This is an optimization exercise on Yosys and OpenROAD, whose aim is small area, a short achievable clock period and few clock cycles per item, not a production implementation.
Only simulation tests tie the RTL to the original design; equivalence was not proved.
The series may have gaps, and a smaller design here may also do less where the tests do not look.

run_1/congestion_map.png
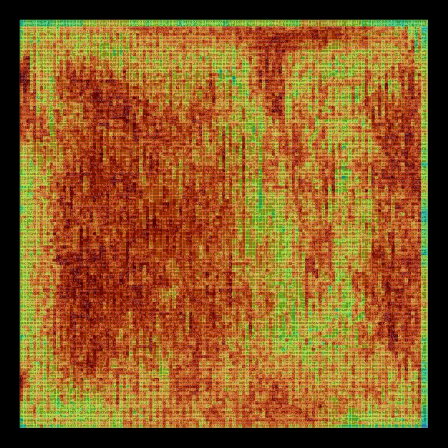
run_1/blocks.png
Scale: 1 px per um. Other sequential cells in the stronger grey, the rest of the logic in the fainter grey.
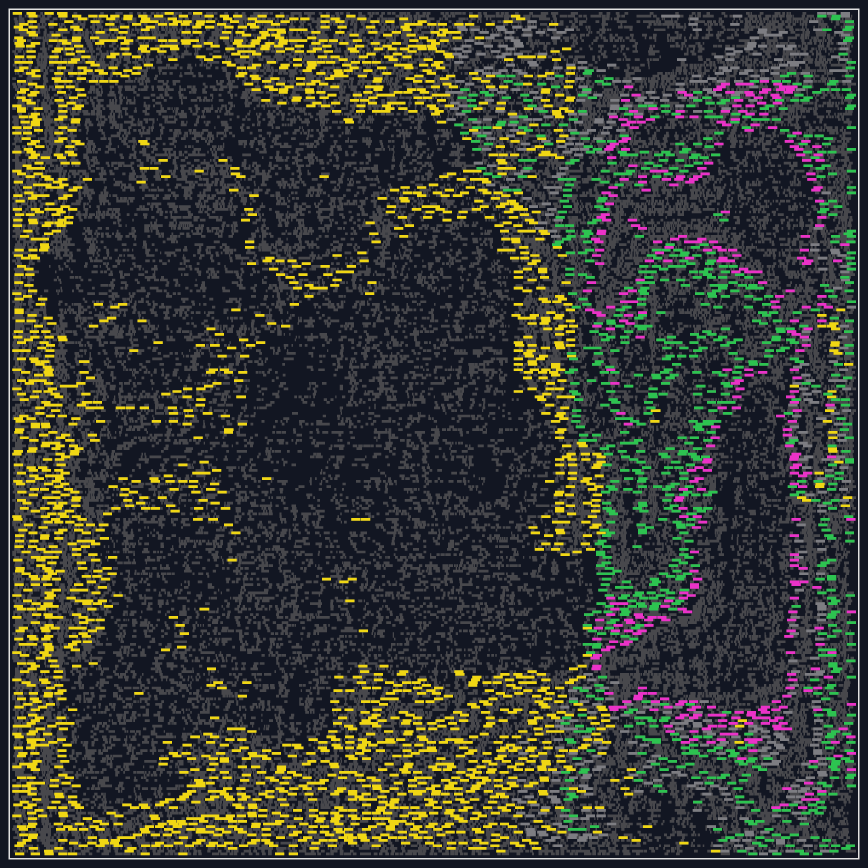
run_1/layers.png
Scale: 1 px per um.
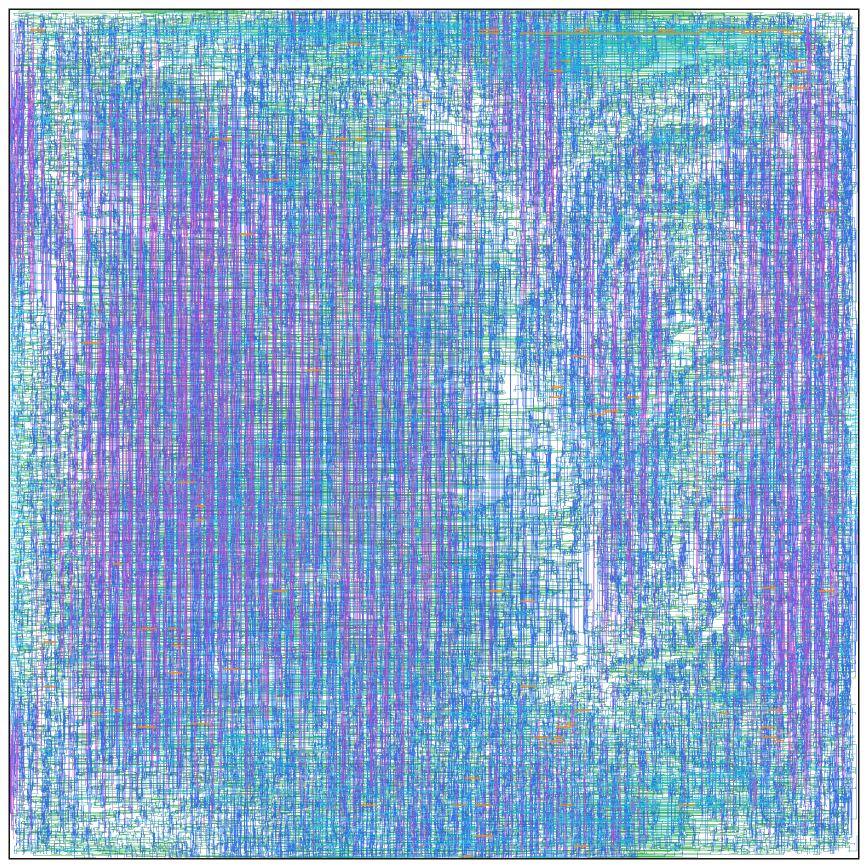
### flow/config.mk
export PLATFORM = sky130hd
export DESIGN_NAME = chacha20_poly1305_core
export DESIGN_NICKNAME = chacha20_poly1305_core
export VERILOG_FILES = /design/flow/design.v
export SDC_FILE = /design/flow/constraint.sdc
export NUM_CORES = 8
export LEC_CHECK = 0
export CAP_MARGIN = 35
export CORE_MARGIN = 2
export CORE_UTILIZATION = 40
export SLEW_MARGIN = 35
### flow/constraint.sdc
create_clock -name core_clock -period 22.0 [get_ports {clk}]
set_input_delay 4.4000 -clock core_clock [delete_from_list [all_inputs] [get_ports {clk}]]
set_output_delay 4.4000 -clock core_clock [all_outputs]
set_load 0.01 [all_outputs]
### flow/design.v
`timescale 1ns/1ps
module chacha_block(
    input  wire        clk,
    input  wire        rst_n,
    input  wire        start,         
    input  wire [511:0] state_in,
    output reg  [511:0] state_out,
    output reg         done           
);
    reg [31:0] w0,w1,w2,w3,w4,w5,w6,w7,w8,w9,w10,w11,w12,w13,w14,w15;
    reg [31:0] w_orig0,w_orig1,w_orig2,w_orig3,w_orig4,w_orig5,w_orig6,w_orig7;
    reg [31:0] w_orig8,w_orig9,w_orig10,w_orig11,w_orig12,w_orig13,w_orig14,w_orig15;
    reg [4:0] round_cnt;  
    reg running;
    integer r;
    function [127:0] qr_func;
        input [31:0] a_in, b_in, c_in, d_in;
        reg [31:0] a1,b1,c1,d1;
        reg [31:0] a2,b2,c2,d2;
    begin
        a1 = a_in + b_in;
        d1 = ((d_in ^ a1) << 16) | ((d_in ^ a1) >> 16);
        c1 = c_in + d1;
        b1 = ((b_in ^ c1) << 12) | ((b_in ^ c1) >> 20);
        a2 = a1 + b1;
        d2 = ((d1 ^ a2) << 8) | ((d1 ^ a2) >> 24);
        c2 = c1 + d2;
        b2 = ((b1 ^ c2) << 7) | ((b1 ^ c2) >> 25);
        qr_func = {a2, b2, c2, d2};
    end
    endfunction
    reg [31:0] na0, na1, na2, na3, na4, na5, na6, na7, na8, na9, na10, na11, na12, na13, na14, na15;
    always @(posedge clk or negedge rst_n) begin
        if(!rst_n) begin
            state_out <= 512'h0;
            done <= 1'b0;
            running <= 1'b0;
            round_cnt <= 5'd0;
            w0<=0;w1<=0;w2<=0;w3<=0;w4<=0;w5<=0;w6<=0;w7<=0;
            w8<=0;w9<=0;w10<=0;w11<=0;w12<=0;w13<=0;w14<=0;w15<=0;
            w_orig0<=0; w_orig1<=0; w_orig2<=0; w_orig3<=0;
            w_orig4<=0; w_orig5<=0; w_orig6<=0; w_orig7<=0;
            w_orig8<=0; w_orig9<=0; w_orig10<=0; w_orig11<=0;
            w_orig12<=0; w_orig13<=0; w_orig14<=0; w_orig15<=0;
        end else begin
            done <= 1'b0;
            if(start && !running) begin
                w0  <= state_in[511:480]; w1  <= state_in[479:448];
                w2  <= state_in[447:416]; w3  <= state_in[415:384];
                w4  <= state_in[383:352]; w5  <= state_in[351:320];
                w6  <= state_in[319:288]; w7  <= state_in[287:256];
                w8  <= state_in[255:224]; w9  <= state_in[223:192];
                w10 <= state_in[191:160]; w11 <= state_in[159:128];
                w12 <= state_in[127:96];  w13 <= state_in[95:64];
                w14 <= state_in[63:32];   w15 <= state_in[31:0];
                w_orig0  <= state_in[511:480]; w_orig1  <= state_in[479:448];
                w_orig2  <= state_in[447:416]; w_orig3  <= state_in[415:384];
                w_orig4  <= state_in[383:352]; w_orig5  <= state_in[351:320];
                w_orig6  <= state_in[319:288]; w_orig7  <= state_in[287:256];
                w_orig8  <= state_in[255:224]; w_orig9  <= state_in[223:192];
                w_orig10 <= state_in[191:160]; w_orig11 <= state_in[159:128];
                w_orig12 <= state_in[127:96];  w_orig13 <= state_in[95:64];
                w_orig14 <= state_in[63:32];   w_orig15 <= state_in[31:0];
                round_cnt <= 5'd0;
                running <= 1'b1;
            end else if(running) begin
                if(round_cnt[0] == 1'b0) begin
                    {na0, na4, na8, na12} = qr_func(w0, w4, w8, w12);
                    {na1, na5, na9, na13} = qr_func(w1, w5, w9, w13);
                    {na2, na6, na10, na14} = qr_func(w2, w6, w10, w14);
                    {na3, na7, na11, na15} = qr_func(w3, w7, w11, w15);
                end else begin
                    {na0, na5, na10, na15} = qr_func(w0, w5, w10, w15);
                    {na1, na6, na11, na12} = qr_func(w1, w6, w11, w12);
                    {na2, na7, na8, na13}  = qr_func(w2, w7, w8,  w13);
                    {na3, na4, na9, na14}  = qr_func(w3, w4, w9,  w14);
                end
                w0  <= na0;  w1  <= na1;  w2  <= na2;  w3  <= na3;
                w4  <= na4;  w5  <= na5;  w6  <= na6;  w7  <= na7;
                w8  <= na8;  w9  <= na9;  w10 <= na10; w11 <= na11;
                w12 <= na12; w13 <= na13; w14 <= na14; w15 <= na15;
                if(round_cnt == 5'd19) begin
                    state_out[511:480] <= w_orig0 + na0;
                    state_out[479:448] <= w_orig1 + na1;
                    state_out[447:416] <= w_orig2 + na2;
                    state_out[415:384] <= w_orig3 + na3;
                    state_out[383:352] <= w_orig4 + na4;
                    state_out[351:320] <= w_orig5 + na5;
                    state_out[319:288] <= w_orig6 + na6;
                    state_out[287:256] <= w_orig7 + na7;
                    state_out[255:224] <= w_orig8 + na8;
                    state_out[223:192] <= w_orig9 + na9;
                    state_out[191:160] <= w_orig10 + na10;
                    state_out[159:128] <= w_orig11 + na11;
                    state_out[127:96]  <= w_orig12 + na12;
                    state_out[95:64]   <= w_orig13 + na13;
                    state_out[63:32]   <= w_orig14 + na14;
                    state_out[31:0]    <= w_orig15 + na15;
                    running <= 1'b0;
                    round_cnt <= 5'd0;
                    done <= 1'b1;
                end else begin
                    round_cnt <= round_cnt + 1'b1;
                end
            end
        end
    end
endmodule
`timescale 1ns/1ps
module chacha_core(
    input  wire clk,
    input  wire reset_n,
    input  wire init,
    input  wire next,
    input  wire [255:0] key,
    input  wire [63:0] ctr,
    input  wire [63:0] iv,
    input  wire [511:0] data_in,
    output reg  ready,
    output reg  data_out_valid,
    output reg [511:0] data_out
);
    reg [511:0] state;
    reg request_pending;
    wire [511:0] chacha_out;
    wire block_done;
    reg start_block;
    wire [511:0] init_state = {
        32'h61707865,32'h3320646e,32'h79622d32,32'h6b206574,
        key[255:224], key[223:192], key[191:160], key[159:128],
        key[127:96], key[95:64], key[63:32], key[31:0],
        ctr, iv
    };
    chacha_block BLOCK(
        .clk(clk),
        .rst_n(reset_n),
        .start(start_block),
        .state_in(state),
        .state_out(chacha_out),
        .done(block_done)
    );
    reg pending_start;
    always @(posedge clk or negedge reset_n) begin
        if(!reset_n) begin
            state <= 512'h0;
            ready <= 1'b1;
            data_out_valid <= 1'b0;
            request_pending <= 1'b0;
            data_out <= 512'h0;
            start_block <= 1'b0;
            pending_start <= 1'b0;
        end else begin
            data_out_valid <= 1'b0;
            start_block <= 1'b0;
            if((init || next) && ready) begin
                state <= init_state;
                start_block <= 1'b1;
                pending_start <= 1'b1;
                ready <= 1'b0;
            end else if(pending_start && block_done) begin
                data_out <= data_in ^ chacha_out;
                data_out_valid <= 1'b1;
                pending_start <= 1'b0;
                ready <= 1'b1;
            end
        end
    end
endmodule
`timescale 1ns/1ps
module mult_130x128_limb(
    input  wire clk,
    input  wire reset_n,
    input  wire start,
    input  wire [129:0] a_in,
    input  wire [127:0] b_in,
    output reg [257:0] product_out,
    output reg busy,
    output reg done
);
    reg [257:0] acc;
    reg [257:0] a_shift;
    reg [127:0] b_reg;
    reg [7:0] bit_idx;
    always @(posedge clk or negedge reset_n) begin
        if(!reset_n) begin
            product_out <= 258'b0;
            acc <= 258'b0;
            a_shift <= 258'b0;
            b_reg <= 128'b0;
            bit_idx <= 8'd0;
            busy <= 1'b0;
            done <= 1'b0;
        end else begin
            done <= 1'b0;
            if(start && !busy) begin
                a_shift <= {128'b0, a_in};
                b_reg <= b_in;
                acc <= 258'b0;
                bit_idx <= 8'd0;
                busy <= 1'b1;
            end else if(busy) begin
                if(b_reg[0]) acc <= acc + a_shift;
                a_shift <= a_shift << 1;
                b_reg <= b_reg >> 1;
                bit_idx <= bit_idx + 1'b1;
                if(bit_idx == 127) begin
                    product_out <= b_reg[0] ? acc + a_shift : acc;
                    busy <= 1'b0;
                    done <= 1'b1;
                end
            end
        end
    end
endmodule
`timescale 1ns/1ps
module reduce_mod_poly1305(
    input wire clk,
    input wire reset_n,
    input wire start,
    input wire [257:0] value_in,
    output reg [129:0] value_out,
    output reg busy,
    output reg done
);
    reg [257:0] val_reg;
    reg [129:0] lo;
    reg [127:0] hi;
    reg [131:0] tmp;
    reg [130:0] tmp2;
    localparam [130:0] P1305 = {1'b0, 2'b11, {31{4'hf}}, 4'hb};  
    reg state;
    always @(posedge clk or negedge reset_n) begin
        if(!reset_n) begin
            value_out <= 130'b0;
            busy <= 1'b0;
            done <= 1'b0;
            val_reg <= 258'b0;
            state <= 1'b0;
            lo <= 0;
            hi <= 0;
            tmp <= 0;
        end else begin
            done <= 1'b0;
            if(start && !busy) begin
                busy <= 1'b1;
                val_reg <= value_in;
                state <= 1'b1;
            end else if(busy && state) begin
                lo = val_reg[129:0];
                hi = val_reg[257:130];
                tmp = lo + (hi * 5);
                tmp2 = tmp[129:0] + (tmp[131:130] * 5);
                if(tmp2 >= P1305)
                    value_out <= tmp2 - P1305;
                else
                    value_out <= tmp2[129:0];
                busy <= 1'b0;
                done <= 1'b1;
                state <= 1'b0;
            end
        end
    end
endmodule
`timescale 1ns/1ps
module chacha20_poly1305_core(
    input  wire clk,
    input  wire reset_n,
    input  wire init,
    input  wire encdec,
    input  wire [255:0] key,
    input  wire [95:0] nonce,
    input  wire [511:0] data_in,
    output reg  ready,
    output reg  valid,
    output reg  tag_ok,
    output wire [511:0] data_out,
    output wire [127:0] tag
);
    reg [127:0] r_reg, s_reg;
    reg [129:0] acc_reg;
    wire [511:0] chacha_data_out;
    wire chacha_valid;
    reg chacha_start;
    chacha_core cha_inst(
        .clk(clk),
        .reset_n(reset_n),
        .init(chacha_start),
        .next(1'b0),
        .key(key),
        .ctr({32'h0, nonce[31:0]}),
        .iv(nonce[95:32]),
        .data_in(data_in),
        .ready(),
        .data_out_valid(chacha_valid),
        .data_out(chacha_data_out)
    );
    reg mul_start, red_start;
    reg [129:0] mul_a;
    reg [127:0] mul_b;
    wire [257:0] mul_product;
    wire mul_done;
    wire [129:0] red_out;
    wire red_done;
    mult_130x128_limb mult_inst(
        .clk(clk),
        .reset_n(reset_n),
        .start(mul_start),
        .a_in(mul_a),
        .b_in(mul_b),
        .product_out(mul_product),
        .busy(),
        .done(mul_done)
    );
    reduce_mod_poly1305 red_inst(
        .clk(clk),
        .reset_n(reset_n),
        .start(red_start),
        .value_in(mul_product),
        .value_out(red_out),
        .busy(),
        .done(red_done)
    );
    reg chacha_valid_d;
    wire chacha_valid_rise;
    always @(posedge clk or negedge reset_n) begin
        if(!reset_n)
            chacha_valid_d <= 1'b0;
        else
            chacha_valid_d <= chacha_valid;
    end
    assign chacha_valid_rise = chacha_valid & ~chacha_valid_d;
    parameter IDLE = 3'd0;
    parameter CHACHA = 3'd1;
    parameter MUL = 3'd2;
    parameter RED = 3'd3;
    parameter DONE = 3'd4;
    reg [2:0] state, next_state;
    always @(posedge clk or negedge reset_n) begin
        if(!reset_n)
            state <= IDLE;
        else
            state <= next_state;
    end
    always @(*) begin
        next_state = state;
        case(state)
            IDLE: if(init) next_state = CHACHA;
            CHACHA: if(chacha_valid_rise) next_state = MUL;
            MUL: if(mul_done) next_state = RED;
            RED: if(red_done) next_state = DONE;
            DONE: next_state = IDLE;
        endcase
    end
    always @(posedge clk or negedge reset_n) begin
        if(!reset_n) begin
            ready <= 1'b1;
            valid <= 1'b0;
            tag_ok <= 1'b0;
            chacha_start <= 1'b0;
            mul_start <= 1'b0;
            red_start <= 1'b0;
            r_reg <= 128'b0;
            s_reg <= 128'b0;
            acc_reg <= 130'b0;
            mul_a <= 130'b0;
            mul_b <= 128'b0;
        end else begin
            ready <= 1'b0;
            valid <= 1'b0;
            tag_ok <= 1'b0;
            chacha_start <= 1'b0;
            mul_start <= 1'b0;
            red_start <= 1'b0;
            case(state)
                IDLE: begin
                    ready <= 1'b1;
                    if(init) chacha_start <= 1'b1;
                end
                CHACHA: if(chacha_valid_rise) begin
                    r_reg <= chacha_data_out[127:0];
                    s_reg <= chacha_data_out[255:128];
                    mul_a <= {2'b0, acc_reg} + {2'b0, data_in[127:0]};
                    mul_b <= chacha_data_out[127:0];
                    mul_start <= 1'b1;
                end
                MUL: if(mul_done) red_start <= 1'b1;
                RED: ;
                DONE: begin
                    acc_reg <= red_out;
                    valid <= 1'b1;
                    tag_ok <= 1'b1;
                    ready <= 1'b1;
                end
            endcase
        end
    end
    assign data_out = chacha_data_out;
    assign tag = acc_reg[127:0] + s_reg;
endmodule
### flow/run.sh
#!/bin/bash
# synth_recipe.tcl (not shown) runs the flow's synth.tcl, then flattens the netlist and writes it again
# the make line also repeats each setting of config.mk as NAME=value (left out here)
make -C /OpenROAD-flow-scripts/flow DESIGN_CONFIG=/design/flow/config.mk WORK_HOME=/design/flow/orfs CLKGATE_MAP_FILE= SYNTH_SCRIPT=/design/flow/synth_recipe.tcl finish
==> results.toml, run 1 <==
[outcome]
status = "finished clean"

[synthesis]
ys_async_sr_fraction = 1.000
synth-edff-count = 0
ys_ff_latch = 4080
ys_seq_area_frac = 0.3583
synthCells = 31440
synth_warnings = 5
yosys.area.top_type = "dfrtp_1"

[grt]
use_met2 = 0.6500
grt_first_pass_wirelength_um = 2171000

[setup_path]
worstPathRequired_ps = 22940
cp_top_family = "compound AO/OA/AOI/OAI gates"
crit_path_end_kind = "flop"
path_max_fanout = 3

[sta]
min_period_ps = 21340
maxSlewViolCount = 0

[floorplan]
num_rows = 310

[clocking]
ctsHtreeMaxLevel = 5
cts_sinks = 4080

[route]
drt-initial-drc-count = 29800
drt_wl_total_um = 1645000
wl_per_cell_um = 37.04
top_layer = "met5"
met1_length_um = 630000
vias_per_cell = 6.023

[min_path]
min_path_type = "flop to flop"

[final_layout]
drive_above_1_share = 0.1439
syn2layout_area_growth_pct = 21.41
Testbench counts for the RTL of run 1, summed over its fixed seeds: cycles 40,712, items 256.
Notes on congestion_map.png above:
met1 Track Usage GR: 0.5356
grt met3 use: 0.1226
GRT busiest layer: met2

Notes on blocks.png above:
[yellow] `cha_inst` | placed flops: 2253 | where: spread over the die
[green] `mult_inst` | placed flops: 912
[magenta] `red_inst` | placed flops: 390 | where: a column on the right

Notes on layers.png above:
[blue] M2 | wire length: 694 mm
[magenta] M4 | wire length: 169 mm
[green] M1 | wire length: 630 mm
[cyan] M3 | wire length: 150 mm
[orange] M5 | wire length: 1320 um

## run 1: cell type report
class	count	area, um^2
fillers	67950	365400
flip-flops and latches	4080	102200
repair buffers	3640	32420
diodes	253	633.1
multi-input cells	25360	179700
well taps	9516	11910
inverters	688	2633
clock buffers	654	13310
clock inverters	211	3197
## run 1: logic make-up (layout without fill, tap and decap cells)
kind of cell | count (synthesis) | in the layout
AOI/OAI and AO/OA | 8390 | 8390
xor gates and xnor gates | 3641 | 3641
adders and majority gates | 2373 | 2373
buffers and inverters | 2004 | 5193
DFF | 4080 | 4080
muxes | 2160 | 2160
other | 0 | 253
and+or+nand+nor | 8793 | 8793
## run 1: Yosys cell counts, types with 388 or more instances
master / instances
dfrtp_1: 4078
xnor2_1: 2150
o21bai_1: 388
nor2_1: 2021
a21oi_1: 2547
o21ai_0: 2691
nand3_1: 482
clkbuf_1: 1192
nand2_1: 4116
a21o_1: 801
mux2i_1: 885
nor3_1: 492
ha_1: 2323
xor2_1: 1488
inv_1: 683
mux2_2: 1275
## run 1: through the flow
stage               utilization  cell area (um^2)
CTS                      0.4823            343100
floorplan                     -            284900
global placement         0.4565            324700
detailed placement       0.4590            326500
global route             0.4857            345500
finish                   0.4863            345900
## run 1: cell usage in the layout, fill, tap and decap left out, types with 801 or more instances in the layout
| cell type | netlist | routed |
|---|---|---|
| dfrtp_1 | 4078 | 4044 |
| nand2_1 | 4116 | 4109 |
| a21o_1 | 801 | 801 |
| clkdlybuf4s50_1 | 0 | 1507 |
| mux2i_1 | 885 | 878 |
| buf_4 | 4 | 2013 |
| ha_1 | 2323 | 2320 |
| mux2_2 | 1275 | 1275 |
| xnor2_1 | 2150 | 1958 |
| o21ai_0 | 2691 | 2628 |
| xor2_1 | 1488 | 1376 |
| a21oi_1 | 2547 | 2480 |
| nor2_1 | 2021 | 2001 |
## run 1: worst paths after layout
path,endpoint,slack (ps),depth (start not counted)
max,cha_inst.BLOCK.state_out[287],660,110
min,chacha_valid_d,380,0
max reg2reg,cha_inst.BLOCK.state_out[287],660,110
min reg2reg,chacha_valid_d,380,0
max in group asynchronous,cha_inst.BLOCK.w4[15],14800,6
min in group asynchronous,mult_inst.acc[32],3090,1
run_1/ff_map.png
Scale: 1 px per um. Other sequential cells in the stronger grey, the rest of the logic in the fainter grey.
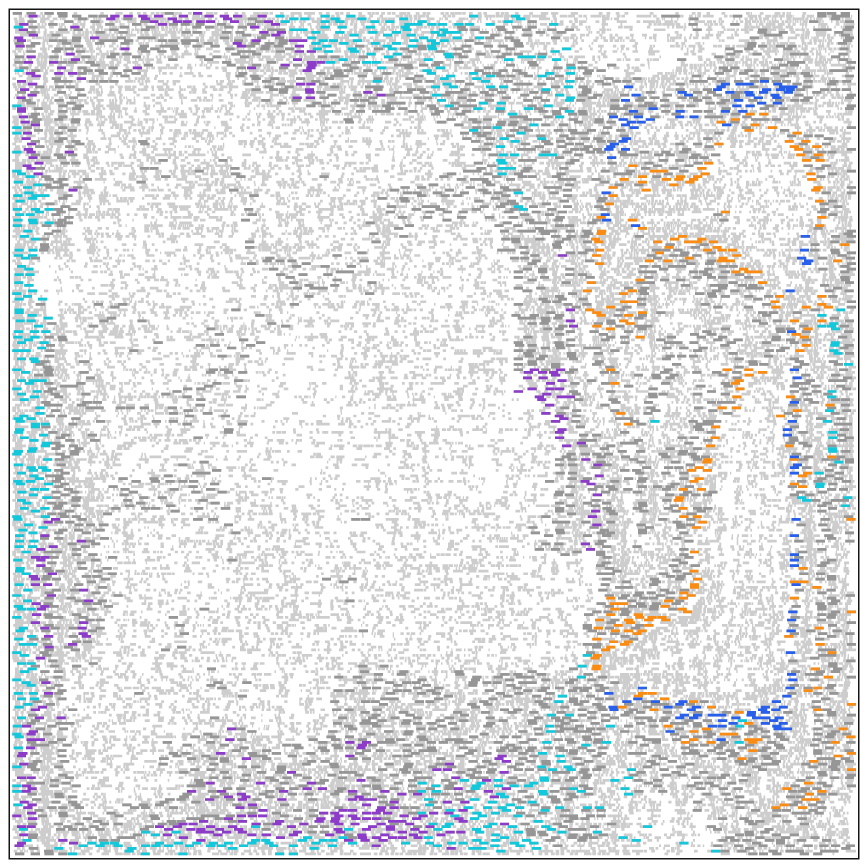

--- run 2: outline of the changes from run 1 ---
flow/design.v: 399 -> 3014 lines; modules unchanged: 0
  chacha_block: edited, 107 -> 51 lines
  ks_carry: new, 23 lines
  chacha_core: edited, 59 -> 16 lines
  mac_csa_step: new, 2697 lines
  reduce_mod_poly1305: edited, 48 -> 15 lines
  mac_acc_sel: new, 8 lines
  mac_acc_add: new, 15 lines
  bk_add: new, 29 lines
  chacha20_poly1305_core: edited, 135 -> 155 lines
  removed: mult_130x128_limb
==> module mac_acc_sel as of run 2 <==
module mac_acc_sel(
    input  wire [131:0] y,
    output wire         sel
);
    wire [1:0] h = y[131:130];
    wire [4:0] thr = (h == 2'd0) ? 5'd27 : (h == 2'd1) ? 5'd22 : 5'd17;
    assign sel = (&y[129:5]) & (y[4:0] >= thr);
endmodule
==> module bk_add as of run 2 <==
module bk_add #(parameter N = 128) (
    input  wire [N-1:0] a,
    input  wire [N-1:0] b,
    input  wire         ci,
    output wire [N-1:0] s,
    output wire         co
);
    reg [N-1:0] g, p, gg, pp;
    integer d, i;
    always @* begin
        g = a & b;
        p = a ^ b;
        gg = g;
        gg[0] = g[0] | (p[0] & ci);
        pp = p;
        for (d = 1; d < N; d = d * 2)
            for (i = 2 * d - 1; i < N; i = i + 2 * d) begin
                gg[i] = gg[i] | (pp[i] & gg[i - d]);
                pp[i] = pp[i] & pp[i - d];
            end
        for (d = 64; d >= 1; d = d / 2)
            for (i = 3 * d - 1; i < N; i = i + 2 * d) begin
                gg[i] = gg[i] | (pp[i] & gg[i - d]);
                pp[i] = pp[i] & pp[i - d];
            end
    end
    assign s  = p ^ {gg[N-2:0], ci};
    assign co = gg[N-1];
endmodule
==> module chacha_core as of run 2 <==
module chacha_core(
    input  wire [255:0] key,
    input  wire [95:0]  nonce,
    input  wire [511:0] data_in,
    input  wire [3:0]   k,
    output wire [511:0] init_state,
    output wire [31:0]  iw,
    output wire [31:0]  dw
);
    assign init_state = {
        32'h61707865, 32'h3320646e, 32'h79622d32, 32'h6b206574,
        key, 32'h0, nonce[31:0], nonce[95:64], nonce[63:32]
    };
    assign iw = init_state[511 - 32*k -: 32];
    assign dw = data_in[511 - 32*k -: 32];
endmodule
==> module mac_acc_add as of run 2 <==
module mac_acc_add(
    input  wire [131:0] y,
    input  wire         sel,
    input  wire [127:0] x,
    output wire [129:0] sum
);
    wire [1:0] h = y[131:130];
    wire [2:0] hs  = {1'b0, h} + {2'b00, sel};
    wire [3:0] fix = {hs, 2'b00} + {1'b0, hs};                
    wire [129:0] r2 = {2'b00, x};
    wire [129:0] r3 = {126'b0, fix};
    wire [129:0] t1 = y[129:0] ^ r2 ^ r3;
    wire [129:0] t2 = {(y[128:0] & r2[128:0]) | (y[128:0] & r3[128:0]) | (r2[128:0] & r3[128:0]), 1'b0};
    bk_add #(.N(130)) u_add(.a(t1), .b(t2), .ci(1'b0), .s(sum), .co());
endmodule
==> module ks_carry as of run 2 <==
module ks_carry(
    input  wire [31:0] a,
    input  wire [31:0] b,
    output wire [31:0] c
);
    reg [31:0] g, p, gn, pn;
    integer d, i;
    always @* begin
        g = a & b;
        p = a ^ b;
        for (d = 1; d < 32; d = d * 2) begin
            gn = g;
            pn = p;
            for (i = d; i < 32; i = i + 1) begin
                gn[i] = g[i] | (p[i] & g[i - d]);
                pn[i] = p[i] & p[i - d];
            end
            g = gn;
            p = pn;
        end
    end
    assign c = {g[30:0], 1'b0};
endmodule
==> module chacha20_poly1305_core as of run 2 <==
module chacha20_poly1305_core(
    input  wire clk,
    input  wire reset_n,
    input  wire init,
    input  wire encdec,
    input  wire [255:0] key,
    input  wire [95:0] nonce,
    input  wire [511:0] data_in,
    output reg  ready,
    output reg  valid,
    output reg  tag_ok,
    output wire [511:0] data_out,
    output wire [127:0] tag
);
    localparam K = 8;
    localparam W = 130 + K;
    localparam [2:0] S_IDLE = 3'd0, S_RND = 3'd1, S_MUL = 3'd2, S_FIN = 3'd3, S_TAG = 3'd4,
                     S_TAG2 = 3'd5;
    reg [2:0]   state;
    reg [5:0]   cnt;
    reg [511:0] st;
    reg [131:0] acc;
    reg [W-1:0] ms, mc;
    reg [31:0]  ffi, ffd;
    reg         selr;
    wire idle = (state == S_IDLE);
    wire rnd  = (state == S_RND);
    wire mul  = (state == S_MUL);
    wire last = rnd && (cnt == 6'd39);
    wire [511:0] rnd_out;
    chacha_block u_blk(.ph(cnt[1:0]), .st(st), .nx(rnd_out));
    wire [3:0]  t    = cnt[3:0];
    wire        ring = mul && (t >= 4'd3) && (t <= 4'd14);
    wire [3:0]  knext = !mul ? 4'd13 : (t == 4'd0) ? 4'd14 : (t == 4'd1) ? 4'd15 : (t - 4'd2);
    wire [31:0] ffx = (t == 4'd0) ? st[95:64] : (t == 4'd1) ? st[63:32] :
                      (t == 4'd2) ? st[31:0]  : st[511:480];
    wire [31:0] ffy = (ffx + ffi) ^ ffd;
    wire [511:0] init_state;
    wire [31:0]  iw, dw;
    chacha_core u_core(.key(key), .nonce(nonce), .data_in(data_in), .k(knext),
                       .init_state(init_state), .iw(iw), .dw(dw));
    wire [K-1:0] digit = st[127 - K*t -: K];
    wire [W-1:0] step_s, step_c;
    mac_csa_step u_step(.s(ms), .c(mc), .a(acc[129:0]), .d(digit), .so(step_s), .co(step_c));
    wire [131:0] fold_y;
    reduce_mod_poly1305 u_red(.s(ms), .c(mc), .y(fold_y));
    wire tagc = (state == S_TAG) || (state == S_TAG2);
    wire sel_now;
    mac_acc_sel u_asel(.y(acc), .sel(sel_now));
    wire [129:0] acc_sum;
    mac_acc_add u_aadd(.y(acc), .sel(selr & (state != S_TAG)), .x(tagc ? st[255:128] : mc[127:0]),
                       .sum(acc_sum));
    always @(posedge clk or negedge reset_n) begin
        if (!reset_n) begin
            state  <= S_IDLE;
            cnt    <= 6'd0;
            ready  <= 1'b1;
            valid  <= 1'b0;
            tag_ok <= 1'b0;
        end else begin
            valid  <= 1'b0;
            tag_ok <= 1'b0;
            case (state)
                S_IDLE: if (init) begin
                    state <= S_RND;
                    cnt   <= 6'd0;
                    ready <= 1'b0;
                end
                S_RND: begin
                    cnt <= (cnt == 6'd39) ? 6'd0 : cnt + 6'd1;
                    if (cnt == 6'd39) state <= S_MUL;
                end
                S_MUL: begin
                    cnt <= cnt + 6'd1;
                    if (t == 4'd15) state <= S_FIN;
                end
                S_FIN: state <= S_TAG;
                S_TAG: begin
                    if (sel_now)
                        state <= S_TAG2;
                    else begin
                        state  <= S_IDLE;
                        valid  <= 1'b1;
                        tag_ok <= 1'b1;
                        ready  <= 1'b1;
                    end
                end
                S_TAG2: begin
                    state  <= S_IDLE;
                    valid  <= 1'b1;
                    tag_ok <= 1'b1;
                    ready  <= 1'b1;
                end
                default: state <= S_IDLE;
            endcase
        end
    end
    always @(posedge clk or negedge reset_n) begin
        if (!reset_n)
            selr <= 1'b0;
        else if (state == S_TAG)
            selr <= sel_now;
    end
    always @(posedge clk or negedge reset_n) begin
        if (!reset_n)
            acc <= 132'b0;
        else if (rnd && cnt == 6'd0)
            acc <= {2'b00, acc_sum};
        else if (state == S_FIN)
            acc <= fold_y;
    end
    genvar i;
    generate
        for (i = 0; i < 16; i = i + 1) begin : g_st
            always @(posedge clk) begin
                if (rnd) begin
                    if (i == 12)
                        st[511 - 32*i -: 32] <= rnd_out[511 - 32*i -: 32] ^
                                                (data_in[511 - 32*i -: 32] & {32{last}});
                    else
                        st[511 - 32*i -: 32] <= rnd_out[511 - 32*i -: 32];
                end else if (idle)
                    st[511 - 32*i -: 32] <= init_state[511 - 32*i -: 32];
                else if (mul) begin
                    if (i >= 13) begin
                        if (t == i - 13) st[511 - 32*i -: 32] <= ffy;
                    end else if (i == 11) begin
                        if (ring) st[511 - 32*i -: 32] <= ffy;
                    end else if (i < 11) begin
                        if (ring) st[511 - 32*i -: 32] <= st[511 - 32*(i+1) -: 32];
                    end
                end
            end
        end
    endgenerate
    always @(posedge clk) begin
        ffi <= iw;
        ffd <= dw;
    end
    always @(posedge clk) begin
        if (rnd) begin
            ms <= {W{1'b0}};
            mc <= {W{1'b0}};
        end else if (idle) begin
            ms <= step_s;
            mc <= {{(W-128){1'b0}}, data_in[127:0]};
        end else begin
            ms <= step_s;
            mc <= step_c;
            if (tagc) ms[127:0] <= acc_sum[127:0];
        end
    end
    assign data_out = st;
    assign tag = ms[127:0];
endmodule
==> module chacha_block as of run 2 <==
module chacha_block(
    input  wire [1:0]   ph,
    input  wire [511:0] st,
    output wire [511:0] nx
);
    function [31:0] rotl16(input [31:0] x); rotl16 = {x[15:0], x[31:16]}; endfunction
    function [31:0] rotl12(input [31:0] x); rotl12 = {x[19:0], x[31:20]}; endfunction
    function [31:0] rotl8 (input [31:0] x); rotl8  = {x[23:0], x[31:24]}; endfunction
    function [31:0] rotl7 (input [31:0] x); rotl7  = {x[24:0], x[31:25]}; endfunction
    wire [31:0] a [0:3];
    wire [31:0] b [0:3];
    wire [31:0] c [0:3];
    wire [31:0] d [0:3];
    wire [31:0] a1 [0:3];
    wire [31:0] d1 [0:3];
    wire [31:0] c1 [0:3];
    wire [31:0] u  [0:3];
    wire [31:0] p1 [0:3];
    wire [31:0] k1 [0:3];
    wire [31:0] t1 [0:3];
    wire [31:0] p2 [0:3];
    wire [31:0] k2 [0:3];
    genvar j;
    generate
        for (j = 0; j < 4; j = j + 1) begin : g_unit
            assign a[j] = st[511 - 32*j      -: 32];
            assign b[j] = st[511 - 32*(4+j)  -: 32];
            assign c[j] = st[511 - 32*(8+j)  -: 32];
            assign d[j] = st[511 - 32*(12+j) -: 32];
            ks_carry u_k1(.a(a[j]), .b(b[j]), .c(k1[j]));
            assign p1[j] = a[j] ^ b[j];
            assign a1[j] = p1[j] ^ k1[j];
            assign t1[j] = (d[j] ^ p1[j]) ^ k1[j];
            assign d1[j] = ph[0] ? rotl8(t1[j]) : rotl16(t1[j]);
            ks_carry u_k2(.a(c[j]), .b(d1[j]), .c(k2[j]));
            assign p2[j] = c[j] ^ d1[j];
            assign c1[j] = p2[j] ^ k2[j];
            assign u[j]  = (b[j] ^ p2[j]) ^ k2[j];
        end
        for (j = 0; j < 4; j = j + 1) begin : g_wb
            assign nx[511 - 32*j -: 32] = a1[j];
            assign nx[511 - 32*(4+j) -: 32] =
                (ph == 2'd0 || ph == 2'd2) ? rotl12(u[j]) :
                (ph == 2'd1) ? rotl7(u[(j+1)%4]) : rotl7(u[(j+3)%4]);
            assign nx[511 - 32*(8+j) -: 32] = ph[0] ? c1[(j+2)%4] : c1[j];
            assign nx[511 - 32*(12+j) -: 32] =
                (ph == 2'd0 || ph == 2'd2) ? d1[j] :
                (ph == 2'd1) ? d1[(j+3)%4] : d1[(j+1)%4];
        end
    endgenerate
endmodule
==> module reduce_mod_poly1305 as of run 2 <==
module reduce_mod_poly1305(
    input  wire [137:0] s,
    input  wire [137:0] c,
    output wire [131:0] y
);
    wire [8:0]   hs = {1'b0, s[137:130]} + {1'b0, c[137:130]};
    wire [11:0]  f  = {1'b0, hs, 2'b00} + {3'b000, hs};        
    wire [129:0] r3 = {118'b0, f};
    wire [129:0] t1 = s[129:0] ^ c[129:0] ^ r3;
    wire [130:0] t2 = {(s[129:0] & c[129:0]) | (s[129:0] & r3) | (c[129:0] & r3), 1'b0};
    wire [130:0] ys;
    wire         yc;
    bk_add #(.N(131)) u_add(.a({1'b0, t1}), .b(t2), .ci(1'b0), .s(ys), .co(yc));
    assign y = {yc, ys};
endmodule
==> flow/flow/run.sh (new file) <==
#!/bin/bash
# Layout flow: the standard ORFS flow (standard.sh, unchanged synthesis,
# floorplan, placement, CTS and routing), with its timing repair aiming for
# extra setup slack (SETUP_SLACK_MARGIN) so that the layout reaches a shorter
# clock period than the constraint's.  The full make output goes to
# standard_flow.log; each ORFS step's own log is under orfs/logs/.
set -euo pipefail
MARGIN=15
bash standard.sh SETUP_SLACK_MARGIN=$MARGIN finish > standard_flow.log 2>&1
tail -n 40 standard_flow.log
==> flow/standard.sh (new file) <==
#!/bin/bash
# synth_recipe.tcl (not shown) runs the flow's synth.tcl, then flattens the netlist and writes it again
# the make line also repeats each setting of config.mk as NAME=value (left out here)
make -C /OpenROAD-flow-scripts/flow DESIGN_CONFIG=/design/flow/config.mk WORK_HOME=/design/flow/orfs CLKGATE_MAP_FILE= SYNTH_SCRIPT=/design/flow/synth_recipe.tcl "${@:-finish}"
removed: flow/run.sh
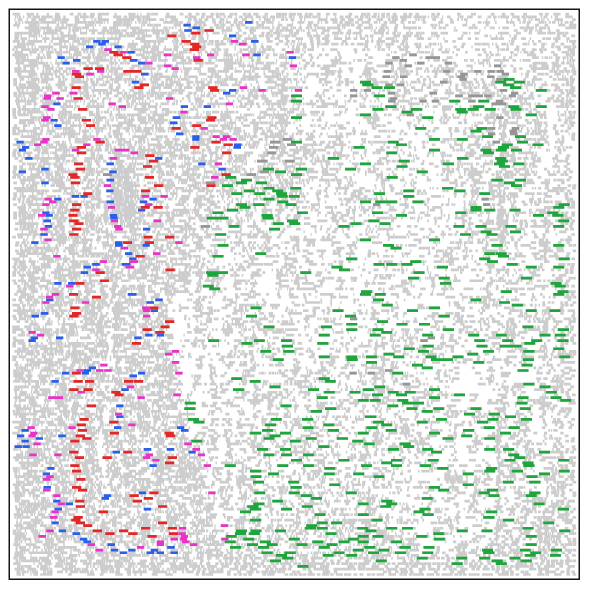
run_2/ff_map.png
Scale: 1 px per um. Other sequential cells in the stronger grey, the rest of the logic in the fainter grey.
[magenta] `mc` | placed flops: 137
[green] `st` | placed flops: 512
[blue] `ms` | placed flops: 138
[red] `acc` | placed flops: 132 | where: a column on the left
not coloured: 76
Seq area share: 0.1588
register area: 25790 um^2
final core utilization: 0.5115

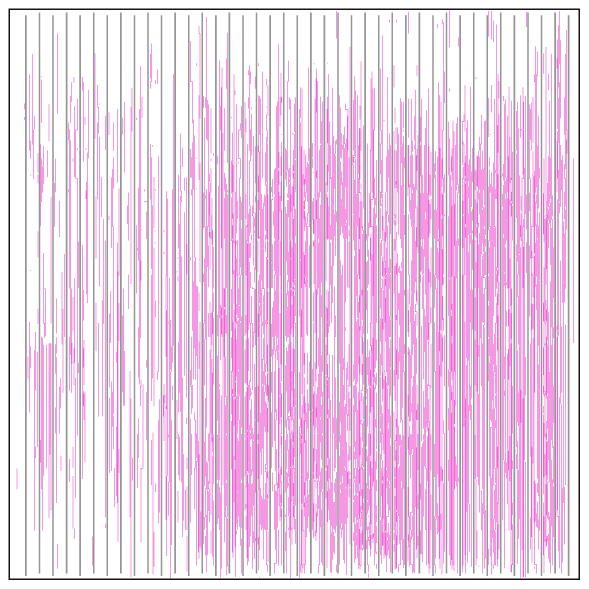
run_2/m4.png
Scale: 1 px per um. Supply wires on this layer in grey.
share of all routed wire: 12%
longest straight run: 445 um
nets with wire on the layer: 1120

==> results.toml, run 2 <==
[synthesis]
ys_seq_area_frac = 0.2021
synth.most_common_cell = "nand2_1"
synthCells = 15410
yosys.area.top_type = "fa_1"
ys_async_sr_fraction = 0.1447
synthTopCellsByCount = "nand2_1 (2399), inv_1 (1792), fa_1 (1226)"
synth_warnings = 5
ys_ff_latch = 995
synth-edff-count = 512

[setup_path]
startpoint_type = "flop"
path_depth = 22
crit_path_end_kind = "flop"
cpPeakStageDelay_ps = 970
cp_top_family = "compound AO/OA/AOI/OAI gates"
ff2ff_path_depth = 22
path_max_fanout = 6
cp_slowest_cell = "edfxtp_1"
critical_path_buf_inv_count = 2
worstPathArrival_ps = 7820
regToRegSetupSlack_ps = 14820
worstPathRequired_ps = 22630
crit_chain = "ha_2 > and3_1 > nand2_1 > a21oi_1 > and3_1 > a211oi_4 > xnor2_4 > xor2_2 > nor2_2 > a21oi_4 > ha_4 > a211oi_2 > o21ai_1 > a21oi_2 > buf_4 > buf_4 > nand2_1 > xor2_4 > xor2_1 > o21ai_0 > a2bb2oi_1 > a21oi_1"

[clocking]
cts_buffer_depth = 4
cts_root_buf = "clkbuf_16"
cts_sinks = 995
ctsHtreeMaxLevel = 4

[final_layout]
fill_cells = 30590
fin_nets = 19820
largest_register_ffs = 512
multi_input_area_um2 = 96400
final_common_cell = "nand2_1"
final_cell_mix = "nand2_1 (2379), inv_1 (1772), clkdlybuf4s50_1 (1502), fa_1 (1216), a21oi_1 (1045)"
drive_above_1_share = 0.1137
syn2layout_area_growth_pct = 27.38

[route]
vias_per_cell = 6.619
drt_wl_total_um = 964300
drt-initial-drc-count = 22340
wl_per_cell_um = 45.12
dr.pass1.iters = 10

[sta]
maxSlewViolCount = 0
hold_ws_ps = 538.0
skew_ps = 109.6
min_period_ps = 7184
tightest_slew_ps = 1364
setup_tns_ps = 0

[grt]
grt_first_pass_wirelength_um = 1244000
grt_max_degree = 151
antenna_found_initial = 261

[placement]
dp_slack_ps = 12190
place_area_um2 = 148000
post-dp-hpwl_um = 760800

[min_path]
hold_path_depth = 2
min_path_type = "flop to flop"

[flow_run]
drv_cap = 0

[outcome]
status = "finished clean"

[floorplan]
ios = 1511
Testbench counts for the RTL of run 2, summed over its fixed seeds: cycles 15,112, items 256.
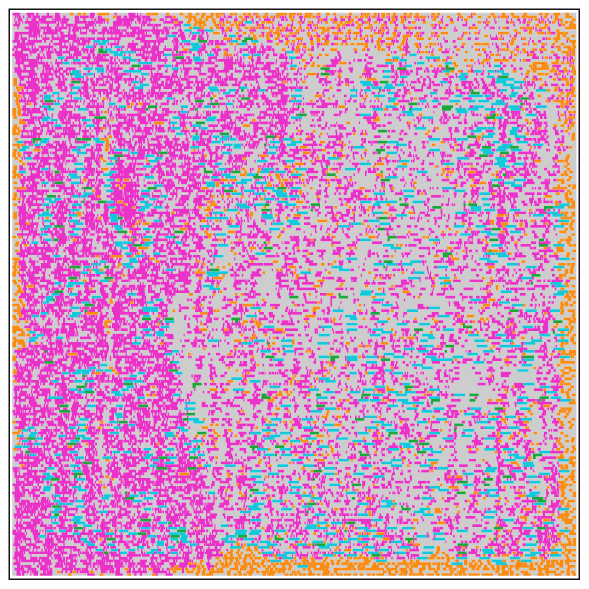
run_2/class_map.png
Scale: 1 px per um. Fill, decap, tap and diode cells in grey.
[green] clock drivers and dummy loads | cells: 271
[magenta] remaining logic cells | cells: 13340
[cyan] registers | cells: 995
[orange] remaining buffers and delay cells | cells: 2298
placement row count: 207
core footprint: 317500 um^2
final instance area: 162400 um^2

[run 2: cell types whose count changed after synthesis, moves of 1236 or more]
| cell | previous run | this run |
|---|---|---|
| dfrtp_1 | 4078 | 143 |
| ha_1 | 2323 | 942 |
| o21ai_0 | 2691 | 607 |
| nand2_1 | 4116 | 2399 |
| mux2_2 | 1275 | 39 |
| xnor2_1 | 2150 | 330 |
| a21oi_1 | 2547 | 1151 |
[run 2: cells by family (layout without fill, tap and decap cells)]
family,count (synthesis),count (layout),share of synthesized area
DFF,995,995,0.2021
adders and majority gates,2168,2168,0.2849
and+or+nand+nor,5129,5131,0.1815
other,0,287,0
AOI/OAI and AO/OA,3222,3222,0.1599
xor gates and xnor gates,724,724,0.05234
muxes,296,296,0.02990
buffers and inverters,2876,4368,0.08934
[run 2: what timing repair did]
item                                    CTS  global route
buffers inserted                        218           144
gates cloned                              3             2
pin swaps                               154           227
resized for setup                       566           354
endpoints found under the setup margin  617           398
endpoints found under the hold margin     0             0
[run 2: worst paths after layout]
path                          from       end
max                        st[279]   st[306]
min                          ready     ready
max reg2reg                st[279]   st[306]
min reg2reg                  ready     ready
max in group asynchronous  reset_n  acc[109]
min in group asynchronous  reset_n   acc[27]
[run 2: layer usage]
metal,vias up,wire length (um),GRT usage
met5,-,1492,0.03406
met4,100,116500,0.5621
met3,3695,152800,0.3111
met2,13220,373800,0.7785
met1,69980,319800,0.6461
li1,54460,-,-
[run 2: tightest hold or removal path: cells and delay by family (launching register included)]
kind | cells | cell delay, ps
AOI/OAI and AO/OA | 1 | 110
and+or+nand+nor | 1 | 50
DFF | 1 | 370
[run 2: layout make-up]
cell class,instances,area share
Antenna cell,287,0.004422
Clock inverter,69,0.004099
Tap cell,4180,0.03220
Sequential cell,995,0.1588
Timing Repair Buffer,2298,0.1389
Inverter,1799,0.04217
Multi-Input combinational cell,11540,0.5935
Clock buffer,202,0.02588
[run 2: per-stage QoR]
step | cells
after floorplan | 15410
after global placement | 20420
after detailed placement | 20430
after CTS | 20930
after global routing | 21140
final | 21370
==> run 2 -> run 3 <==
--- a/flow/design.v
+++ b/flow/design.v
@@ -2793,37 +2793,30 @@
     input  wire [137:0] s,
     input  wire [137:0] c,
-    output wire [131:0] y
+    output wire [138:0] v
 );
-    wire [8:0]   hs = {1'b0, s[137:130]} + {1'b0, c[137:130]};
-    wire [11:0]  f  = {1'b0, hs, 2'b00} + {3'b000, hs};        
-    wire [129:0] r3 = {118'b0, f};
-    wire [129:0] t1 = s[129:0] ^ c[129:0] ^ r3;
-    wire [130:0] t2 = {(s[129:0] & c[129:0]) | (s[129:0] & r3) | (c[129:0] & r3), 1'b0};
-    wire [130:0] ys;
-    wire         yc;
-    bk_add #(.N(131)) u_add(.a({1'b0, t1}), .b(t2), .ci(1'b0), .s(ys), .co(yc));
-    assign y = {yc, ys};
+    wire [137:0] vs;
+    wire         vc;
+    bk_add #(.N(138)) u_add(.a(s), .b(c), .ci(1'b0), .s(vs), .co(vc));
+    assign v = {vc, vs};
 endmodule
 module mac_acc_sel(
-    input  wire [131:0] y,
+    input  wire [138:0] v,
     output wire         sel
 );
-    wire [1:0] h = y[131:130];
-    wire [4:0] thr = (h == 2'd0) ? 5'd27 : (h == 2'd1) ? 5'd22 : 5'd17;
-    assign sel = (&y[129:5]) & (y[4:0] >= thr);
+    wire [11:0] thr = 12'd4091 - ({1'b0, v[138:130], 2'b00} + {3'b000, v[138:130]});    
+    assign sel = (&v[129:12]) & (v[11:0] >= thr);
 endmodule
 module mac_acc_add(
-    input  wire [131:0] y,
+    input  wire [138:0] v,
     input  wire         sel,
     input  wire [127:0] x,
     output wire [129:0] sum
 );
-    wire [1:0] h = y[131:130];
-    wire [2:0] hs  = {1'b0, h} + {2'b00, sel};
-    wire [3:0] fix = {hs, 2'b00} + {1'b0, hs};                
+    wire [8:0]  vh  = v[138:130];
+    wire [11:0] fix = {1'b0, vh, 2'b00} + {3'b000, vh} + {9'b0, sel, 1'b0, sel};    
     wire [129:0] r2 = {2'b00, x};
-    wire [129:0] r3 = {126'b0, fix};
-    wire [129:0] t1 = y[129:0] ^ r2 ^ r3;
-    wire [129:0] t2 = {(y[128:0] & r2[128:0]) | (y[128:0] & r3[128:0]) | (r2[128:0] & r3[128:0]), 1'b0};
+    wire [129:0] r3 = {118'b0, fix};
+    wire [129:0] t1 = v[129:0] ^ r2 ^ r3;
+    wire [129:0] t2 = {(v[128:0] & r2[128:0]) | (v[128:0] & r3[128:0]) | (r2[128:0] & r3[128:0]), 1'b0};
     bk_add #(.N(130)) u_add(.a(t1), .b(t2), .ci(1'b0), .s(sum), .co());
 endmodule
@@ -2879,5 +2872,5 @@
     reg [5:0]   cnt;
     reg [511:0] st;
-    reg [131:0] acc;
+    reg [138:0] acc;
     reg [W-1:0] ms, mc;
     reg [31:0]  ffi, ffd;
@@ -2902,11 +2895,11 @@
     wire [W-1:0] step_s, step_c;
     mac_csa_step u_step(.s(ms), .c(mc), .a(acc[129:0]), .d(digit), .so(step_s), .co(step_c));
-    wire [131:0] fold_y;
-    reduce_mod_poly1305 u_red(.s(ms), .c(mc), .y(fold_y));
+    wire [138:0] fold_v;
+    reduce_mod_poly1305 u_red(.s(ms), .c(mc), .v(fold_v));
     wire tagc = (state == S_TAG) || (state == S_TAG2);
     wire sel_now;
-    mac_acc_sel u_asel(.y(acc), .sel(sel_now));
+    mac_acc_sel u_asel(.v(acc), .sel(sel_now));
     wire [129:0] acc_sum;
-    mac_acc_add u_aadd(.y(acc), .sel(selr & (state != S_TAG)), .x(tagc ? st[255:128] : mc[127:0]),
+    mac_acc_add u_aadd(.v(acc), .sel(selr & (state != S_TAG)), .x(tagc ? st[255:128] : mc[127:0]),
                        .sum(acc_sum));
     always @(posedge clk or negedge reset_n) begin
@@ -2963,9 +2956,9 @@
     always @(posedge clk or negedge reset_n) begin
         if (!reset_n)
-            acc <= 132'b0;
+            acc <= 139'b0;
         else if (rnd && cnt == 6'd0)
-            acc <= {2'b00, acc_sum};
+            acc <= {9'b0, acc_sum};
         else if (state == S_FIN)
-            acc <= fold_y;
+            acc <= fold_v;
     end
     genvar i;
==> flow/flow/run.sh (replaced) <==
#!/bin/bash
# Layout flow: the standard ORFS flow (standard.sh: unchanged synthesis,
# floorplan, placement, CTS and routing) with two changes:
#  - timing repair aims for extra setup slack (SETUP_SLACK_MARGIN), so that the
#    layout reaches a shorter clock period than the constraint's;
#  - the buffers that buffer_ports puts on every input and output port are
#    buf_2 cells instead of the tool's default choice (a 10 um2 delay buffer).
# The full make output goes to standard_flow.log; each ORFS step's own log is
# under orfs/logs/.
set -euo pipefail
MARGIN=15
bash standard.sh "SETUP_SLACK_MARGIN=$MARGIN" \
    "BUFFER_PORTS_ARGS=-buffer_cell sky130_fd_sc_hd__buf_2" finish > standard_flow.log 2>&1
tail -n 40 standard_flow.log
--- a/flow/config.mk
+++ b/flow/config.mk
@@ -8,4 +8,4 @@
 export CAP_MARGIN = 35
 export CORE_MARGIN = 2
-export CORE_UTILIZATION = 40
+export CORE_UTILIZATION = 55
 export SLEW_MARGIN = 35
==> results.toml, run 3 <==
[outcome]
status = "stopped before the end"
lastStage = "global routing"
error = "[ERROR GRT-0116] Global routing finished with congestion. Check the congestion regions in the DRC Viewer."

[synthesis]
synthTopCellsByCount = "nand2_1 (2158), inv_1 (1677), fa_1 (1226)"
ys_seq_area_frac = 0.2055
synth_area_per_cell_um2 = 8.416
synth.most_common_cell = "nand2_1"
ys_types = 105
synth_warnings = 5
ys_ff_latch = 1002
synth_compound_area_frac = 0.1737
synthCells = 15000
synthAdderAreaFrac = 0.2761
yosys.area_share.simple = 0.1712
syn_nets = 17920
yosys.area.top_type = "fa_1"
synth_top_family_by_area = "adder cells"
ys_async_sr_fraction = 0.1507
synth_flop_cell = "edfxtp_1"
yosysTopAreaCellShare = 0.1945
synth_xor_area_frac = 0.05420
synth_area_leaders = "fa_1 (19%), edfxtp_1 (12%), ha_1 (8.2%)"
synth-edff-count = 512
syn_area_um2 = 126200
synthMuxAreaShare = 0.03274

[floorplan]
die_h_um = 483.0
ios = 1511
num_rows = 175
start_util = 0.5543
die_w_um = 483.0

[clocking]
cts_made_buffers = 138
cts_sinks = 1002
cts_root_buf = "clkbuf_16"
ctsHtreeMaxLevel = 4
cts_buffer_depth = 3

[grt]
grt_max_degree = 158

[placement]
port_buffers = 1509
post-dp-hpwl_um = 711000
place_congestion = 1.314
Testbench counts for the RTL of run 3, summed over its fixed seeds: cycles 15,112, items 256.
-- run 3: cell types whose count changed after synthesis, sizes merged, moves of 65 or more --
| cell | change |
|---|---|
| ha | -118 |
| o22ai | +148 |
| nand2 | -241 |
| a21oi | -192 |
| and3 | -65 |
| xor2 | -101 |
| a211oi | -70 |
| inv | -116 |
| a221o | +84 |
| nand3 | -87 |
| xnor2 | +94 |
| clkbuf | -82 |
| buf | +83 |
-- run 3: worst max path at each step --
stage            start      end  slack, ps  depth (start not counted)
4_1_cts        st[295]  st[311]      14890                         22
3_5_place_dp   st[352]  st[347]      12580                         27
3_3_place_gp   st[310]  st[257]      12560                         23
2_1_floorplan   cnt[0]  st[128]      13650                         11
-- run 3: kinds of logic after synthesis --
group	Yosys count
compound gates	3356
xor+xnor	727
fa+ha+maj	2050
buf+inv	2758
flops	1002
mux	349
simple gates	4755
-- run 3: metrics by stage --
stage               cells  instance area [um^2]  setup WS [ps]  utilization
CTS                 19220                146100          14890       0.6418
detailed placement  18770                136700          12580       0.6004
global placement    18760                136000          12560       0.5974
floorplan           15000                126300          13650            -
-- run 3: timing repair --
item | in CTS
hold buffers | 0
pin swaps | 143
setup buffers | 190
gates cloned | 7
endpoints found under the setup margin | 585
resized for setup | 519
==> run 3 -> run 4 <==
--- a/flow/config.mk
+++ b/flow/config.mk
@@ -8,4 +8,4 @@
 export CAP_MARGIN = 35
 export CORE_MARGIN = 2
-export CORE_UTILIZATION = 55
+export CORE_UTILIZATION = 40
 export SLEW_MARGIN = 35
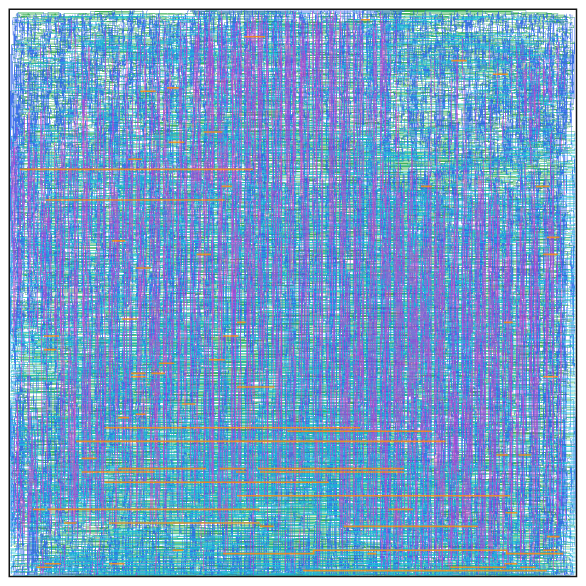
run_4/layers.png
Scale: 1 px per um.
[green] M1 | wire length: 353 mm
[cyan] M3 | wire length: 190 mm
[magenta] M4 | wire length: 107 mm
[blue] M2 | wire length: 360 mm
[orange] M5 | wire length: 3910 um
Avg WL per Cell: 47.76 um
WL final: 1015000 um
via count: 146500
Total GRT Usage: 0.6099

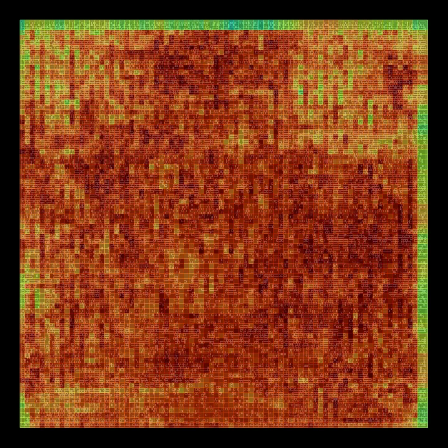
run_4/congestion_map.png
met1 Track Usage GR: 0.7203
final core utilization: 0.5009
grt met2 use: 0.7421
grt met3 use: 0.3874

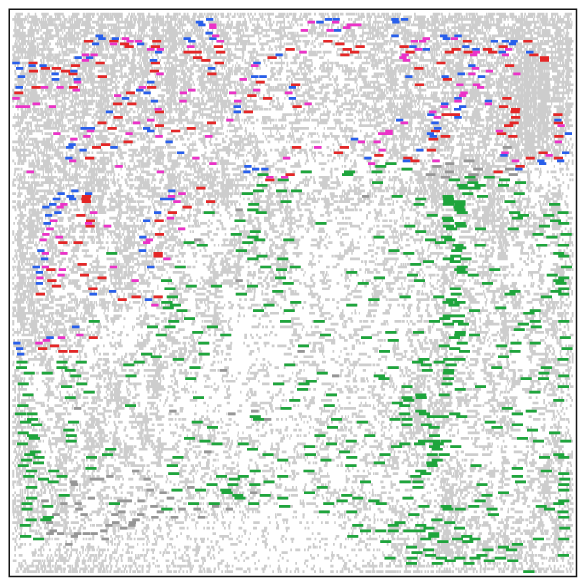
run_4/ff_map.png
Scale: 1 px per um. Other sequential cells in the stronger grey, the rest of the logic in the fainter grey.
[blue] `ms` | placed flops: 138
[magenta] `mc` | placed flops: 137
[red] `acc` | placed flops: 139
[green] `st` | placed flops: 512
not coloured: 76

==> results.toml, run 4 <==
[outcome]
status = "finished clean"

[synthesis]
synth_flop_cell = "edfxtp_1"
yosys.area.top_type = "fa_1"
synthTopCellsByCount = "nand2_1 (2158), inv_1 (1677), fa_1 (1226)"
syn_area_um2 = 126200
synthCells = 15000
ys_types = 105
ys_seq_area_frac = 0.2055
yosysTopAreaCellShare = 0.1945
synth_warnings = 5

[setup_path]
critical_path_buf_inv_count = 7
worstPathRequired_ps = 22770
crit_path_end_kind = "flop"
cpPeakStageDelay_ps = 520
path_max_fanout = 4
startpoint_type = "flop"

[final_layout]
seq_area_um2 = 25960
fin_nets = 19490
final_cell_mix = "nand2_1 (2131), inv_1 (1650), buf_2 (1508), fa_1 (1208), nor2_1 (870)"
final_common_cell = "nand2_1"
fill_cells = 30450
drive_above_1_share = 0.2324

[placement]
post-dp-hpwl_um = 807200
port_buffers = 1509
place_congestion = 1.162

[floorplan]
die_w_um = 565.7
start_util = 0.4014
core-area_um2 = 314500
num_rows = 206
die_h_um = 565.7

[clocking]
cts_made_buffers = 149
cts_buffer_depth = 4
ctsHtreeMaxLevel = 4
cts_root_buf = "clkbuf_16"
ctsHoldBuffers = 0

[sta]
maxSlewViolCount = 0
skew_ps = 81.74
hold_ws_ps = 553.1
tightest_slew_ps = 1201

[route]
drt-initial-drc-count = 26940
dr.pass1.iters = 9

[grt]
grt_first_pass_wirelength_um = 1275000

[min_path]
min_path_type = "flop to flop"
[run 4: cell counts after synthesis]
No cell type changed its count.
[run 4: repair_timing]
action | in CTS | in global routing
pin swaps | 264 | 315
gates resized for setup | 817 | 482
setup buffers | 332 | 153
cloned | 1 | 3
endpoints found under the setup margin | 626 | 412
[run 4: cell families after synthesis]
kind of cell,after synthesis,synth area share
AND/OR/NAND/NOR,4755,0.1712
XOR/XNOR,727,0.05420
adder cells (fa/ha/maj),2050,0.2761
buffers and inverters,2758,0.08645
flip-flops,1002,0.2055
AO/OA/AOI/OAI,3356,0.1737
multiplexers,349,0.03274
[run 4: metal layers]
metal | wire (um) | GRT usage
met5 | 3913 | 0.08988
met4 | 107200 | 0.5205
met3 | 190100 | 0.3874
met2 | 360400 | 0.7421
met1 | 353200 | 0.7203
[run 4: cell type report]
| type | count | area share |
|---|---|---|
| repair buffers | 2505 | 0.1072 |
| flip-flops and latches | 1002 | 0.1648 |
| well taps | 4160 | 0.03304 |
| clock inverters | 73 | 0.004313 |
| clock buffers | 192 | 0.02648 |
| diodes | 396 | 0.006291 |
| multi-input cells | 11240 | 0.6174 |
| inverters | 1680 | 0.04054 |
[run 4: stage by stage]
stage               utilization  instance area, um^2  setup slack (ps)  cells
floorplan                     -               126300             13650  15000
global placement         0.4420               139000             12050  20070
detailed placement       0.4455               140100             12110  20090
CTS                      0.4852               152600             14730  20690
global route             0.4987               156800             14550  20970
finish                   0.5009               157500             14350  21250
[run 4: how the worst max path moves through the flow]
| stage | from | slack [ps] | depth (start not counted) | endpoint |
|---|---|---|---|---|
| after floorplan | cnt[0] | 13650 | 11 | st[128] |
| after global placement | st[289] | 12050 | 26 | st[299] |
| after detailed placement | st[256] | 12110 | 25 | st[292] |
| after CTS | st[320] | 14730 | 31 | st[317] |
| after global routing | st[320] | 14550 | 32 | st[328] |
| final | st[321] | 14350 | 30 | st[328] |
[run 4: tightest hold or removal path: stages, from the launching register on]
cell and delay (ps):
edfxtp_1 340, nand2_1 50, o21ai_0 60
run_4/class_map.png
Scale: 1 px per um. Fill, decap, tap and diode cells in grey.
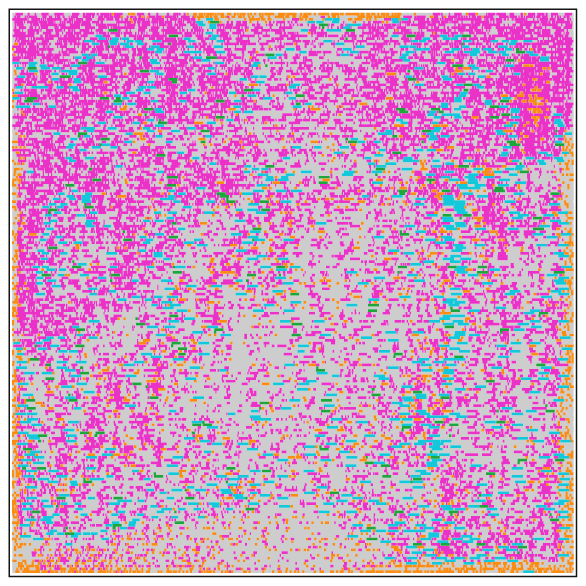

==> run 4 -> run 5 <==
==> flow/flow/run.sh (replaced) <==
#!/bin/bash
# Layout flow: the standard ORFS flow (standard.sh) with these changes:
#  - synthesis: the standard synthesis script, except that Yosys's quick ABC
#    pass before full-adder extraction is skipped (synth -noabc for the fine
#    stage), so that extract_fa finds the carry-save adders' full adders
#    without inverters between them; the registers keep the standard
#    synthesis's names and cell types (rename_regs.py checks both and renames
#    the flip-flops to the standard names, which the standard synthesis run
#    first provides);
#  - timing repair aims for extra setup slack (SETUP_SLACK_MARGIN), so that the
#    layout reaches a shorter clock period than the constraint's;
#  - the buffers that buffer_ports puts on every input and output port are
#    buf_2 cells instead of the tool's default choice (a 10 um2 delay buffer).
# Logs: std_synth.log (standard synthesis), own_synth.log and standard_flow.log
# (make output); each ORFS step's own log is under orfs/logs/.
set -euo pipefail
MARGIN=15
TARGET=${OWN_FLOW_TARGET:-finish}
R=orfs/results/$FLOW_PLATFORM/chacha20_poly1305_core/base
export OWN_FLOW_DIR=$PWD/flow
export OWN_STD_NETLIST=$PWD/std_1_2_yosys.v
ARGS=("SYNTH_SCRIPT=$PWD/flow/synth_noabc.tcl" "SETUP_SLACK_MARGIN=$MARGIN"
      "BUFFER_PORTS_ARGS=-buffer_cell sky130_fd_sc_hd__buf_2")

# 1. the standard synthesis, for the register names
bash standard.sh synth > std_synth.log 2>&1
cp "$R/1_2_yosys.v" "$OWN_STD_NETLIST"
rm -f "$R/1_2_yosys.v" "$R/1_2_yosys.sdc" "$R/1_synth.odb" "$R/1_synth.sdc"

# 2. own synthesis, then the rest of the flow
bash standard.sh "${ARGS[@]}" synth > own_synth.log 2>&1
bash standard.sh "${ARGS[@]}" "$TARGET" > standard_flow.log 2>&1
tail -n 40 standard_flow.log
==> flow/flow/rename_regs.py (new file) <==
#!/usr/bin/env python3
"""rename_regs.py STD_NETLIST NETLIST

Renames the flip-flop instances of NETLIST (in place) to the names that the
standard synthesis (STD_NETLIST) gives the same registers.  Both netlists name
a register bit as <register name>$_<Yosys flip-flop type>_; the register name
part must match one to one, and so must each register's cell type."""
import re
import sys

FF = re.compile(r'^(\s*)(sky130_fd_sc_hd__(?:dfxtp|dfrtp|dfstp|dfrbp|dfbbp|dfbbn|dfsbp|dfxbp|edfxtp|edfxbp|dfrtn|sdf\w*|sedf\w*|dlx\w*|dlr\w*)_\d+)\s+(\S+)(\s*\()', re.M)


def base(name):
    i = name.find('$_')
    return name[:i] if i >= 0 else name


def regs(text):
    out = {}
    for m in FF.finditer(text):
        b = base(m.group(3))
        if b in out:
            sys.exit(f"rename_regs: two registers named {b}")
        out[b] = (m.group(2), m.group(3))
    return out


std = regs(open(sys.argv[1]).read())
text = open(sys.argv[2]).read()
own = regs(text)
if set(std) != set(own):
    sys.exit(f"rename_regs: register sets differ: {sorted(set(std) ^ set(own))[:10]}")
for b, (cell, name) in own.items():
    if std[b][0] != cell:
        sys.exit(f"rename_regs: {b} is {cell} here but {std[b][0]} in the standard synthesis")


def sub(m):
    return f"{m.group(1)}{m.group(2)} {std[base(m.group(3))][1]}{m.group(4)}"


text = FF.sub(sub, text)
open(sys.argv[2], 'w').write(text)
changed = sum(1 for b in own if own[b][1] != std[b][1])
print(f"rename_regs: {len(own)} registers, {changed} renamed")
==> flow/flow/synth_noabc.tcl (new file) <==
proc synth {args} { if {[lsearch -exact $args "fine:"] >= 0} { yosys synth -nofsm -noshare -noabc {*}$args } else { yosys synth -nofsm -noshare {*}$args } }
source $::env(SCRIPTS_DIR)/synth.tcl
# left out here: clear keep_hierarchy, flatten, clean up, hide names made inside functions, write 1_2_yosys.v
# Give each register the name the standard synthesis gives it (the names carry
# Yosys's internal flip-flop type, whose polarity letters can differ here).
exec python3 $::env(OWN_FLOW_DIR)/rename_regs.py $::env(OWN_STD_NETLIST) $::env(RESULTS_DIR)/1_2_yosys.v
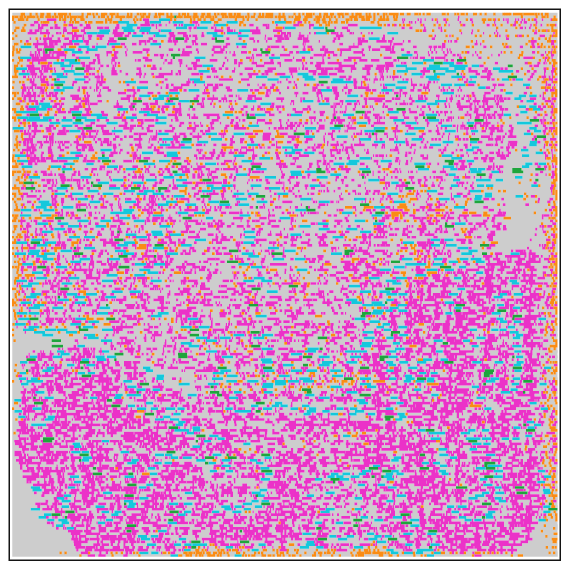
run_5/class_map.png
Scale: 1 px per um. Fill, decap, tap and diode cells in grey.
[magenta] remaining logic cells | cells: 11049
[green] clock drivers and dummy loads | cells: 266
[orange] remaining buffers and delay cells | cells: 2261
[cyan] registers | cells: 1002

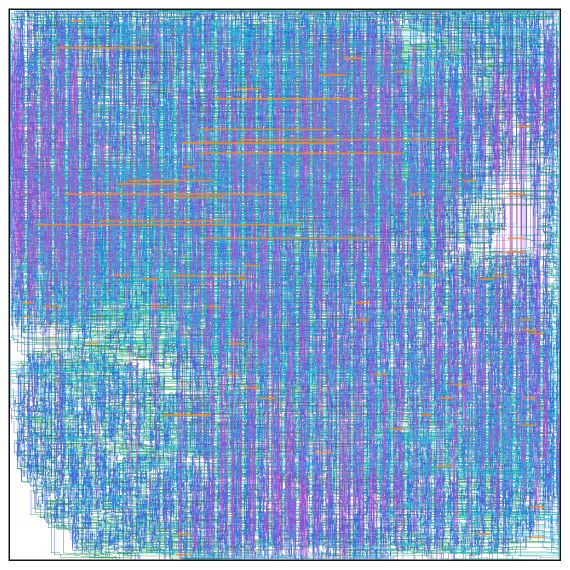
run_5/layers.png
Scale: 1 px per um.
[magenta] M4 | wire length: 108 mm
[cyan] M3 | wire length: 155 mm
[blue] M2 | wire length: 337 mm
[orange] M5 | wire length: 2700 um
[green] M1 | wire length: 309 mm

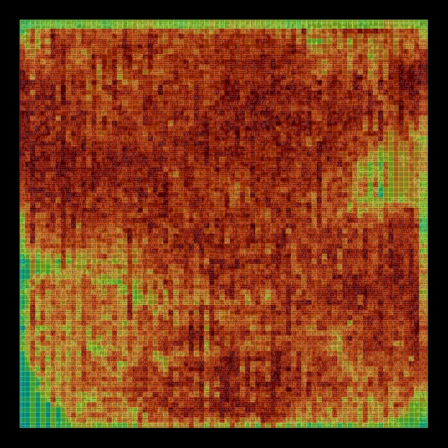
run_5/congestion_map.png
grt met3 use: 0.3349
Avg WL per Cell: 48.32 um
Total GRT Usage: 0.5823
final core utilization: 0.4901

==> results.toml, run 5 <==
[outcome]
status = "finished clean"

[floorplan]
core-area_um2 = 296500
num_rows = 200
ios = 1511

[setup_path]
worstPathRequired_ps = 22600
worstPathArrival_ps = 7860
path_max_fanout = 6

[placement]
place_congestion = 1.156
post-dp-hpwl_um = 715700
dp_slack_ps = 12900

[grt]
grt_first_pass_wirelength_um = 1155000
use_met1 = 0.6641
antenna_found_initial = 363
use_met2 = 0.7343

[final_layout]
fill_cells = 28890
final_cell_mix = "nand2_1 (1882), buf_2 (1511), fa_1 (1218), and2_1 (1085), a21oi_1 (826)"
fin_area_um2 = 145300
drive_above_1_share = 0.2281
largest_register_ffs = 512

[route]
vias_per_cell = 6.992
met3_length_um = 155000
dr_wl_met2_um = 337200
drt_wl_total_um = 911800
drt-initial-drc-count = 24790

[synthesis]
ys_async_sr_fraction = 0.1507
synth_warnings = 5
ys_seq_area_frac = 0.2179
synth_area_leaders = "fa_1 (21%), edfxtp_1 (13%), ha_1 (8.6%)"
synthTopCellsByCount = "nand2_1 (1894), fa_1 (1226), and2_1 (1088)"
ys_ff_latch = 1002
yosysTopAreaCellShare = 0.2061
synth_flop_cell = "edfxtp_1"
yosys.area.top_type = "fa_1"
synth.most_common_cell = "nand2_1"
syn_nets = 15870

[clocking]
cts_sinks = 1002
ctsHtreeMaxLevel = 4
cts_made_buffers = 150

[sta]
final.setup.worst_slack_ps = 14740
maxSlewViolCount = 0
setup_tns_ps = 0

[min_path]
min_path_type = "flop to flop"
-- run 5: per-stage QoR --
stage,util,hold slack (ps),std cells
floorplan,-,492.6,12950
global placement,0.4447,550.5,17940
detailed placement,0.4474,558.5,17960
CTS,0.4768,568.7,18370
global route,0.4886,588.2,18690
finish,0.4901,570.6,18870
-- run 5: cell families after synthesis --
kind of cell             count (synthesis)  share of synthesized area
AO/OA/AOI/OAI                         3375                     0.1847
XOR/XNOR                               743                    0.05755
adder cells (fa/ha/maj)               2048                     0.2925
buffers and inverters                 1064                    0.03861
flip-flops                            1002                     0.2179
multiplexers                           375                    0.03743
AND/OR/NAND/NOR                       4347                     0.1713
-- run 5: cell type report --
cell class,instances,area (um^2),share of cell area
Sequential cell,1002,25960,0.1786
Multi-Input combinational cell,10890,93710,0.6448
Clock inverter,55,589.3,0.004055
Timing Repair inverter,1,8.758,0.00006026
Inverter,158,636.9,0.004382
Antenna cell,355,888.4,0.006112
Timing Repair Buffer,2261,14270,0.09821
Tap cell,3939,4928,0.03391
Clock buffer,211,4339,0.02986
-- run 5: repair_timing --
item / 4_1_cts / 5_1_grt
setup endpoints to repair: 604 / 351
pin swaps: 77 / 139
hold endpoints to repair: 0 / 0
setup buffers: 140 / 140
cloned: 5 / 3
hold buffers: 0 / 0
resized for setup: 404 / 275
-- run 5: worst paths after layout --
| path | start | to | slack (ps) | cells past startpoint |
|---|---|---|---|---|
| min in group asynchronous | reset_n | acc[35] | 3520 | 1 |
| worst max-delay path | st[290] | st[261] | 14740 | 21 |
| worst max register to register | st[290] | st[261] | 14740 | 21 |
| max in group asynchronous | reset_n | acc[107] | 16200 | 3 |
| worst min-delay path | acc[134] | acc[134] | 570 | 2 |
| worst min register to register | acc[134] | acc[134] | 570 | 2 |
-- run 5: critical path: stages (launching register included) --
cell and delay [ps]:
edfxtp_1 580, ha_1 480, o21ai_0 170, o21ai_2 290, and2_1 240, nand2_1 70, nand2_1 100, xor2_2 660
xor2_1 210, mux2i_1 770, inv_1 440, ha_1 600, o21a_1 210, o32ai_4 100, or3_4 430, a311oi_4 290
a21o_1 160, a21oi_1 80, xor2_1 290, buf_4 260, xor2_4 300, a211oi_4 140
run_5/ff_map.png
Scale: 1 px per um. Other sequential cells in the stronger grey, the rest of the logic in the fainter grey.
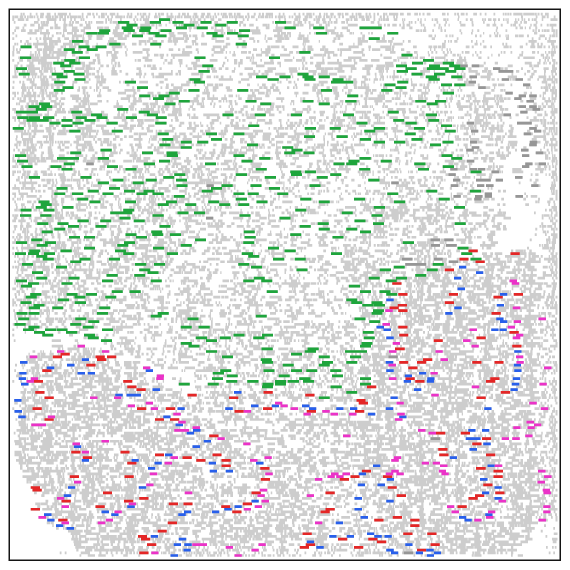

==> run 5 -> run 6 <==
--- a/flow/flow/run.sh
+++ b/flow/flow/run.sh
@@ -15,5 +15,5 @@
 # (make output); each ORFS step's own log is under orfs/logs/.
 set -euo pipefail
-MARGIN=15
+MARGIN=15.3
 TARGET=${OWN_FLOW_TARGET:-finish}
 R=orfs/results/$FLOW_PLATFORM/chacha20_poly1305_core/base
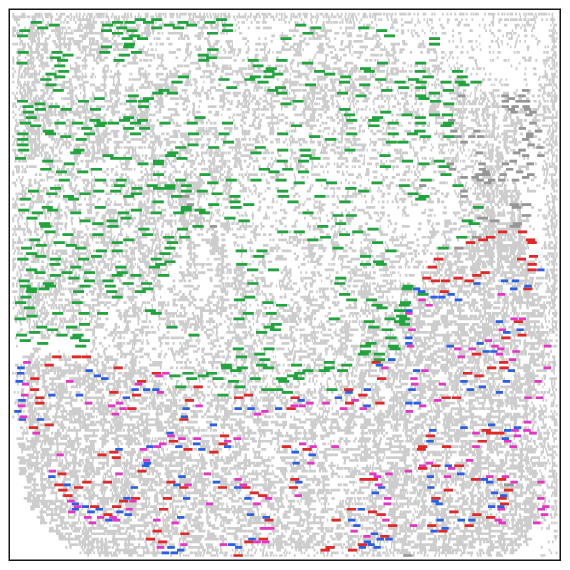
run_6/ff_map.png
Scale: 1 px per um. Other sequential cells in the stronger grey, the rest of the logic in the fainter grey.
[green] `st` | placed flops: 512
[red] `acc` | placed flops: 139
[magenta] `mc` | placed flops: 137
[blue] `ms` | placed flops: 138
not coloured: 76

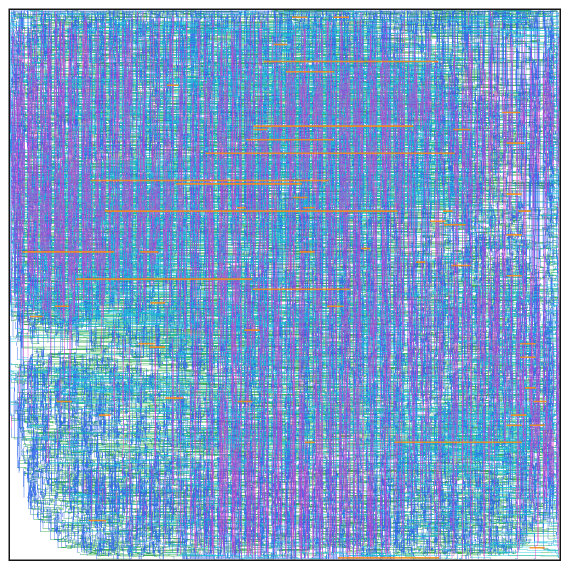
run_6/layers.png
Scale: 1 px per um.
[magenta] M4 | wire length: 112 mm
[cyan] M3 | wire length: 155 mm
[orange] M5 | wire length: 2520 um
[green] M1 | wire length: 310 mm
[blue] M2 | wire length: 338 mm
Avg WL per Cell: 48.27 um
via count: 132300

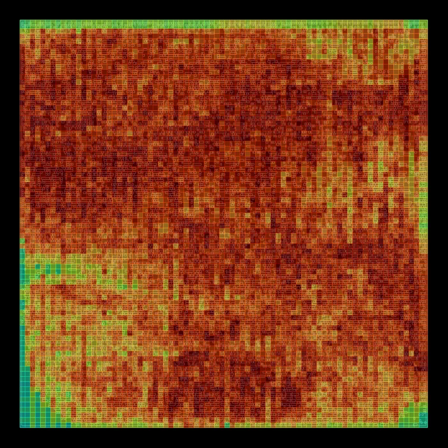
run_6/congestion_map.png
grt met2 use: 0.7335
final core utilization: 0.4991
grt met3 use: 0.3447
met1 Track Usage GR: 0.6632

==> results.toml, run 6 <==
[clocking]
cts_sinks = 1002
cts_buffer_depth = 4
cts_made_buffers = 150

[synthesis]
synth.most_common_cell = "nand2_1"
synth-edff-count = 512
synth_area_per_cell_um2 = 9.191
syn_nets = 15870

[final_layout]
syn2layout_area_growth_pct = 24.31
final_common_cell = "nand2_1"
final_cell_mix = "nand2_1 (1875), buf_2 (1510), fa_1 (1207), and2_1 (1083), a21oi_1 (798)"

[grt]
busiest_layer = "met2"
track_usage = 0.5864

[route]
drt_wl_total_um = 917500
dr.pass1.iters = 14
vias_per_cell = 6.959

[floorplan]
num_rows = 200
die_w_um = 549.6
ios = 1511
die_h_um = 549.6

[sta]
setup_tns_ps = 0
tightest_slew_ps = 1255
skew_ps = 117.8

[setup_path]
critPathLaunch = "st[288]"
crit_top_cell = "buf_4"
ff2ff_path_depth = 28
crit_path_end_kind = "flop"

[outcome]
status = "finished clean"
## run 6: worst min path at each step
| stage | from | to | cells after the start |
|---|---|---|---|
| global route | ready | ready | 1 |
| detailed placement | acc[135] | acc[135] | 2 |
| floorplan | ms[137] | acc[138] | 2 |
| CTS | acc[135] | acc[135] | 2 |
| global placement | st[305] | st[337] | 2 |
| finish | acc[135] | acc[135] | 2 |
## run 6: kinds of logic after synthesis
| logic type | Yosys count | synth area share |
|---|---|---|
| compound gates | 3375 | 0.1847 |
| xor+xnor | 743 | 0.05755 |
| fa+ha+maj | 2048 | 0.2925 |
| buf+inv | 1064 | 0.03861 |
| flops | 1002 | 0.2179 |
| mux | 375 | 0.03743 |
| simple gates | 4347 | 0.1713 |
## run 6: layout make-up
cell class / count / area share
Multi-Input combinational cell: 10890 / 0.6441
Inverter: 158 / 0.004523
Sequential cell: 1002 / 0.1754
Timing Repair Buffer: 2356 / 0.1028
Timing Repair inverter: 1 / 0.00007608
Tap cell: 3939 / 0.03330
Clock inverter: 74 / 0.005402
Clock buffer: 195 / 0.02781
Antenna cell: 391 / 0.006611
## run 6: per-stage QoR
| step | cells | instance area (um^2) | worst slack (ps) | utilization |
|---|---|---|---|---|
| 6_report | 19010 | 148000 | 15030 | 0.4991 |
| 5_1_grt | 18840 | 147600 | 15100 | 0.4977 |
| 4_1_cts | 18460 | 143200 | 15220 | 0.4829 |
| 3_5_place_dp | 17930 | 132600 | 12560 | 0.4471 |
| 3_3_place_gp | 17920 | 131600 | 12360 | 0.4438 |
| 2_1_floorplan | 12950 | 119200 | 13610 | - |
## run 6: routing by layer
layer	part of all wire	routed length (um)
met4	0.12	112000
met1	0.34	310300
met5	0.0028	2524
met3	0.17	155100
met2	0.37	337600
## run 6: worst max-delay path, delay by kind of cell, from the launching register on
family	cells	cell delay [ps]
AOI/OAI and AO/OA	13	2850
xor gates and xnor gates	4	1210
adders and majority gates	3	850
DFF	1	550
and+or+nand+nor	4	510
buffers and inverters	3	480
muxes	1	310
## run 6: repair_timing
action | CTS | global route
gates resized for setup | 582 | 426
setup buffers | 251 | 146
pin swaps | 157 | 216
endpoints found under the setup margin | 631 | 437
cloned | 3 | 2
hold buffers | 0 | 0
run_6/class_map.png
Scale: 1 px per um. Fill, decap, tap and diode cells in grey.
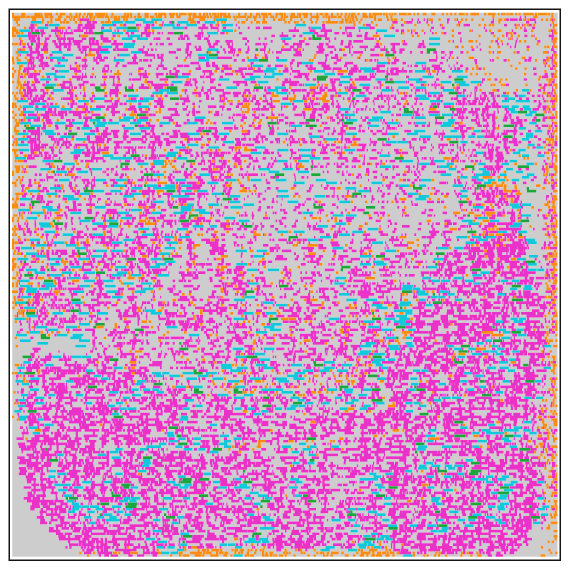

==> run 6 -> run 7 <==
--- a/flow/design.v
+++ b/flow/design.v
@@ -40,12 +40,8 @@
         end
         for (j = 0; j < 4; j = j + 1) begin : g_wb
-            assign nx[511 - 32*j -: 32] = a1[j];
-            assign nx[511 - 32*(4+j) -: 32] =
-                (ph == 2'd0 || ph == 2'd2) ? rotl12(u[j]) :
-                (ph == 2'd1) ? rotl7(u[(j+1)%4]) : rotl7(u[(j+3)%4]);
-            assign nx[511 - 32*(8+j) -: 32] = ph[0] ? c1[(j+2)%4] : c1[j];
-            assign nx[511 - 32*(12+j) -: 32] =
-                (ph == 2'd0 || ph == 2'd2) ? d1[j] :
-                (ph == 2'd1) ? d1[(j+3)%4] : d1[(j+1)%4];
+            assign nx[511 - 32*j -: 32] = (ph == 2'd3) ? a1[(j+2)%4] : a1[j];
+            assign nx[511 - 32*(4+j) -: 32] = ph[0] ? rotl7(u[(j+1)%4]) : rotl12(u[j]);
+            assign nx[511 - 32*(8+j) -: 32] = (ph == 2'd1) ? c1[(j+2)%4] : c1[j];
+            assign nx[511 - 32*(12+j) -: 32] = ph[0] ? d1[(j+3)%4] : d1[j];
         end
     endgenerate
--- a/flow/flow/run.sh
+++ b/flow/flow/run.sh
@@ -15,5 +15,5 @@
 # (make output); each ORFS step's own log is under orfs/logs/.
 set -euo pipefail
-MARGIN=15.3
+MARGIN=15
 TARGET=${OWN_FLOW_TARGET:-finish}
 R=orfs/results/$FLOW_PLATFORM/chacha20_poly1305_core/base
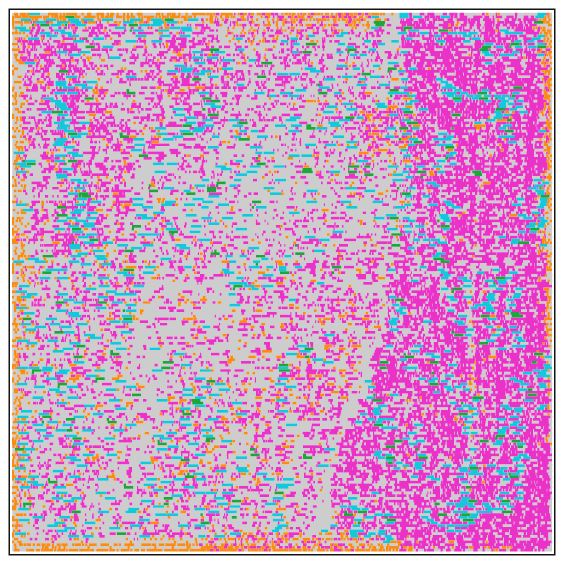
run_7/class_map.png
Scale: 1 px per um. Fill, decap, tap and diode cells in grey.
[orange] remaining buffers and delay cells | cells: 2374
[magenta] remaining logic cells | cells: 10622
[green] clock drivers and dummy loads | cells: 265
[cyan] registers | cells: 1002

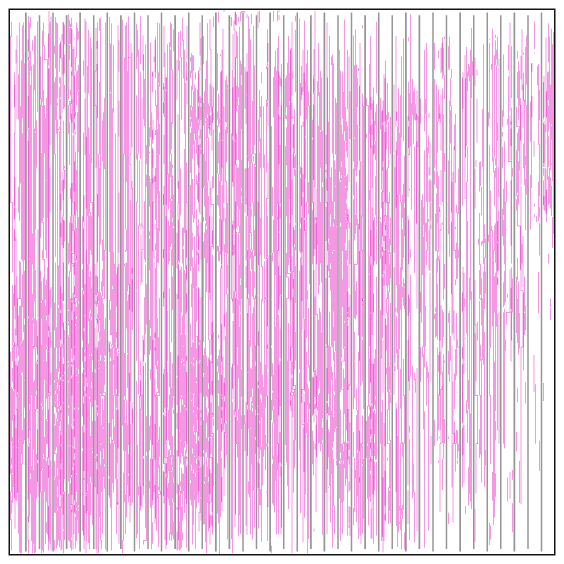
run_7/m4.png
Scale: 1 px per um. Supply wires on this layer in grey.
share of all routed wire: 14%
longest straight run: 481 um
wire length on this layer: 134 mm
nets with wire on the layer: 1331
main direction: vertical

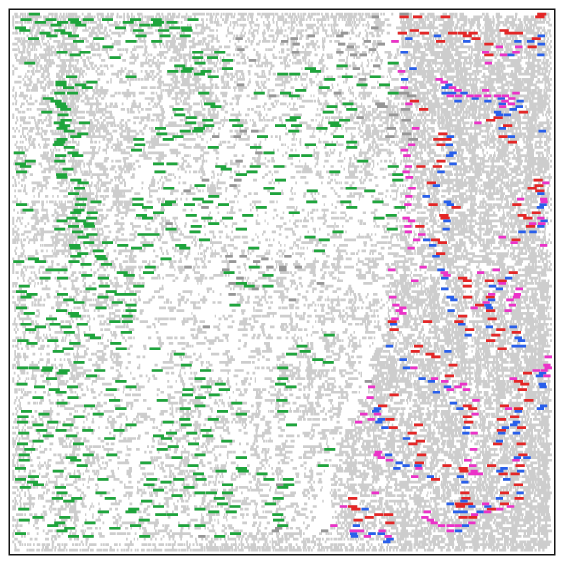
run_7/ff_map.png
Scale: 1 px per um. Other sequential cells in the stronger grey, the rest of the logic in the fainter grey.
[blue] `ms` | placed flops: 138
[green] `st` | placed flops: 512
[magenta] `mc` | placed flops: 137
[red] `acc` | placed flops: 139 | where: a column on the right

==> results.toml, run 7 <==
[clocking]
ctsHoldBuffers = 0
cts_made_buffers = 148
cts_buffer_depth = 4

[placement]
placed_cells_incl_taps = 17550
port_buffers = 1509

[setup_path]
worstPathArrival_ps = 8200
path_max_fanout = 5
startpoint_type = "flop"
critPathLaunch = "st[365]"

[final_layout]
final_cell_mix = "nand2_1 (1547), buf_2 (1515), fa_1 (1215), and2_1 (1092), nor2_1 (824)"
fin_area_um2 = 146200
final_common_cell = "nand2_1"

[floorplan]
core-area_um2 = 290600
die_w_um = 544.1

[flow_run]
drv_cap = 2

[grt]
track_usage = 0.6426
grt_max_degree = 139

[synthesis]
synth_area_leaders = "fa_1 (21%), edfxtp_1 (13%), ha_1 (8.8%)"
synth_area_per_cell_um2 = 9.351
syn_nets = 15390

[sta]
min_period_ps = 7574
maxSlewViolCount = 13
tightest_slew_ps = 1844

[route]
drt-initial-drc-count = 26140

[outcome]
status = "finished with violations"
violations = "max-capacitance violations, max-slew violations"
Testbench counts for the RTL of run 7, summed over its fixed seeds: cycles 15,112, items 256.
run 7: changes by cell type after synthesis, sizes merged, moves of 71 or more:
cell / delta
a211oi: -92
a221o: +143
a221oi: -100
a222oi: +82
a22o: +71
nand2: -332
nor2: +108
o21ai: -78
o221ai: -112
run 7: final timing paths:
| path | cells after the start | slack [ps] | endpoint |
|---|---|---|---|
| setup / recovery | 28 | 14430 | st[261] |
| hold / removal | 2 | 560 | st[182] |
| max in group asynchronous | 2 | 17050 | acc[131] |
| min in group asynchronous | 1 | 3530 | acc[72] |
| hold reg to reg | 2 | 560 | st[182] |
| setup reg to reg | 28 | 14430 | st[261] |
run 7: cell type report:
class | count | area (um^2) | share of cell area
diodes | 621 | 1554 | 0.01063
clock buffers | 195 | 4138 | 0.02830
clock inverters | 70 | 932.1 | 0.006375
inverters | 130 | 538.0 | 0.003679
multi-input cells | 10490 | 92640 | 0.6336
flip-flops and latches | 1002 | 25950 | 0.1775
well taps | 3900 | 4880 | 0.03337
repair buffers | 2374 | 15580 | 0.1066
run 7: what timing repair did:
item | CTS | global route
pin swaps | 168 | 164
endpoints found under the setup margin | 625 | 402
setup buffers | 196 | 126
resized for setup | 625 | 308
gates cloned | 1 | 0
run 7: cell families after synthesis:
| family | after synthesis | synth area share |
|---|---|---|
| flops | 1002 | 0.2223 |
| mux | 308 | 0.03165 |
| fa+ha+maj | 2047 | 0.2984 |
| buf+inv | 984 | 0.03609 |
| compound gates | 3196 | 0.1825 |
| simple gates | 4205 | 0.1720 |
| xor+xnor | 736 | 0.05712 |
run 7: critical path, delay by kind of cell (launching register included):
kind                     cells  cell delay (ps)
AO/OA/AOI/OAI               13             3020
AND/OR/NAND/NOR              6             1520
XOR/XNOR                     3              830
buffers and inverters        4              760
adder cells (fa/ha/maj)      2              680
flip-flops                   1              360
run 7: routing by layer:
metal,routed length [um],vias to the layer above,track usage
met1,313600,67160,0.6813
met3,167000,4405,0.3881
met5,1277,-,0.05893
met4,134400,72,0.6927
li1,-,48380,-
met2,366300,15110,0.8268
run_7/layers.png
Scale: 1 px per um.
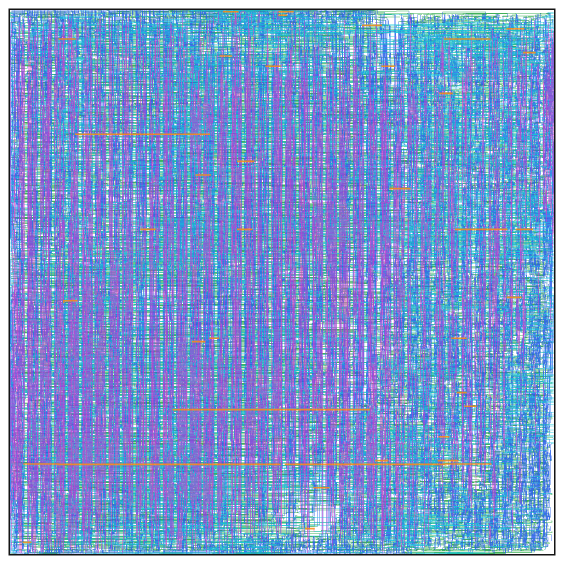

==> run 7 -> run 8 <==
--- a/flow/design.v
+++ b/flow/design.v
@@ -2786,14 +2786,4 @@
 endmodule
 `timescale 1ns/1ps
-module reduce_mod_poly1305(
-    input  wire [137:0] s,
-    input  wire [137:0] c,
-    output wire [138:0] v
-);
-    wire [137:0] vs;
-    wire         vc;
-    bk_add #(.N(138)) u_add(.a(s), .b(c), .ci(1'b0), .s(vs), .co(vc));
-    assign v = {vc, vs};
-endmodule
 module mac_acc_sel(
     input  wire [138:0] v,
@@ -2803,9 +2793,12 @@
     assign sel = (&v[129:12]) & (v[11:0] >= thr);
 endmodule
-module mac_acc_add(
+module reduce_mod_poly1305(
+    input  wire [137:0] s,
+    input  wire [137:0] c,
     input  wire [138:0] v,
     input  wire         sel,
     input  wire [127:0] x,
-    output wire [129:0] sum
+    input  wire         fin,
+    output wire [138:0] y
 );
     wire [8:0]  vh  = v[138:130];
@@ -2815,5 +2808,9 @@
     wire [129:0] t1 = v[129:0] ^ r2 ^ r3;
     wire [129:0] t2 = {(v[128:0] & r2[128:0]) | (v[128:0] & r3[128:0]) | (r2[128:0] & r3[128:0]), 1'b0};
-    bk_add #(.N(130)) u_add(.a(t1), .b(t2), .ci(1'b0), .s(sum), .co());
+    wire [137:0] ys;
+    wire         yc;
+    bk_add #(.N(138)) u_add(.a(fin ? s : {8'b0, t1}), .b(fin ? c : {8'b0, t2}), .ci(1'b0),
+                            .s(ys), .co(yc));
+    assign y = {yc, ys};
 endmodule
 module bk_add #(parameter N = 128) (
@@ -2891,12 +2888,11 @@
     wire [W-1:0] step_s, step_c;
     mac_csa_step u_step(.s(ms), .c(mc), .a(acc[129:0]), .d(digit), .so(step_s), .co(step_c));
-    wire [138:0] fold_v;
-    reduce_mod_poly1305 u_red(.s(ms), .c(mc), .v(fold_v));
     wire tagc = (state == S_TAG) || (state == S_TAG2);
     wire sel_now;
     mac_acc_sel u_asel(.v(acc), .sel(sel_now));
-    wire [129:0] acc_sum;
-    mac_acc_add u_aadd(.v(acc), .sel(selr & (state != S_TAG)), .x(tagc ? st[255:128] : mc[127:0]),
-                       .sum(acc_sum));
+    wire [138:0] ared;
+    reduce_mod_poly1305 u_red(.s(ms), .c(mc), .v(acc), .sel(selr & (state != S_TAG)),
+                              .x(tagc ? st[255:128] : mc[127:0]), .fin(state == S_FIN), .y(ared));
+    wire [129:0] acc_sum = ared[129:0];
     always @(posedge clk or negedge reset_n) begin
         if (!reset_n) begin
@@ -2956,5 +2952,5 @@
             acc <= {9'b0, acc_sum};
         else if (state == S_FIN)
-            acc <= fold_v;
+            acc <= ared;
     end
     genvar i;
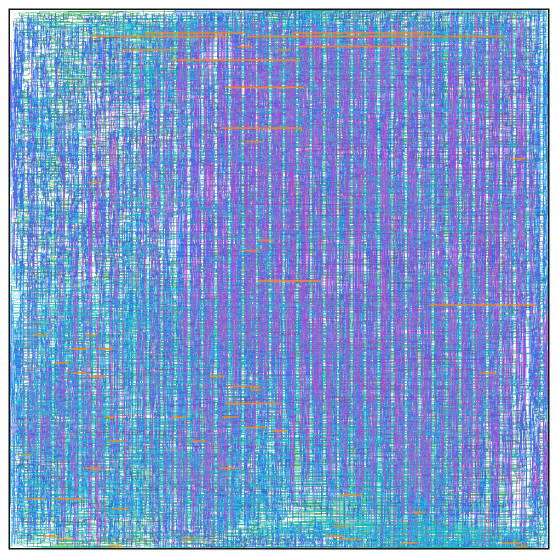
run_8/layers.png
Scale: 1 px per um.
[orange] M5 | wire length: 1910 um
[blue] M2 | wire length: 355 mm
[green] M1 | wire length: 298 mm
[magenta] M4 | wire length: 122 mm
[cyan] M3 | wire length: 164 mm

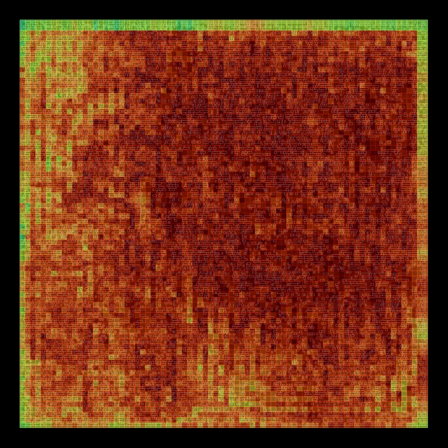
run_8/congestion_map.png
grt met3 use: 0.4313
grt met2 use: 0.8174
met1 Track Usage GR: 0.6542
Total GRT Usage: 0.6337

==> results.toml, run 8 <==
[route]
drt_wl_total_um = 941200
wl_per_cell_um = 49.74
vias_per_cell = 6.977

[clocking]
ctsHoldBuffers = 0
cts_root_buf = "clkbuf_16"
cts_buffer_depth = 4
post-cts-setup-buffers = 290
cts-resized-gates = 777
cts_sinks = 1002

[synthesis]
ys_ff_latch = 1002
yosys.area.top_type = "fa_1"
ys_async_sr_fraction = 0.1507
syn_area_um2 = 114100
synth_area_leaders = "fa_1 (20%), edfxtp_1 (13%), nand2_1 (8.9%)"
ys_types = 113
synth_warnings = 4
synthTopCellsByCount = "nand2_1 (2694), fa_1 (1162), and2_1 (1140)"
syn_nets = 15610
synth_flop_cell = "edfxtp_1"
synth_area_per_cell_um2 = 8.853

[outcome]
violations = "max-capacitance violations, max-slew violations"
status = "finished with violations"

[grt]
grt_first_pass_wirelength_um = 1192000
antenna_found_initial = 341
grt_max_degree = 155

[setup_path]
cp_top_family = "compound AO/OA/AOI/OAI gates"
startpoint_type = "flop"
critical_path_buf_inv_count = 5
path_max_fanout = 6
crit_path_end_kind = "flop"
cpPeakStageDelay_ps = 680
r2r_start = "st[321]"
critPathLaunch = "st[321]"
worstPathArrival_ps = 8510

[floorplan]
ios = 1511
die_w_um = 538.1
die_h_um = 538.1
start_util = 0.4010

[placement]
port_buffers = 1509
place_congestion = 1.181
place_area_um2 = 127500

[flow_run]
drv_cap = 1

[min_path]
hp-start = "selr"

[final_layout]
final_cell_mix = "nand2_1 (2670), buf_2 (1515), fa_1 (1145), and2_1 (1125), a21oi_1 (734)"
final_common_cell = "nand2_1"
multi_input_area_um2 = 91130
drive_above_1_share = 0.2478
fill_cells = 27470
syn2layout_area_growth_pct = 26.42
fin_nets = 17260
largest_register_ffs = 512

[sta]
min_period_ps = 7855
skew_ps = 60.12
maxSlewViolCount = 3
tightest_slew_ps = 1593

[power_and_ir_drop]
Testbench counts for the RTL of run 8, summed over its fixed seeds: cycles 15,112, items 256.
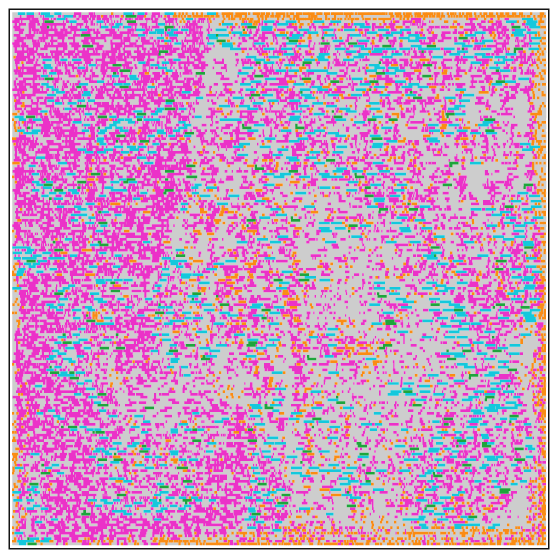
run_8/class_map.png
Scale: 1 px per um. Fill, decap, tap and diode cells in grey.
[cyan] registers | cells: 1002
[green] clock drivers and dummy loads | cells: 263
[magenta] remaining logic cells | cells: 10980
[orange] remaining buffers and delay cells | cells: 2398
placement row count: 196
Seq area share: 0.1800
final instance area: 144200 um^2
final core utilization: 0.5070
core footprint: 284500 um^2

[run 8: cell count changes after synthesis, sizes merged, moves of 80 or more]
cell	previous run	this run
nand3	112	221
a211oi	72	180
a22oi	94	14
nor2	886	767
o21ai	793	553
nand2	1564	2694
a31oi	38	151
ha	821	696
a22o	145	19
[run 8: cell families (layout without fill, tap and decap cells)]
group / count (synthesis) / after routing / share of synthesized area
AO/OA/AOI/OAI: 2803 / 2804 / 0.1619
XOR/XNOR: 675 / 675 / 0.05315
other: 0 / 517 / 0
adder cells (fa/ha/maj): 1858 / 1858 / 0.2802
AND/OR/NAND/NOR: 5240 / 5243 / 0.2094
buffers and inverters: 1030 / 2783 / 0.03832
flip-flops: 1002 / 1002 / 0.2274
multiplexers: 278 / 278 / 0.02969
[run 8: worst min-delay path, stage by stage (launching register included)]
cell	delay [ps]
dfrtp_1	320
o21ai_1	70
nand2_1	60
[run 8: final cells by class]
class                           instances  area share
Clock buffer                          194     0.02814
Inverter                              122    0.003323
Antenna cell                          517    0.008970
Tap cell                             3762     0.03264
Sequential cell                      1002      0.1800
Clock inverter                         69    0.005396
Multi-Input combinational cell      10860      0.6318
Timing Repair Buffer                 2398      0.1097
[run 8: worst paths after layout]
path	endpoint	slack (ps)	depth (start not counted)
min	selr	490	2
min in group asynchronous	acc[98]	3460	1
min reg2reg	selr	490	2
max reg2reg	st[156]	14140	30
max in group asynchronous	acc[36]	17130	3
max	st[156]	14140	30
[run 8: per-layer routing]
| layer | vias to the layer above | routed length [um] | track usage |
|---|---|---|---|
| li1 | 48560 | - | - |
| met1 | 64910 | 297800 | 0.6542 |
| met2 | 13990 | 355400 | 0.8174 |
| met3 | 4448 | 164200 | 0.4313 |
| met4 | 111 | 121900 | 0.6438 |
| met5 | - | 1911 | 0.06398 |
[run 8: per-stage QoR]
step	worst slack, ps	std cells
6_report	14140	18920
2_1_floorplan	13540	12890
3_5_place_dp	11650	17700
5_1_grt	14350	18550
3_3_place_gp	10860	17670
4_1_cts	14610	18260
run_8/ff_map.png
Scale: 1 px per um. Other sequential cells in the stronger grey, the rest of the logic in the fainter grey.
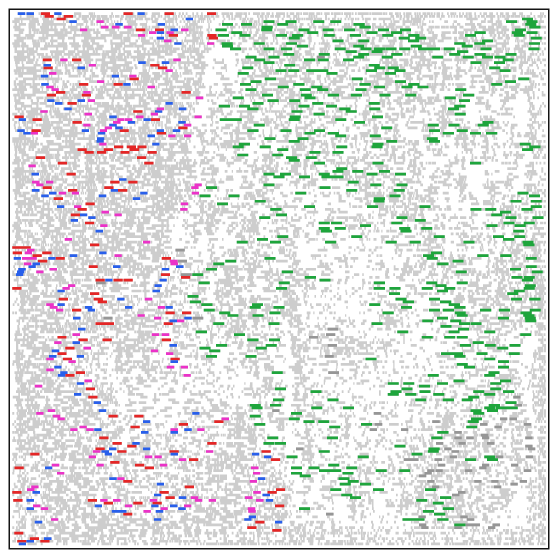

==> run 8 -> run 9 <==
--- a/flow/config.mk
+++ b/flow/config.mk
@@ -6,6 +6,6 @@
 export NUM_CORES = 8
 export LEC_CHECK = 0
-export CAP_MARGIN = 35
+export CAP_MARGIN = 50
 export CORE_MARGIN = 2
 export CORE_UTILIZATION = 40
-export SLEW_MARGIN = 35
+export SLEW_MARGIN = 50
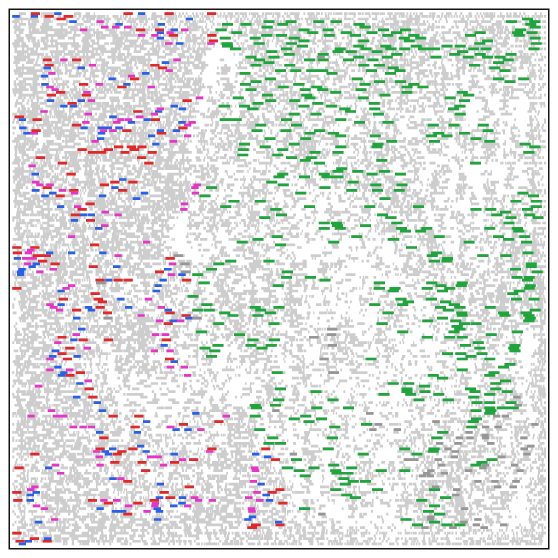
run_9/ff_map.png
Scale: 1 px per um. Other sequential cells in the stronger grey, the rest of the logic in the fainter grey.
[red] `acc` | placed flops: 139
[magenta] `mc` | placed flops: 137
[blue] `ms` | placed flops: 138
[green] `st` | placed flops: 512
not coloured: 76

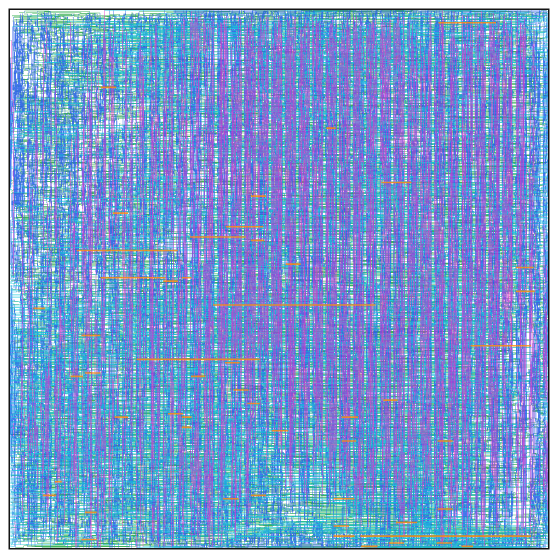
run_9/layers.png
Scale: 1 px per um.
[blue] M2 | wire length: 353 mm
[magenta] M4 | wire length: 122 mm
[green] M1 | wire length: 299 mm
[orange] M5 | wire length: 1400 um
[cyan] M3 | wire length: 168 mm

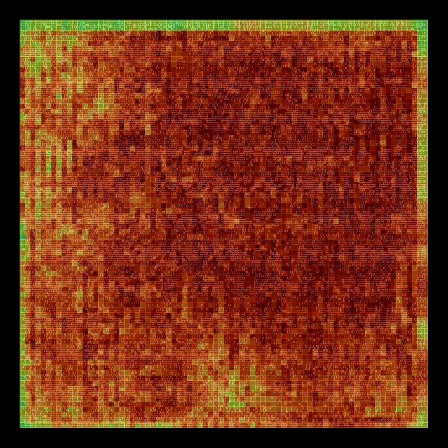
run_9/congestion_map.png
Total GRT Usage: 0.6321
grt met3 use: 0.4255
grt met2 use: 0.8140
final core utilization: 0.5136
Avg WL per Cell: 49.63 um

==> results.toml, run 9 <==
[clocking]
ctsHtreeMaxLevel = 4
cts_sinks = 1002
cts_made_buffers = 150
cts_buffer_depth = 4
cts_root_buf = "clkbuf_16"

[final_layout]
drive_above_1_share = 0.2572
fin_cells = 19010
syn2layout_area_growth_pct = 28.08
seq_area_um2 = 25960
final_common_cell = "nand2_1"
multi_input_area_um2 = 91770
final_cell_mix = "nand2_1 (2672), buf_2 (1518), fa_1 (1140), and2_1 (1127), a21oi_1 (724)"
largest_register_ffs = 512

[sta]
min_period_ps = 7688
tightest_slew_ps = 1042
final.setup.worst_slack_ps = 14310
setup_tns_ps = 0

[synthesis]
ys_async_sr_fraction = 0.1507
yosys.area.top_type = "fa_1"
synthTopCellsByCount = "nand2_1 (2694), fa_1 (1162), and2_1 (1140)"
ys_seq_area_frac = 0.2274
synth_area_leaders = "fa_1 (20%), edfxtp_1 (13%), nand2_1 (8.9%)"
ys_ff_latch = 1002
syn_nets = 15610
syn_area_um2 = 114100
synth_warnings = 4
ys_types = 113
synth-edff-count = 512

[setup_path]
cpPeakStageDelay_ps = 530
cp_slowest_cell = "edfxtp_1"
crit_path_end_kind = "flop"
startpoint_type = "flop"
path_max_fanout = 4
r2r_start = "st[321]"
worstPathRequired_ps = 22650
critical_path_buf_inv_count = 4
critPathLaunch = "st[321]"
worstPathArrival_ps = 8330
crit_top_cell = "a21oi_2"

[placement]
post-dp-hpwl_um = 743000
dp_slack_ps = 11910
port_buffers = 1509
place_congestion = 1.181
placed_cells_incl_taps = 17760

[route]
drt_wl_total_um = 943400
drt-initial-drc-count = 24250
vias = 132000
dr.pass1.iters = 14
vias_per_cell = 6.942

[floorplan]
die_w_um = 538.1
start_util = 0.4010
num_rows = 196
ios = 1511

[outcome]
status = "finished clean"

[grt]
antenna_found_initial = 331
grt_max_degree = 115

[min_path]
hp-start = "selr"
## run 9: cell counts after synthesis
No cell type changed its count.
## run 9: area by class of cell
type                       instances  share of cell area
antenna                          528            0.009043
clock buffer                     190             0.02826
clock inverter                    72            0.006474
inverter                         122            0.003314
multi-input combinational      10860              0.6280
sequential                      1002              0.1777
tap                             3762             0.03221
timing repair buffer            2477              0.1150
## run 9: logic make-up after synthesis
| logic type | share of synthesized area |
|---|---|
| AND/OR/NAND/NOR | 0.2094 |
| adder cells (fa/ha/maj) | 0.2802 |
| buffers and inverters | 0.03832 |
| XOR/XNOR | 0.05315 |
| flip-flops | 0.2274 |
| AO/OA/AOI/OAI | 0.1619 |
| multiplexers | 0.02969 |
## run 9: what timing repair did
action                     CTS  global route
pin swaps                  285           278
setup endpoints to repair  579           390
gates resized for setup    666           418
cloned                       2             0
setup buffers              234           158
## run 9: metal layers
| metal | part of all wire | track usage |
|---|---|---|
| met5 | 0.0015 | 0.06217 |
| met4 | 0.13 | 0.6460 |
| met3 | 0.18 | 0.4255 |
| met2 | 0.37 | 0.8140 |
| met1 | 0.32 | 0.6554 |
## run 9: worst register-to-register path: cells and delay by family, from the launching register on
kind                     cells  cell delay, ps
flip-flops                   1             530
AND/OR/NAND/NOR              2             390
buffers and inverters        4             760
adder cells (fa/ha/maj)      2             860
multiplexers                 1             310
AO/OA/AOI/OAI               17            4060
XOR/XNOR                     2             520
## run 9: per-stage QoR
stage | hold slack, ps | instance area (um^2)
after global routing | 532.6 | 145200
after CTS | 516.5 | 140100
after global placement | 507.0 | 126500
final | 510.2 | 146100
after detailed placement | 504.8 | 129400
after floorplan | 481.7 | 114200
## run 9: final timing paths
path,end,slack (ps),cells past startpoint
max,st[156],14310,28
min,selr,510,2
max reg2reg,st[156],14310,28
min reg2reg,selr,510,2
max in group asynchronous,acc[39],17150,3
min in group asynchronous,acc[98],3460,1
run_9/m4.png
Scale: 1 px per um. Supply wires on this layer in grey.
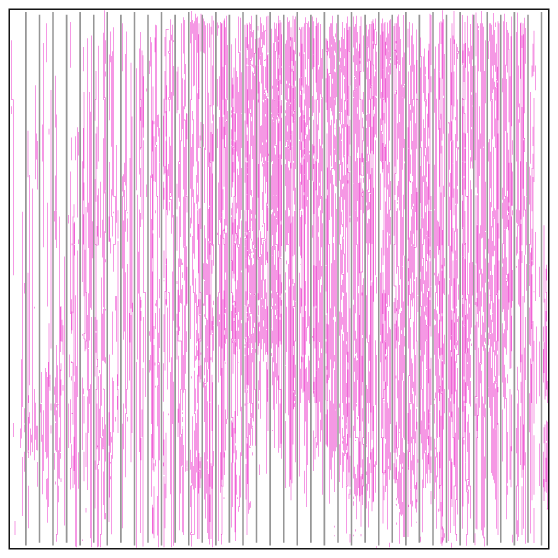

==> run 9 -> run 10 <==
--- a/flow/design.v
+++ b/flow/design.v
@@ -40,8 +40,12 @@
         end
         for (j = 0; j < 4; j = j + 1) begin : g_wb
-            assign nx[511 - 32*j -: 32] = (ph == 2'd3) ? a1[(j+2)%4] : a1[j];
-            assign nx[511 - 32*(4+j) -: 32] = ph[0] ? rotl7(u[(j+1)%4]) : rotl12(u[j]);
-            assign nx[511 - 32*(8+j) -: 32] = (ph == 2'd1) ? c1[(j+2)%4] : c1[j];
-            assign nx[511 - 32*(12+j) -: 32] = ph[0] ? d1[(j+3)%4] : d1[j];
+            assign nx[511 - 32*j -: 32] = a1[j];
+            assign nx[511 - 32*(4+j) -: 32] =
+                (ph == 2'd0 || ph == 2'd2) ? rotl12(u[j]) :
+                (ph == 2'd1) ? rotl7(u[(j+1)%4]) : rotl7(u[(j+3)%4]);
+            assign nx[511 - 32*(8+j) -: 32] = ph[0] ? c1[(j+2)%4] : c1[j];
+            assign nx[511 - 32*(12+j) -: 32] =
+                (ph == 2'd0 || ph == 2'd2) ? d1[j] :
+                (ph == 2'd1) ? d1[(j+3)%4] : d1[(j+1)%4];
         end
     endgenerate
@@ -2786,4 +2790,14 @@
 endmodule
 `timescale 1ns/1ps
+module reduce_mod_poly1305(
+    input  wire [137:0] s,
+    input  wire [137:0] c,
+    output wire [138:0] v
+);
+    wire [137:0] vs;
+    wire         vc;
+    bk_add #(.N(138)) u_add(.a(s), .b(c), .ci(1'b0), .s(vs), .co(vc));
+    assign v = {vc, vs};
+endmodule
 module mac_acc_sel(
     input  wire [138:0] v,
@@ -2793,12 +2807,9 @@
     assign sel = (&v[129:12]) & (v[11:0] >= thr);
 endmodule
-module reduce_mod_poly1305(
-    input  wire [137:0] s,
-    input  wire [137:0] c,
+module mac_acc_add(
     input  wire [138:0] v,
     input  wire         sel,
     input  wire [127:0] x,
-    input  wire         fin,
-    output wire [138:0] y
+    output wire [129:0] sum
 );
     wire [8:0]  vh  = v[138:130];
@@ -2808,9 +2819,5 @@
     wire [129:0] t1 = v[129:0] ^ r2 ^ r3;
     wire [129:0] t2 = {(v[128:0] & r2[128:0]) | (v[128:0] & r3[128:0]) | (r2[128:0] & r3[128:0]), 1'b0};
-    wire [137:0] ys;
-    wire         yc;
-    bk_add #(.N(138)) u_add(.a(fin ? s : {8'b0, t1}), .b(fin ? c : {8'b0, t2}), .ci(1'b0),
-                            .s(ys), .co(yc));
-    assign y = {yc, ys};
+    bk_add #(.N(130)) u_add(.a(t1), .b(t2), .ci(1'b0), .s(sum), .co());
 endmodule
 module bk_add #(parameter N = 128) (
@@ -2888,11 +2895,12 @@
     wire [W-1:0] step_s, step_c;
     mac_csa_step u_step(.s(ms), .c(mc), .a(acc[129:0]), .d(digit), .so(step_s), .co(step_c));
+    wire [138:0] fold_v;
+    reduce_mod_poly1305 u_red(.s(ms), .c(mc), .v(fold_v));
     wire tagc = (state == S_TAG) || (state == S_TAG2);
     wire sel_now;
     mac_acc_sel u_asel(.v(acc), .sel(sel_now));
-    wire [138:0] ared;
-    reduce_mod_poly1305 u_red(.s(ms), .c(mc), .v(acc), .sel(selr & (state != S_TAG)),
-                              .x(tagc ? st[255:128] : mc[127:0]), .fin(state == S_FIN), .y(ared));
-    wire [129:0] acc_sum = ared[129:0];
+    wire [129:0] acc_sum;
+    mac_acc_add u_aadd(.v(acc), .sel(selr & (state != S_TAG)), .x(tagc ? st[255:128] : mc[127:0]),
+                       .sum(acc_sum));
     always @(posedge clk or negedge reset_n) begin
         if (!reset_n) begin
@@ -2952,28 +2960,19 @@
             acc <= {9'b0, acc_sum};
         else if (state == S_FIN)
-            acc <= ared;
+            acc <= fold_v;
     end
     genvar i;
     generate
         for (i = 0; i < 16; i = i + 1) begin : g_st
-            always @(posedge clk) begin
-                if (rnd) begin
-                    if (i == 12)
-                        st[511 - 32*i -: 32] <= rnd_out[511 - 32*i -: 32] ^
-                                                (data_in[511 - 32*i -: 32] & {32{last}});
-                    else
-                        st[511 - 32*i -: 32] <= rnd_out[511 - 32*i -: 32];
-                end else if (idle)
-                    st[511 - 32*i -: 32] <= init_state[511 - 32*i -: 32];
-                else if (mul) begin
-                    if (i >= 13) begin
-                        if (t == i - 13) st[511 - 32*i -: 32] <= ffy;
-                    end else if (i == 11) begin
-                        if (ring) st[511 - 32*i -: 32] <= ffy;
-                    end else if (i < 11) begin
-                        if (ring) st[511 - 32*i -: 32] <= st[511 - 32*(i+1) -: 32];
-                    end
-                end
-            end
+            wire [31:0] cur = st[511 - 32*i -: 32];
+            wire [31:0] r   = (i == 12) ? (rnd_out[511 - 32*i -: 32] ^ (data_in[511 - 32*i -: 32] & {32{last}}))
+                                        : rnd_out[511 - 32*i -: 32];
+            wire        ld  = (i >= 13) ? (mul && t == i - 13) : (i == 11) ? ring : 1'b0;
+            wire        sh  = (i < 11) ? ring : 1'b0;
+            wire [31:0] src = (i < 11) ? st[511 - 32*((i+1)%16) -: 32] : ffy;
+            wire        hold = !(rnd || idle || ld || sh);
+            always @(posedge clk)
+                st[511 - 32*i -: 32] <= ({32{rnd}} & r) | ({32{idle}} & init_state[511 - 32*i -: 32]) |
+                                        ({32{ld || sh}} & src) | ({32{hold}} & cur);
         end
     endgenerate
--- a/flow/config.mk
+++ b/flow/config.mk
@@ -6,6 +6,6 @@
 export NUM_CORES = 8
 export LEC_CHECK = 0
-export CAP_MARGIN = 50
+export CAP_MARGIN = 35
 export CORE_MARGIN = 2
 export CORE_UTILIZATION = 40
-export SLEW_MARGIN = 50
+export SLEW_MARGIN = 35
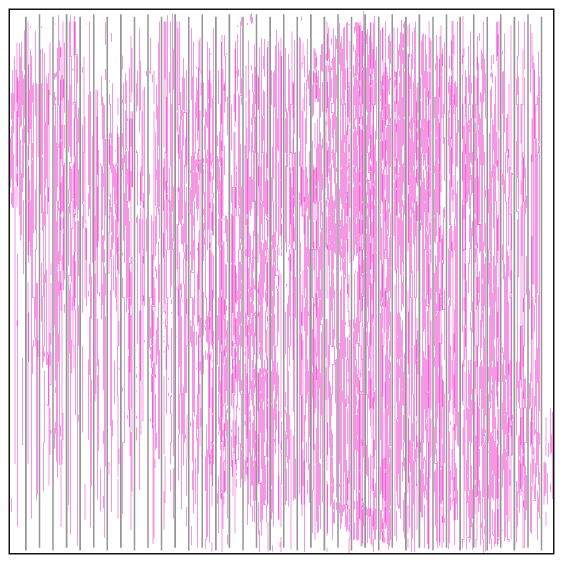
run_10/m4.png
Scale: 1 px per um. Supply wires on this layer in grey.
wire length on this layer: 130 mm
longest straight run: 436 um
nets with wire on the layer: 1266
main direction: vertical
WL final: 950000 um
via count: 134600

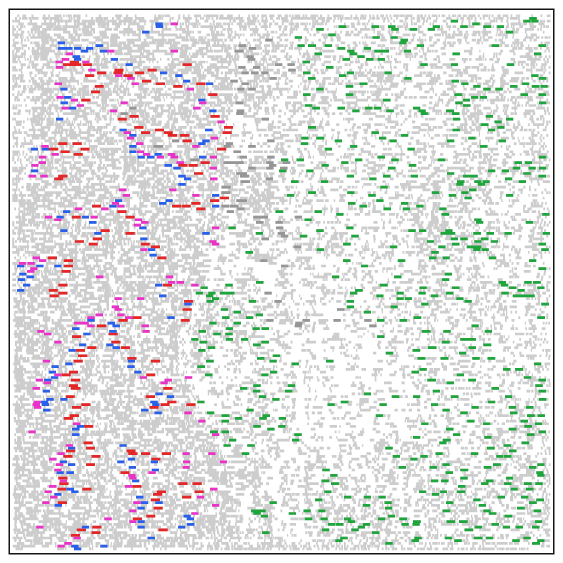
run_10/ff_map.png
Scale: 1 px per um. Other sequential cells in the stronger grey, the rest of the logic in the fainter grey.
[blue] `ms` | placed flops: 138
[magenta] `mc` | placed flops: 137
[green] `st` | placed flops: 512
[red] `acc` | placed flops: 139 | where: a column on the left
not coloured: 76
final core utilization: 0.4837
Seq area share: 0.1502
register area: 20950 um^2

==> results.toml, run 10 <==
[floorplan]
die_w_um = 543.0
num_rows = 197
core-area_um2 = 288400

[clocking]
cts_sinks = 1002
cts_made_buffers = 151
cts_root_buf = "clkbuf_16"

[setup_path]
cp_top_family = "compound AO/OA/AOI/OAI gates"
regToRegSetupSlack_ps = 14810
cpPeakStageDelay_ps = 620
crit_path_end_kind = "flop"
worstPathArrival_ps = 8040
path_depth = 23
crit_chain = "ha_2 > fa_1 > a211oi_2 > nor2_1 > a21oi_2 > o2bb2ai_1 > o311ai_0 > a21oi_1 > xnor2_2 > xnor2_2 > a21oi_2 > ha_1 > inv_1 > o21ai_1 > and4_2 > o21ai_1 > a21boi_1 > o2111ai_1 > a22oi_1 > xor2_2 > xor2_1 > nand2_1 > nand4_1"
r2r_start = "st[256]"
cp_slowest_cell = "xnor2_2"
critical_path_buf_inv_count = 1
r2r-end = "st[264]"
worstPathRequired_ps = 22850
startpoint_type = "flop"

[route]
wl_per_cell_um = 51.43
drt-initial-drc-count = 24120
dr.pass1.iters = 14

[final_layout]
largest_register_ffs = 512
drive_above_1_share = 0.2185
fill_cells = 28170
final_common_cell = "nand2_1"
multi_input_area_um2 = 94570

[flow_run]
drv_cap = 0

[sta]
skew_ps = 63.19
setup_tns_ps = 0
tightest_slew_ps = 1243
min_period_ps = 7194

[min_path]
min_path_type = "flop to flop"
hp-start = "st[480]"
hold_path_end = "st[480]"

[placement]
place_congestion = 1.149
place_area_um2 = 129600

[synthesis]
synth_area_per_cell_um2 = 8.983
synth.most_common_cell = "nand2_1"
syn_nets = 15850
synth_flop_cell = "dfxtp_1"
ys_types = 106
yosys.area.top_type = "fa_1"

[grt]
antenna_found_initial = 372

[outcome]
status = "finished clean"
Testbench counts for the RTL of run 10, summed over its fixed seeds: cycles 15,112, items 256.
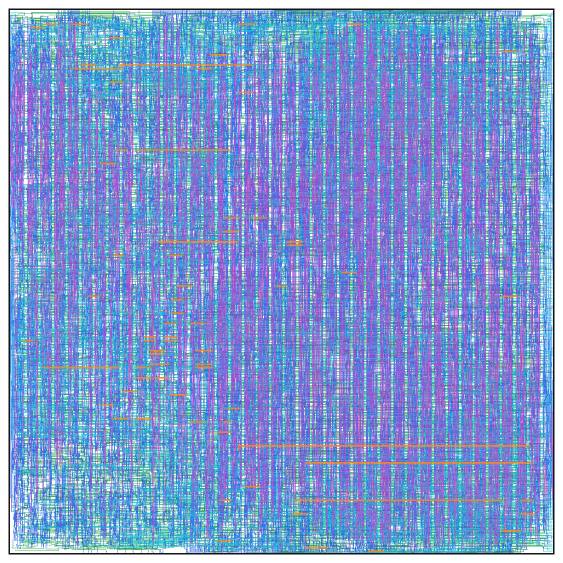
run_10/layers.png
Scale: 1 px per um.
[orange] M5 | wire length: 1990 um
[cyan] M3 | wire length: 152 mm
[magenta] M4 | wire length: 130 mm
[blue] M2 | wire length: 363 mm
[green] M1 | wire length: 303 mm

==> run 10: cell count changes in the layout (fill, tap and decap cells not counted), sizes merged, moves of 117 or more <==
cell,previous run,this run
nand2,2694,1619
a221oi,150,375
dfxtp,339,851
ha,696,822
o221ai,5,130
buf,2463,2100
nor2,767,650
diode,528,367
edfxtp,512,0
and3,81,247
==> run 10: how the worst max path moves through the flow <==
stage / start / slack (ps) / end
final: st[256] / 14810 / st[264]
after CTS: st[353] / 14950 / st[363]
after global routing: st[292] / 14880 / st[326]
after global placement: st[352] / 12850 / st[363]
after detailed placement: st[352] / 12870 / st[363]
after floorplan: cnt[0] / 15000 / mc[10]
==> run 10: cells by family after synthesis <==
family          count (synthesis)  synth area share
simple gates                 4127            0.1720
compound gates               3540            0.2122
fa+ha+maj                    2048            0.2998
buf+inv                      1145           0.04147
flops                        1002            0.1792
xor+xnor                      763           0.06041
mux                           309           0.03502
==> run 10: per-layer routing <==
metal / share of wire / track usage / vias to the layer above
met5: 0.0021 / 0.02154 / -
met4: 0.14 / 0.6833 / 138
met3: 0.16 / 0.3765 / 4514
met2: 0.38 / 0.8191 / 13780
met1: 0.32 / 0.6506 / 66580
li1: - / - / 49560
==> run 10: worst min-delay path: cells and delay by family (launching register included) <==
| family | cells | cell delay, ps |
|---|---|---|
| simple gates | 2 | 120 |
| flops | 1 | 350 |
==> run 10: layout make-up <==
class	instances	share of cell area
Multi-Input combinational cell	10800	0.6780
Sequential cell	1002	0.1502
Timing Repair Buffer	2107	0.09127
Tap cell	3781	0.03391
Clock buffer	216	0.03146
Antenna cell	367	0.006584
Inverter	158	0.004413
Clock inverter	45	0.004225
==> run 10: through the flow <==
stage | std cells | hold WS [ps] | setup slack (ps)
floorplan | 12930 | 493.3 | 15000
global placement | 17690 | 470.0 | 12850
detailed placement | 17720 | 483.4 | 12870
CTS | 18040 | 496.2 | 14950
global route | 18220 | 535.2 | 14880
finish | 18470 | 512.9 | 14810
==> run 10: what timing repair did <==
action	4_1_cts	5_1_grt
pin swaps	48	60
gates resized for setup	306	213
gates cloned	2	7
setup buffers	54	44
hold buffers	0	0
endpoints found under the setup margin	581	390

==> screenshots <==
Cells coloured by class.
Scale: 1 px per um. Fill, decap, tap and diode cells in grey.
panel A
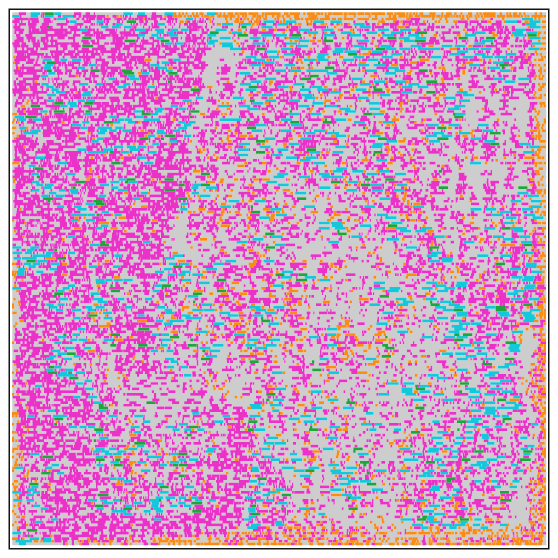
panel B
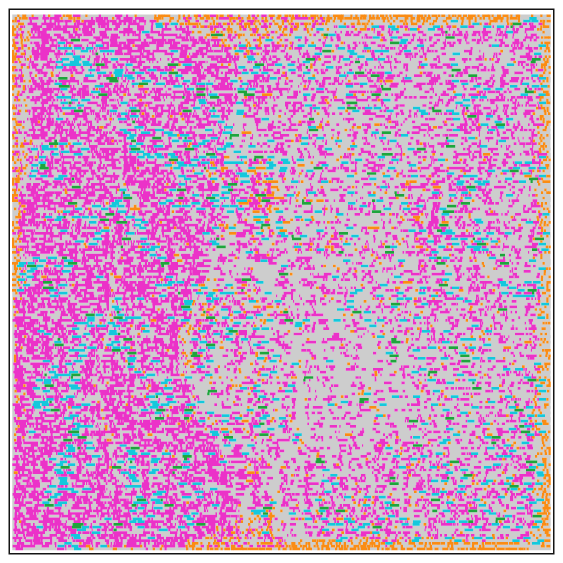
panel C
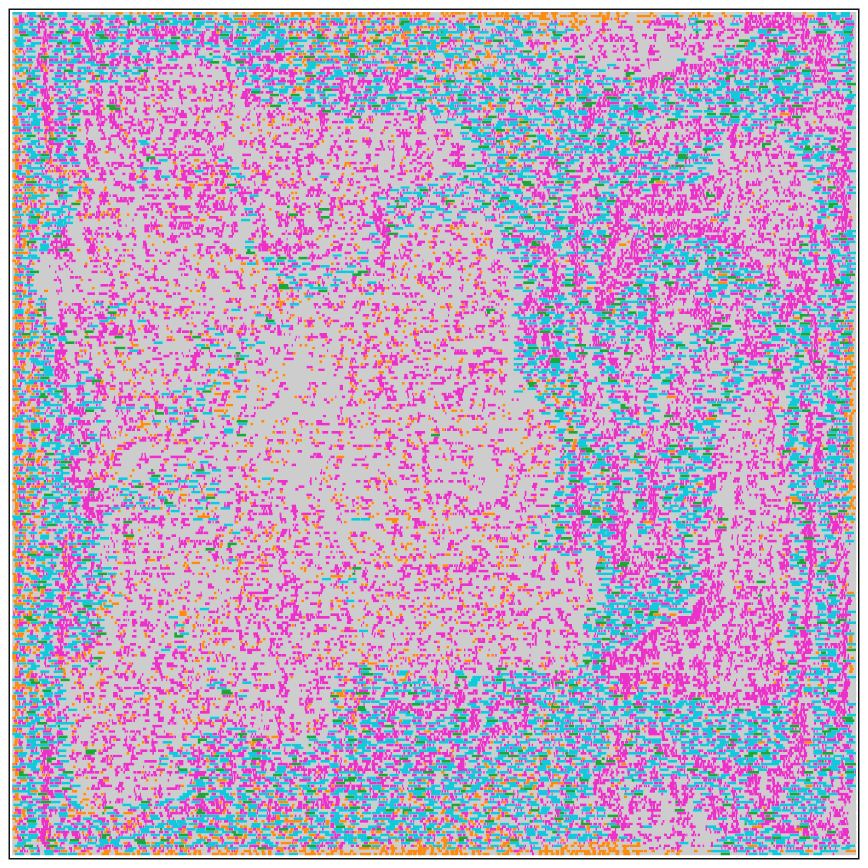
- run 1 = panel C
- run 9 = panel A
- run 10 = panel B

Key to panel C:
[magenta] remaining logic cells | cells: 26045
[green] clock drivers and dummy loads | cells: 865
[orange] remaining buffers and delay cells | cells: 3640
[cyan] registers | cells: 4080


==> gallery <==
Track usage over the die.
picture 1
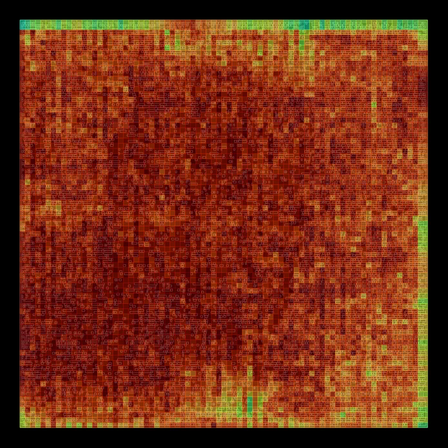
picture 2
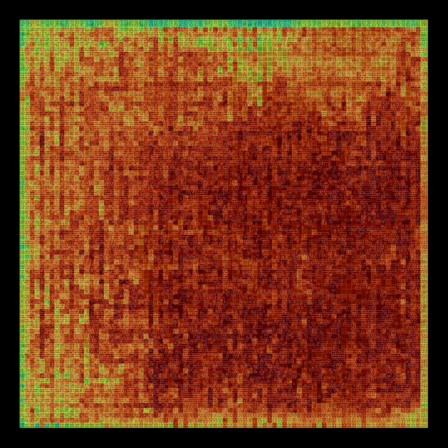
picture 3
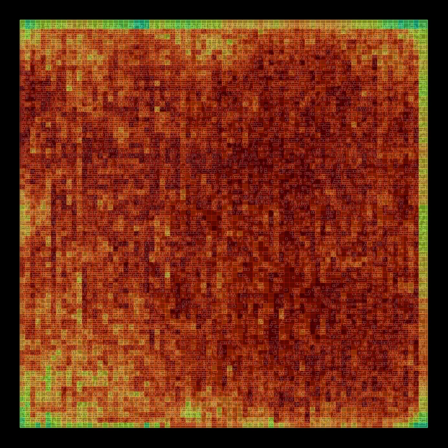
- run 2 = picture 2
- run 10 = picture 3
- run 7 = picture 1

[port drivers added, routing unchanged]
Ports are ideal in the flow. The routed layouts listed here were re-timed in OpenROAD. Step 1 sets driving cells, clkbuf_16 on the clock port and buf_2 on the other inputs (assumed; they add their load-dependent delay and slew). Step 2, shift: input delay + t, output delay - t, t = (earliest + latest rising clock arrival at the registers) / 2. This alone moves slack from input paths to output paths. Three values: ideal, step 1, step 2; two values: the first two.
run	shift t [ns]	setup WS [ns]	worst data-port slew with drivers (ns)
run 1	1.306	0.657 / 0.657 / 0.657	0.39
run 2	1.046	14.816 / 14.697 / 14.591	0.64
run 4	1.062	14.346 / 14.346 / 14.346	0.47
run 5	1.043	14.739 / 14.739 / 14.739	0.51
run 6	1.034	15.028 / 15.028 / 14.870	0.59
run 7	1.024	14.426 / 14.426 / 14.426	0.65
run 8	1.036	14.145 / 14.145 / 14.145	0.61
run 9	1.030	14.312 / 14.312 / 14.312	0.61
run 10	1.046	14.806 / 14.806 / 14.806	0.69
The setup slack of run 2, which loses most, moves by -0.119 ns with the drivers and by -0.225 ns with both steps.
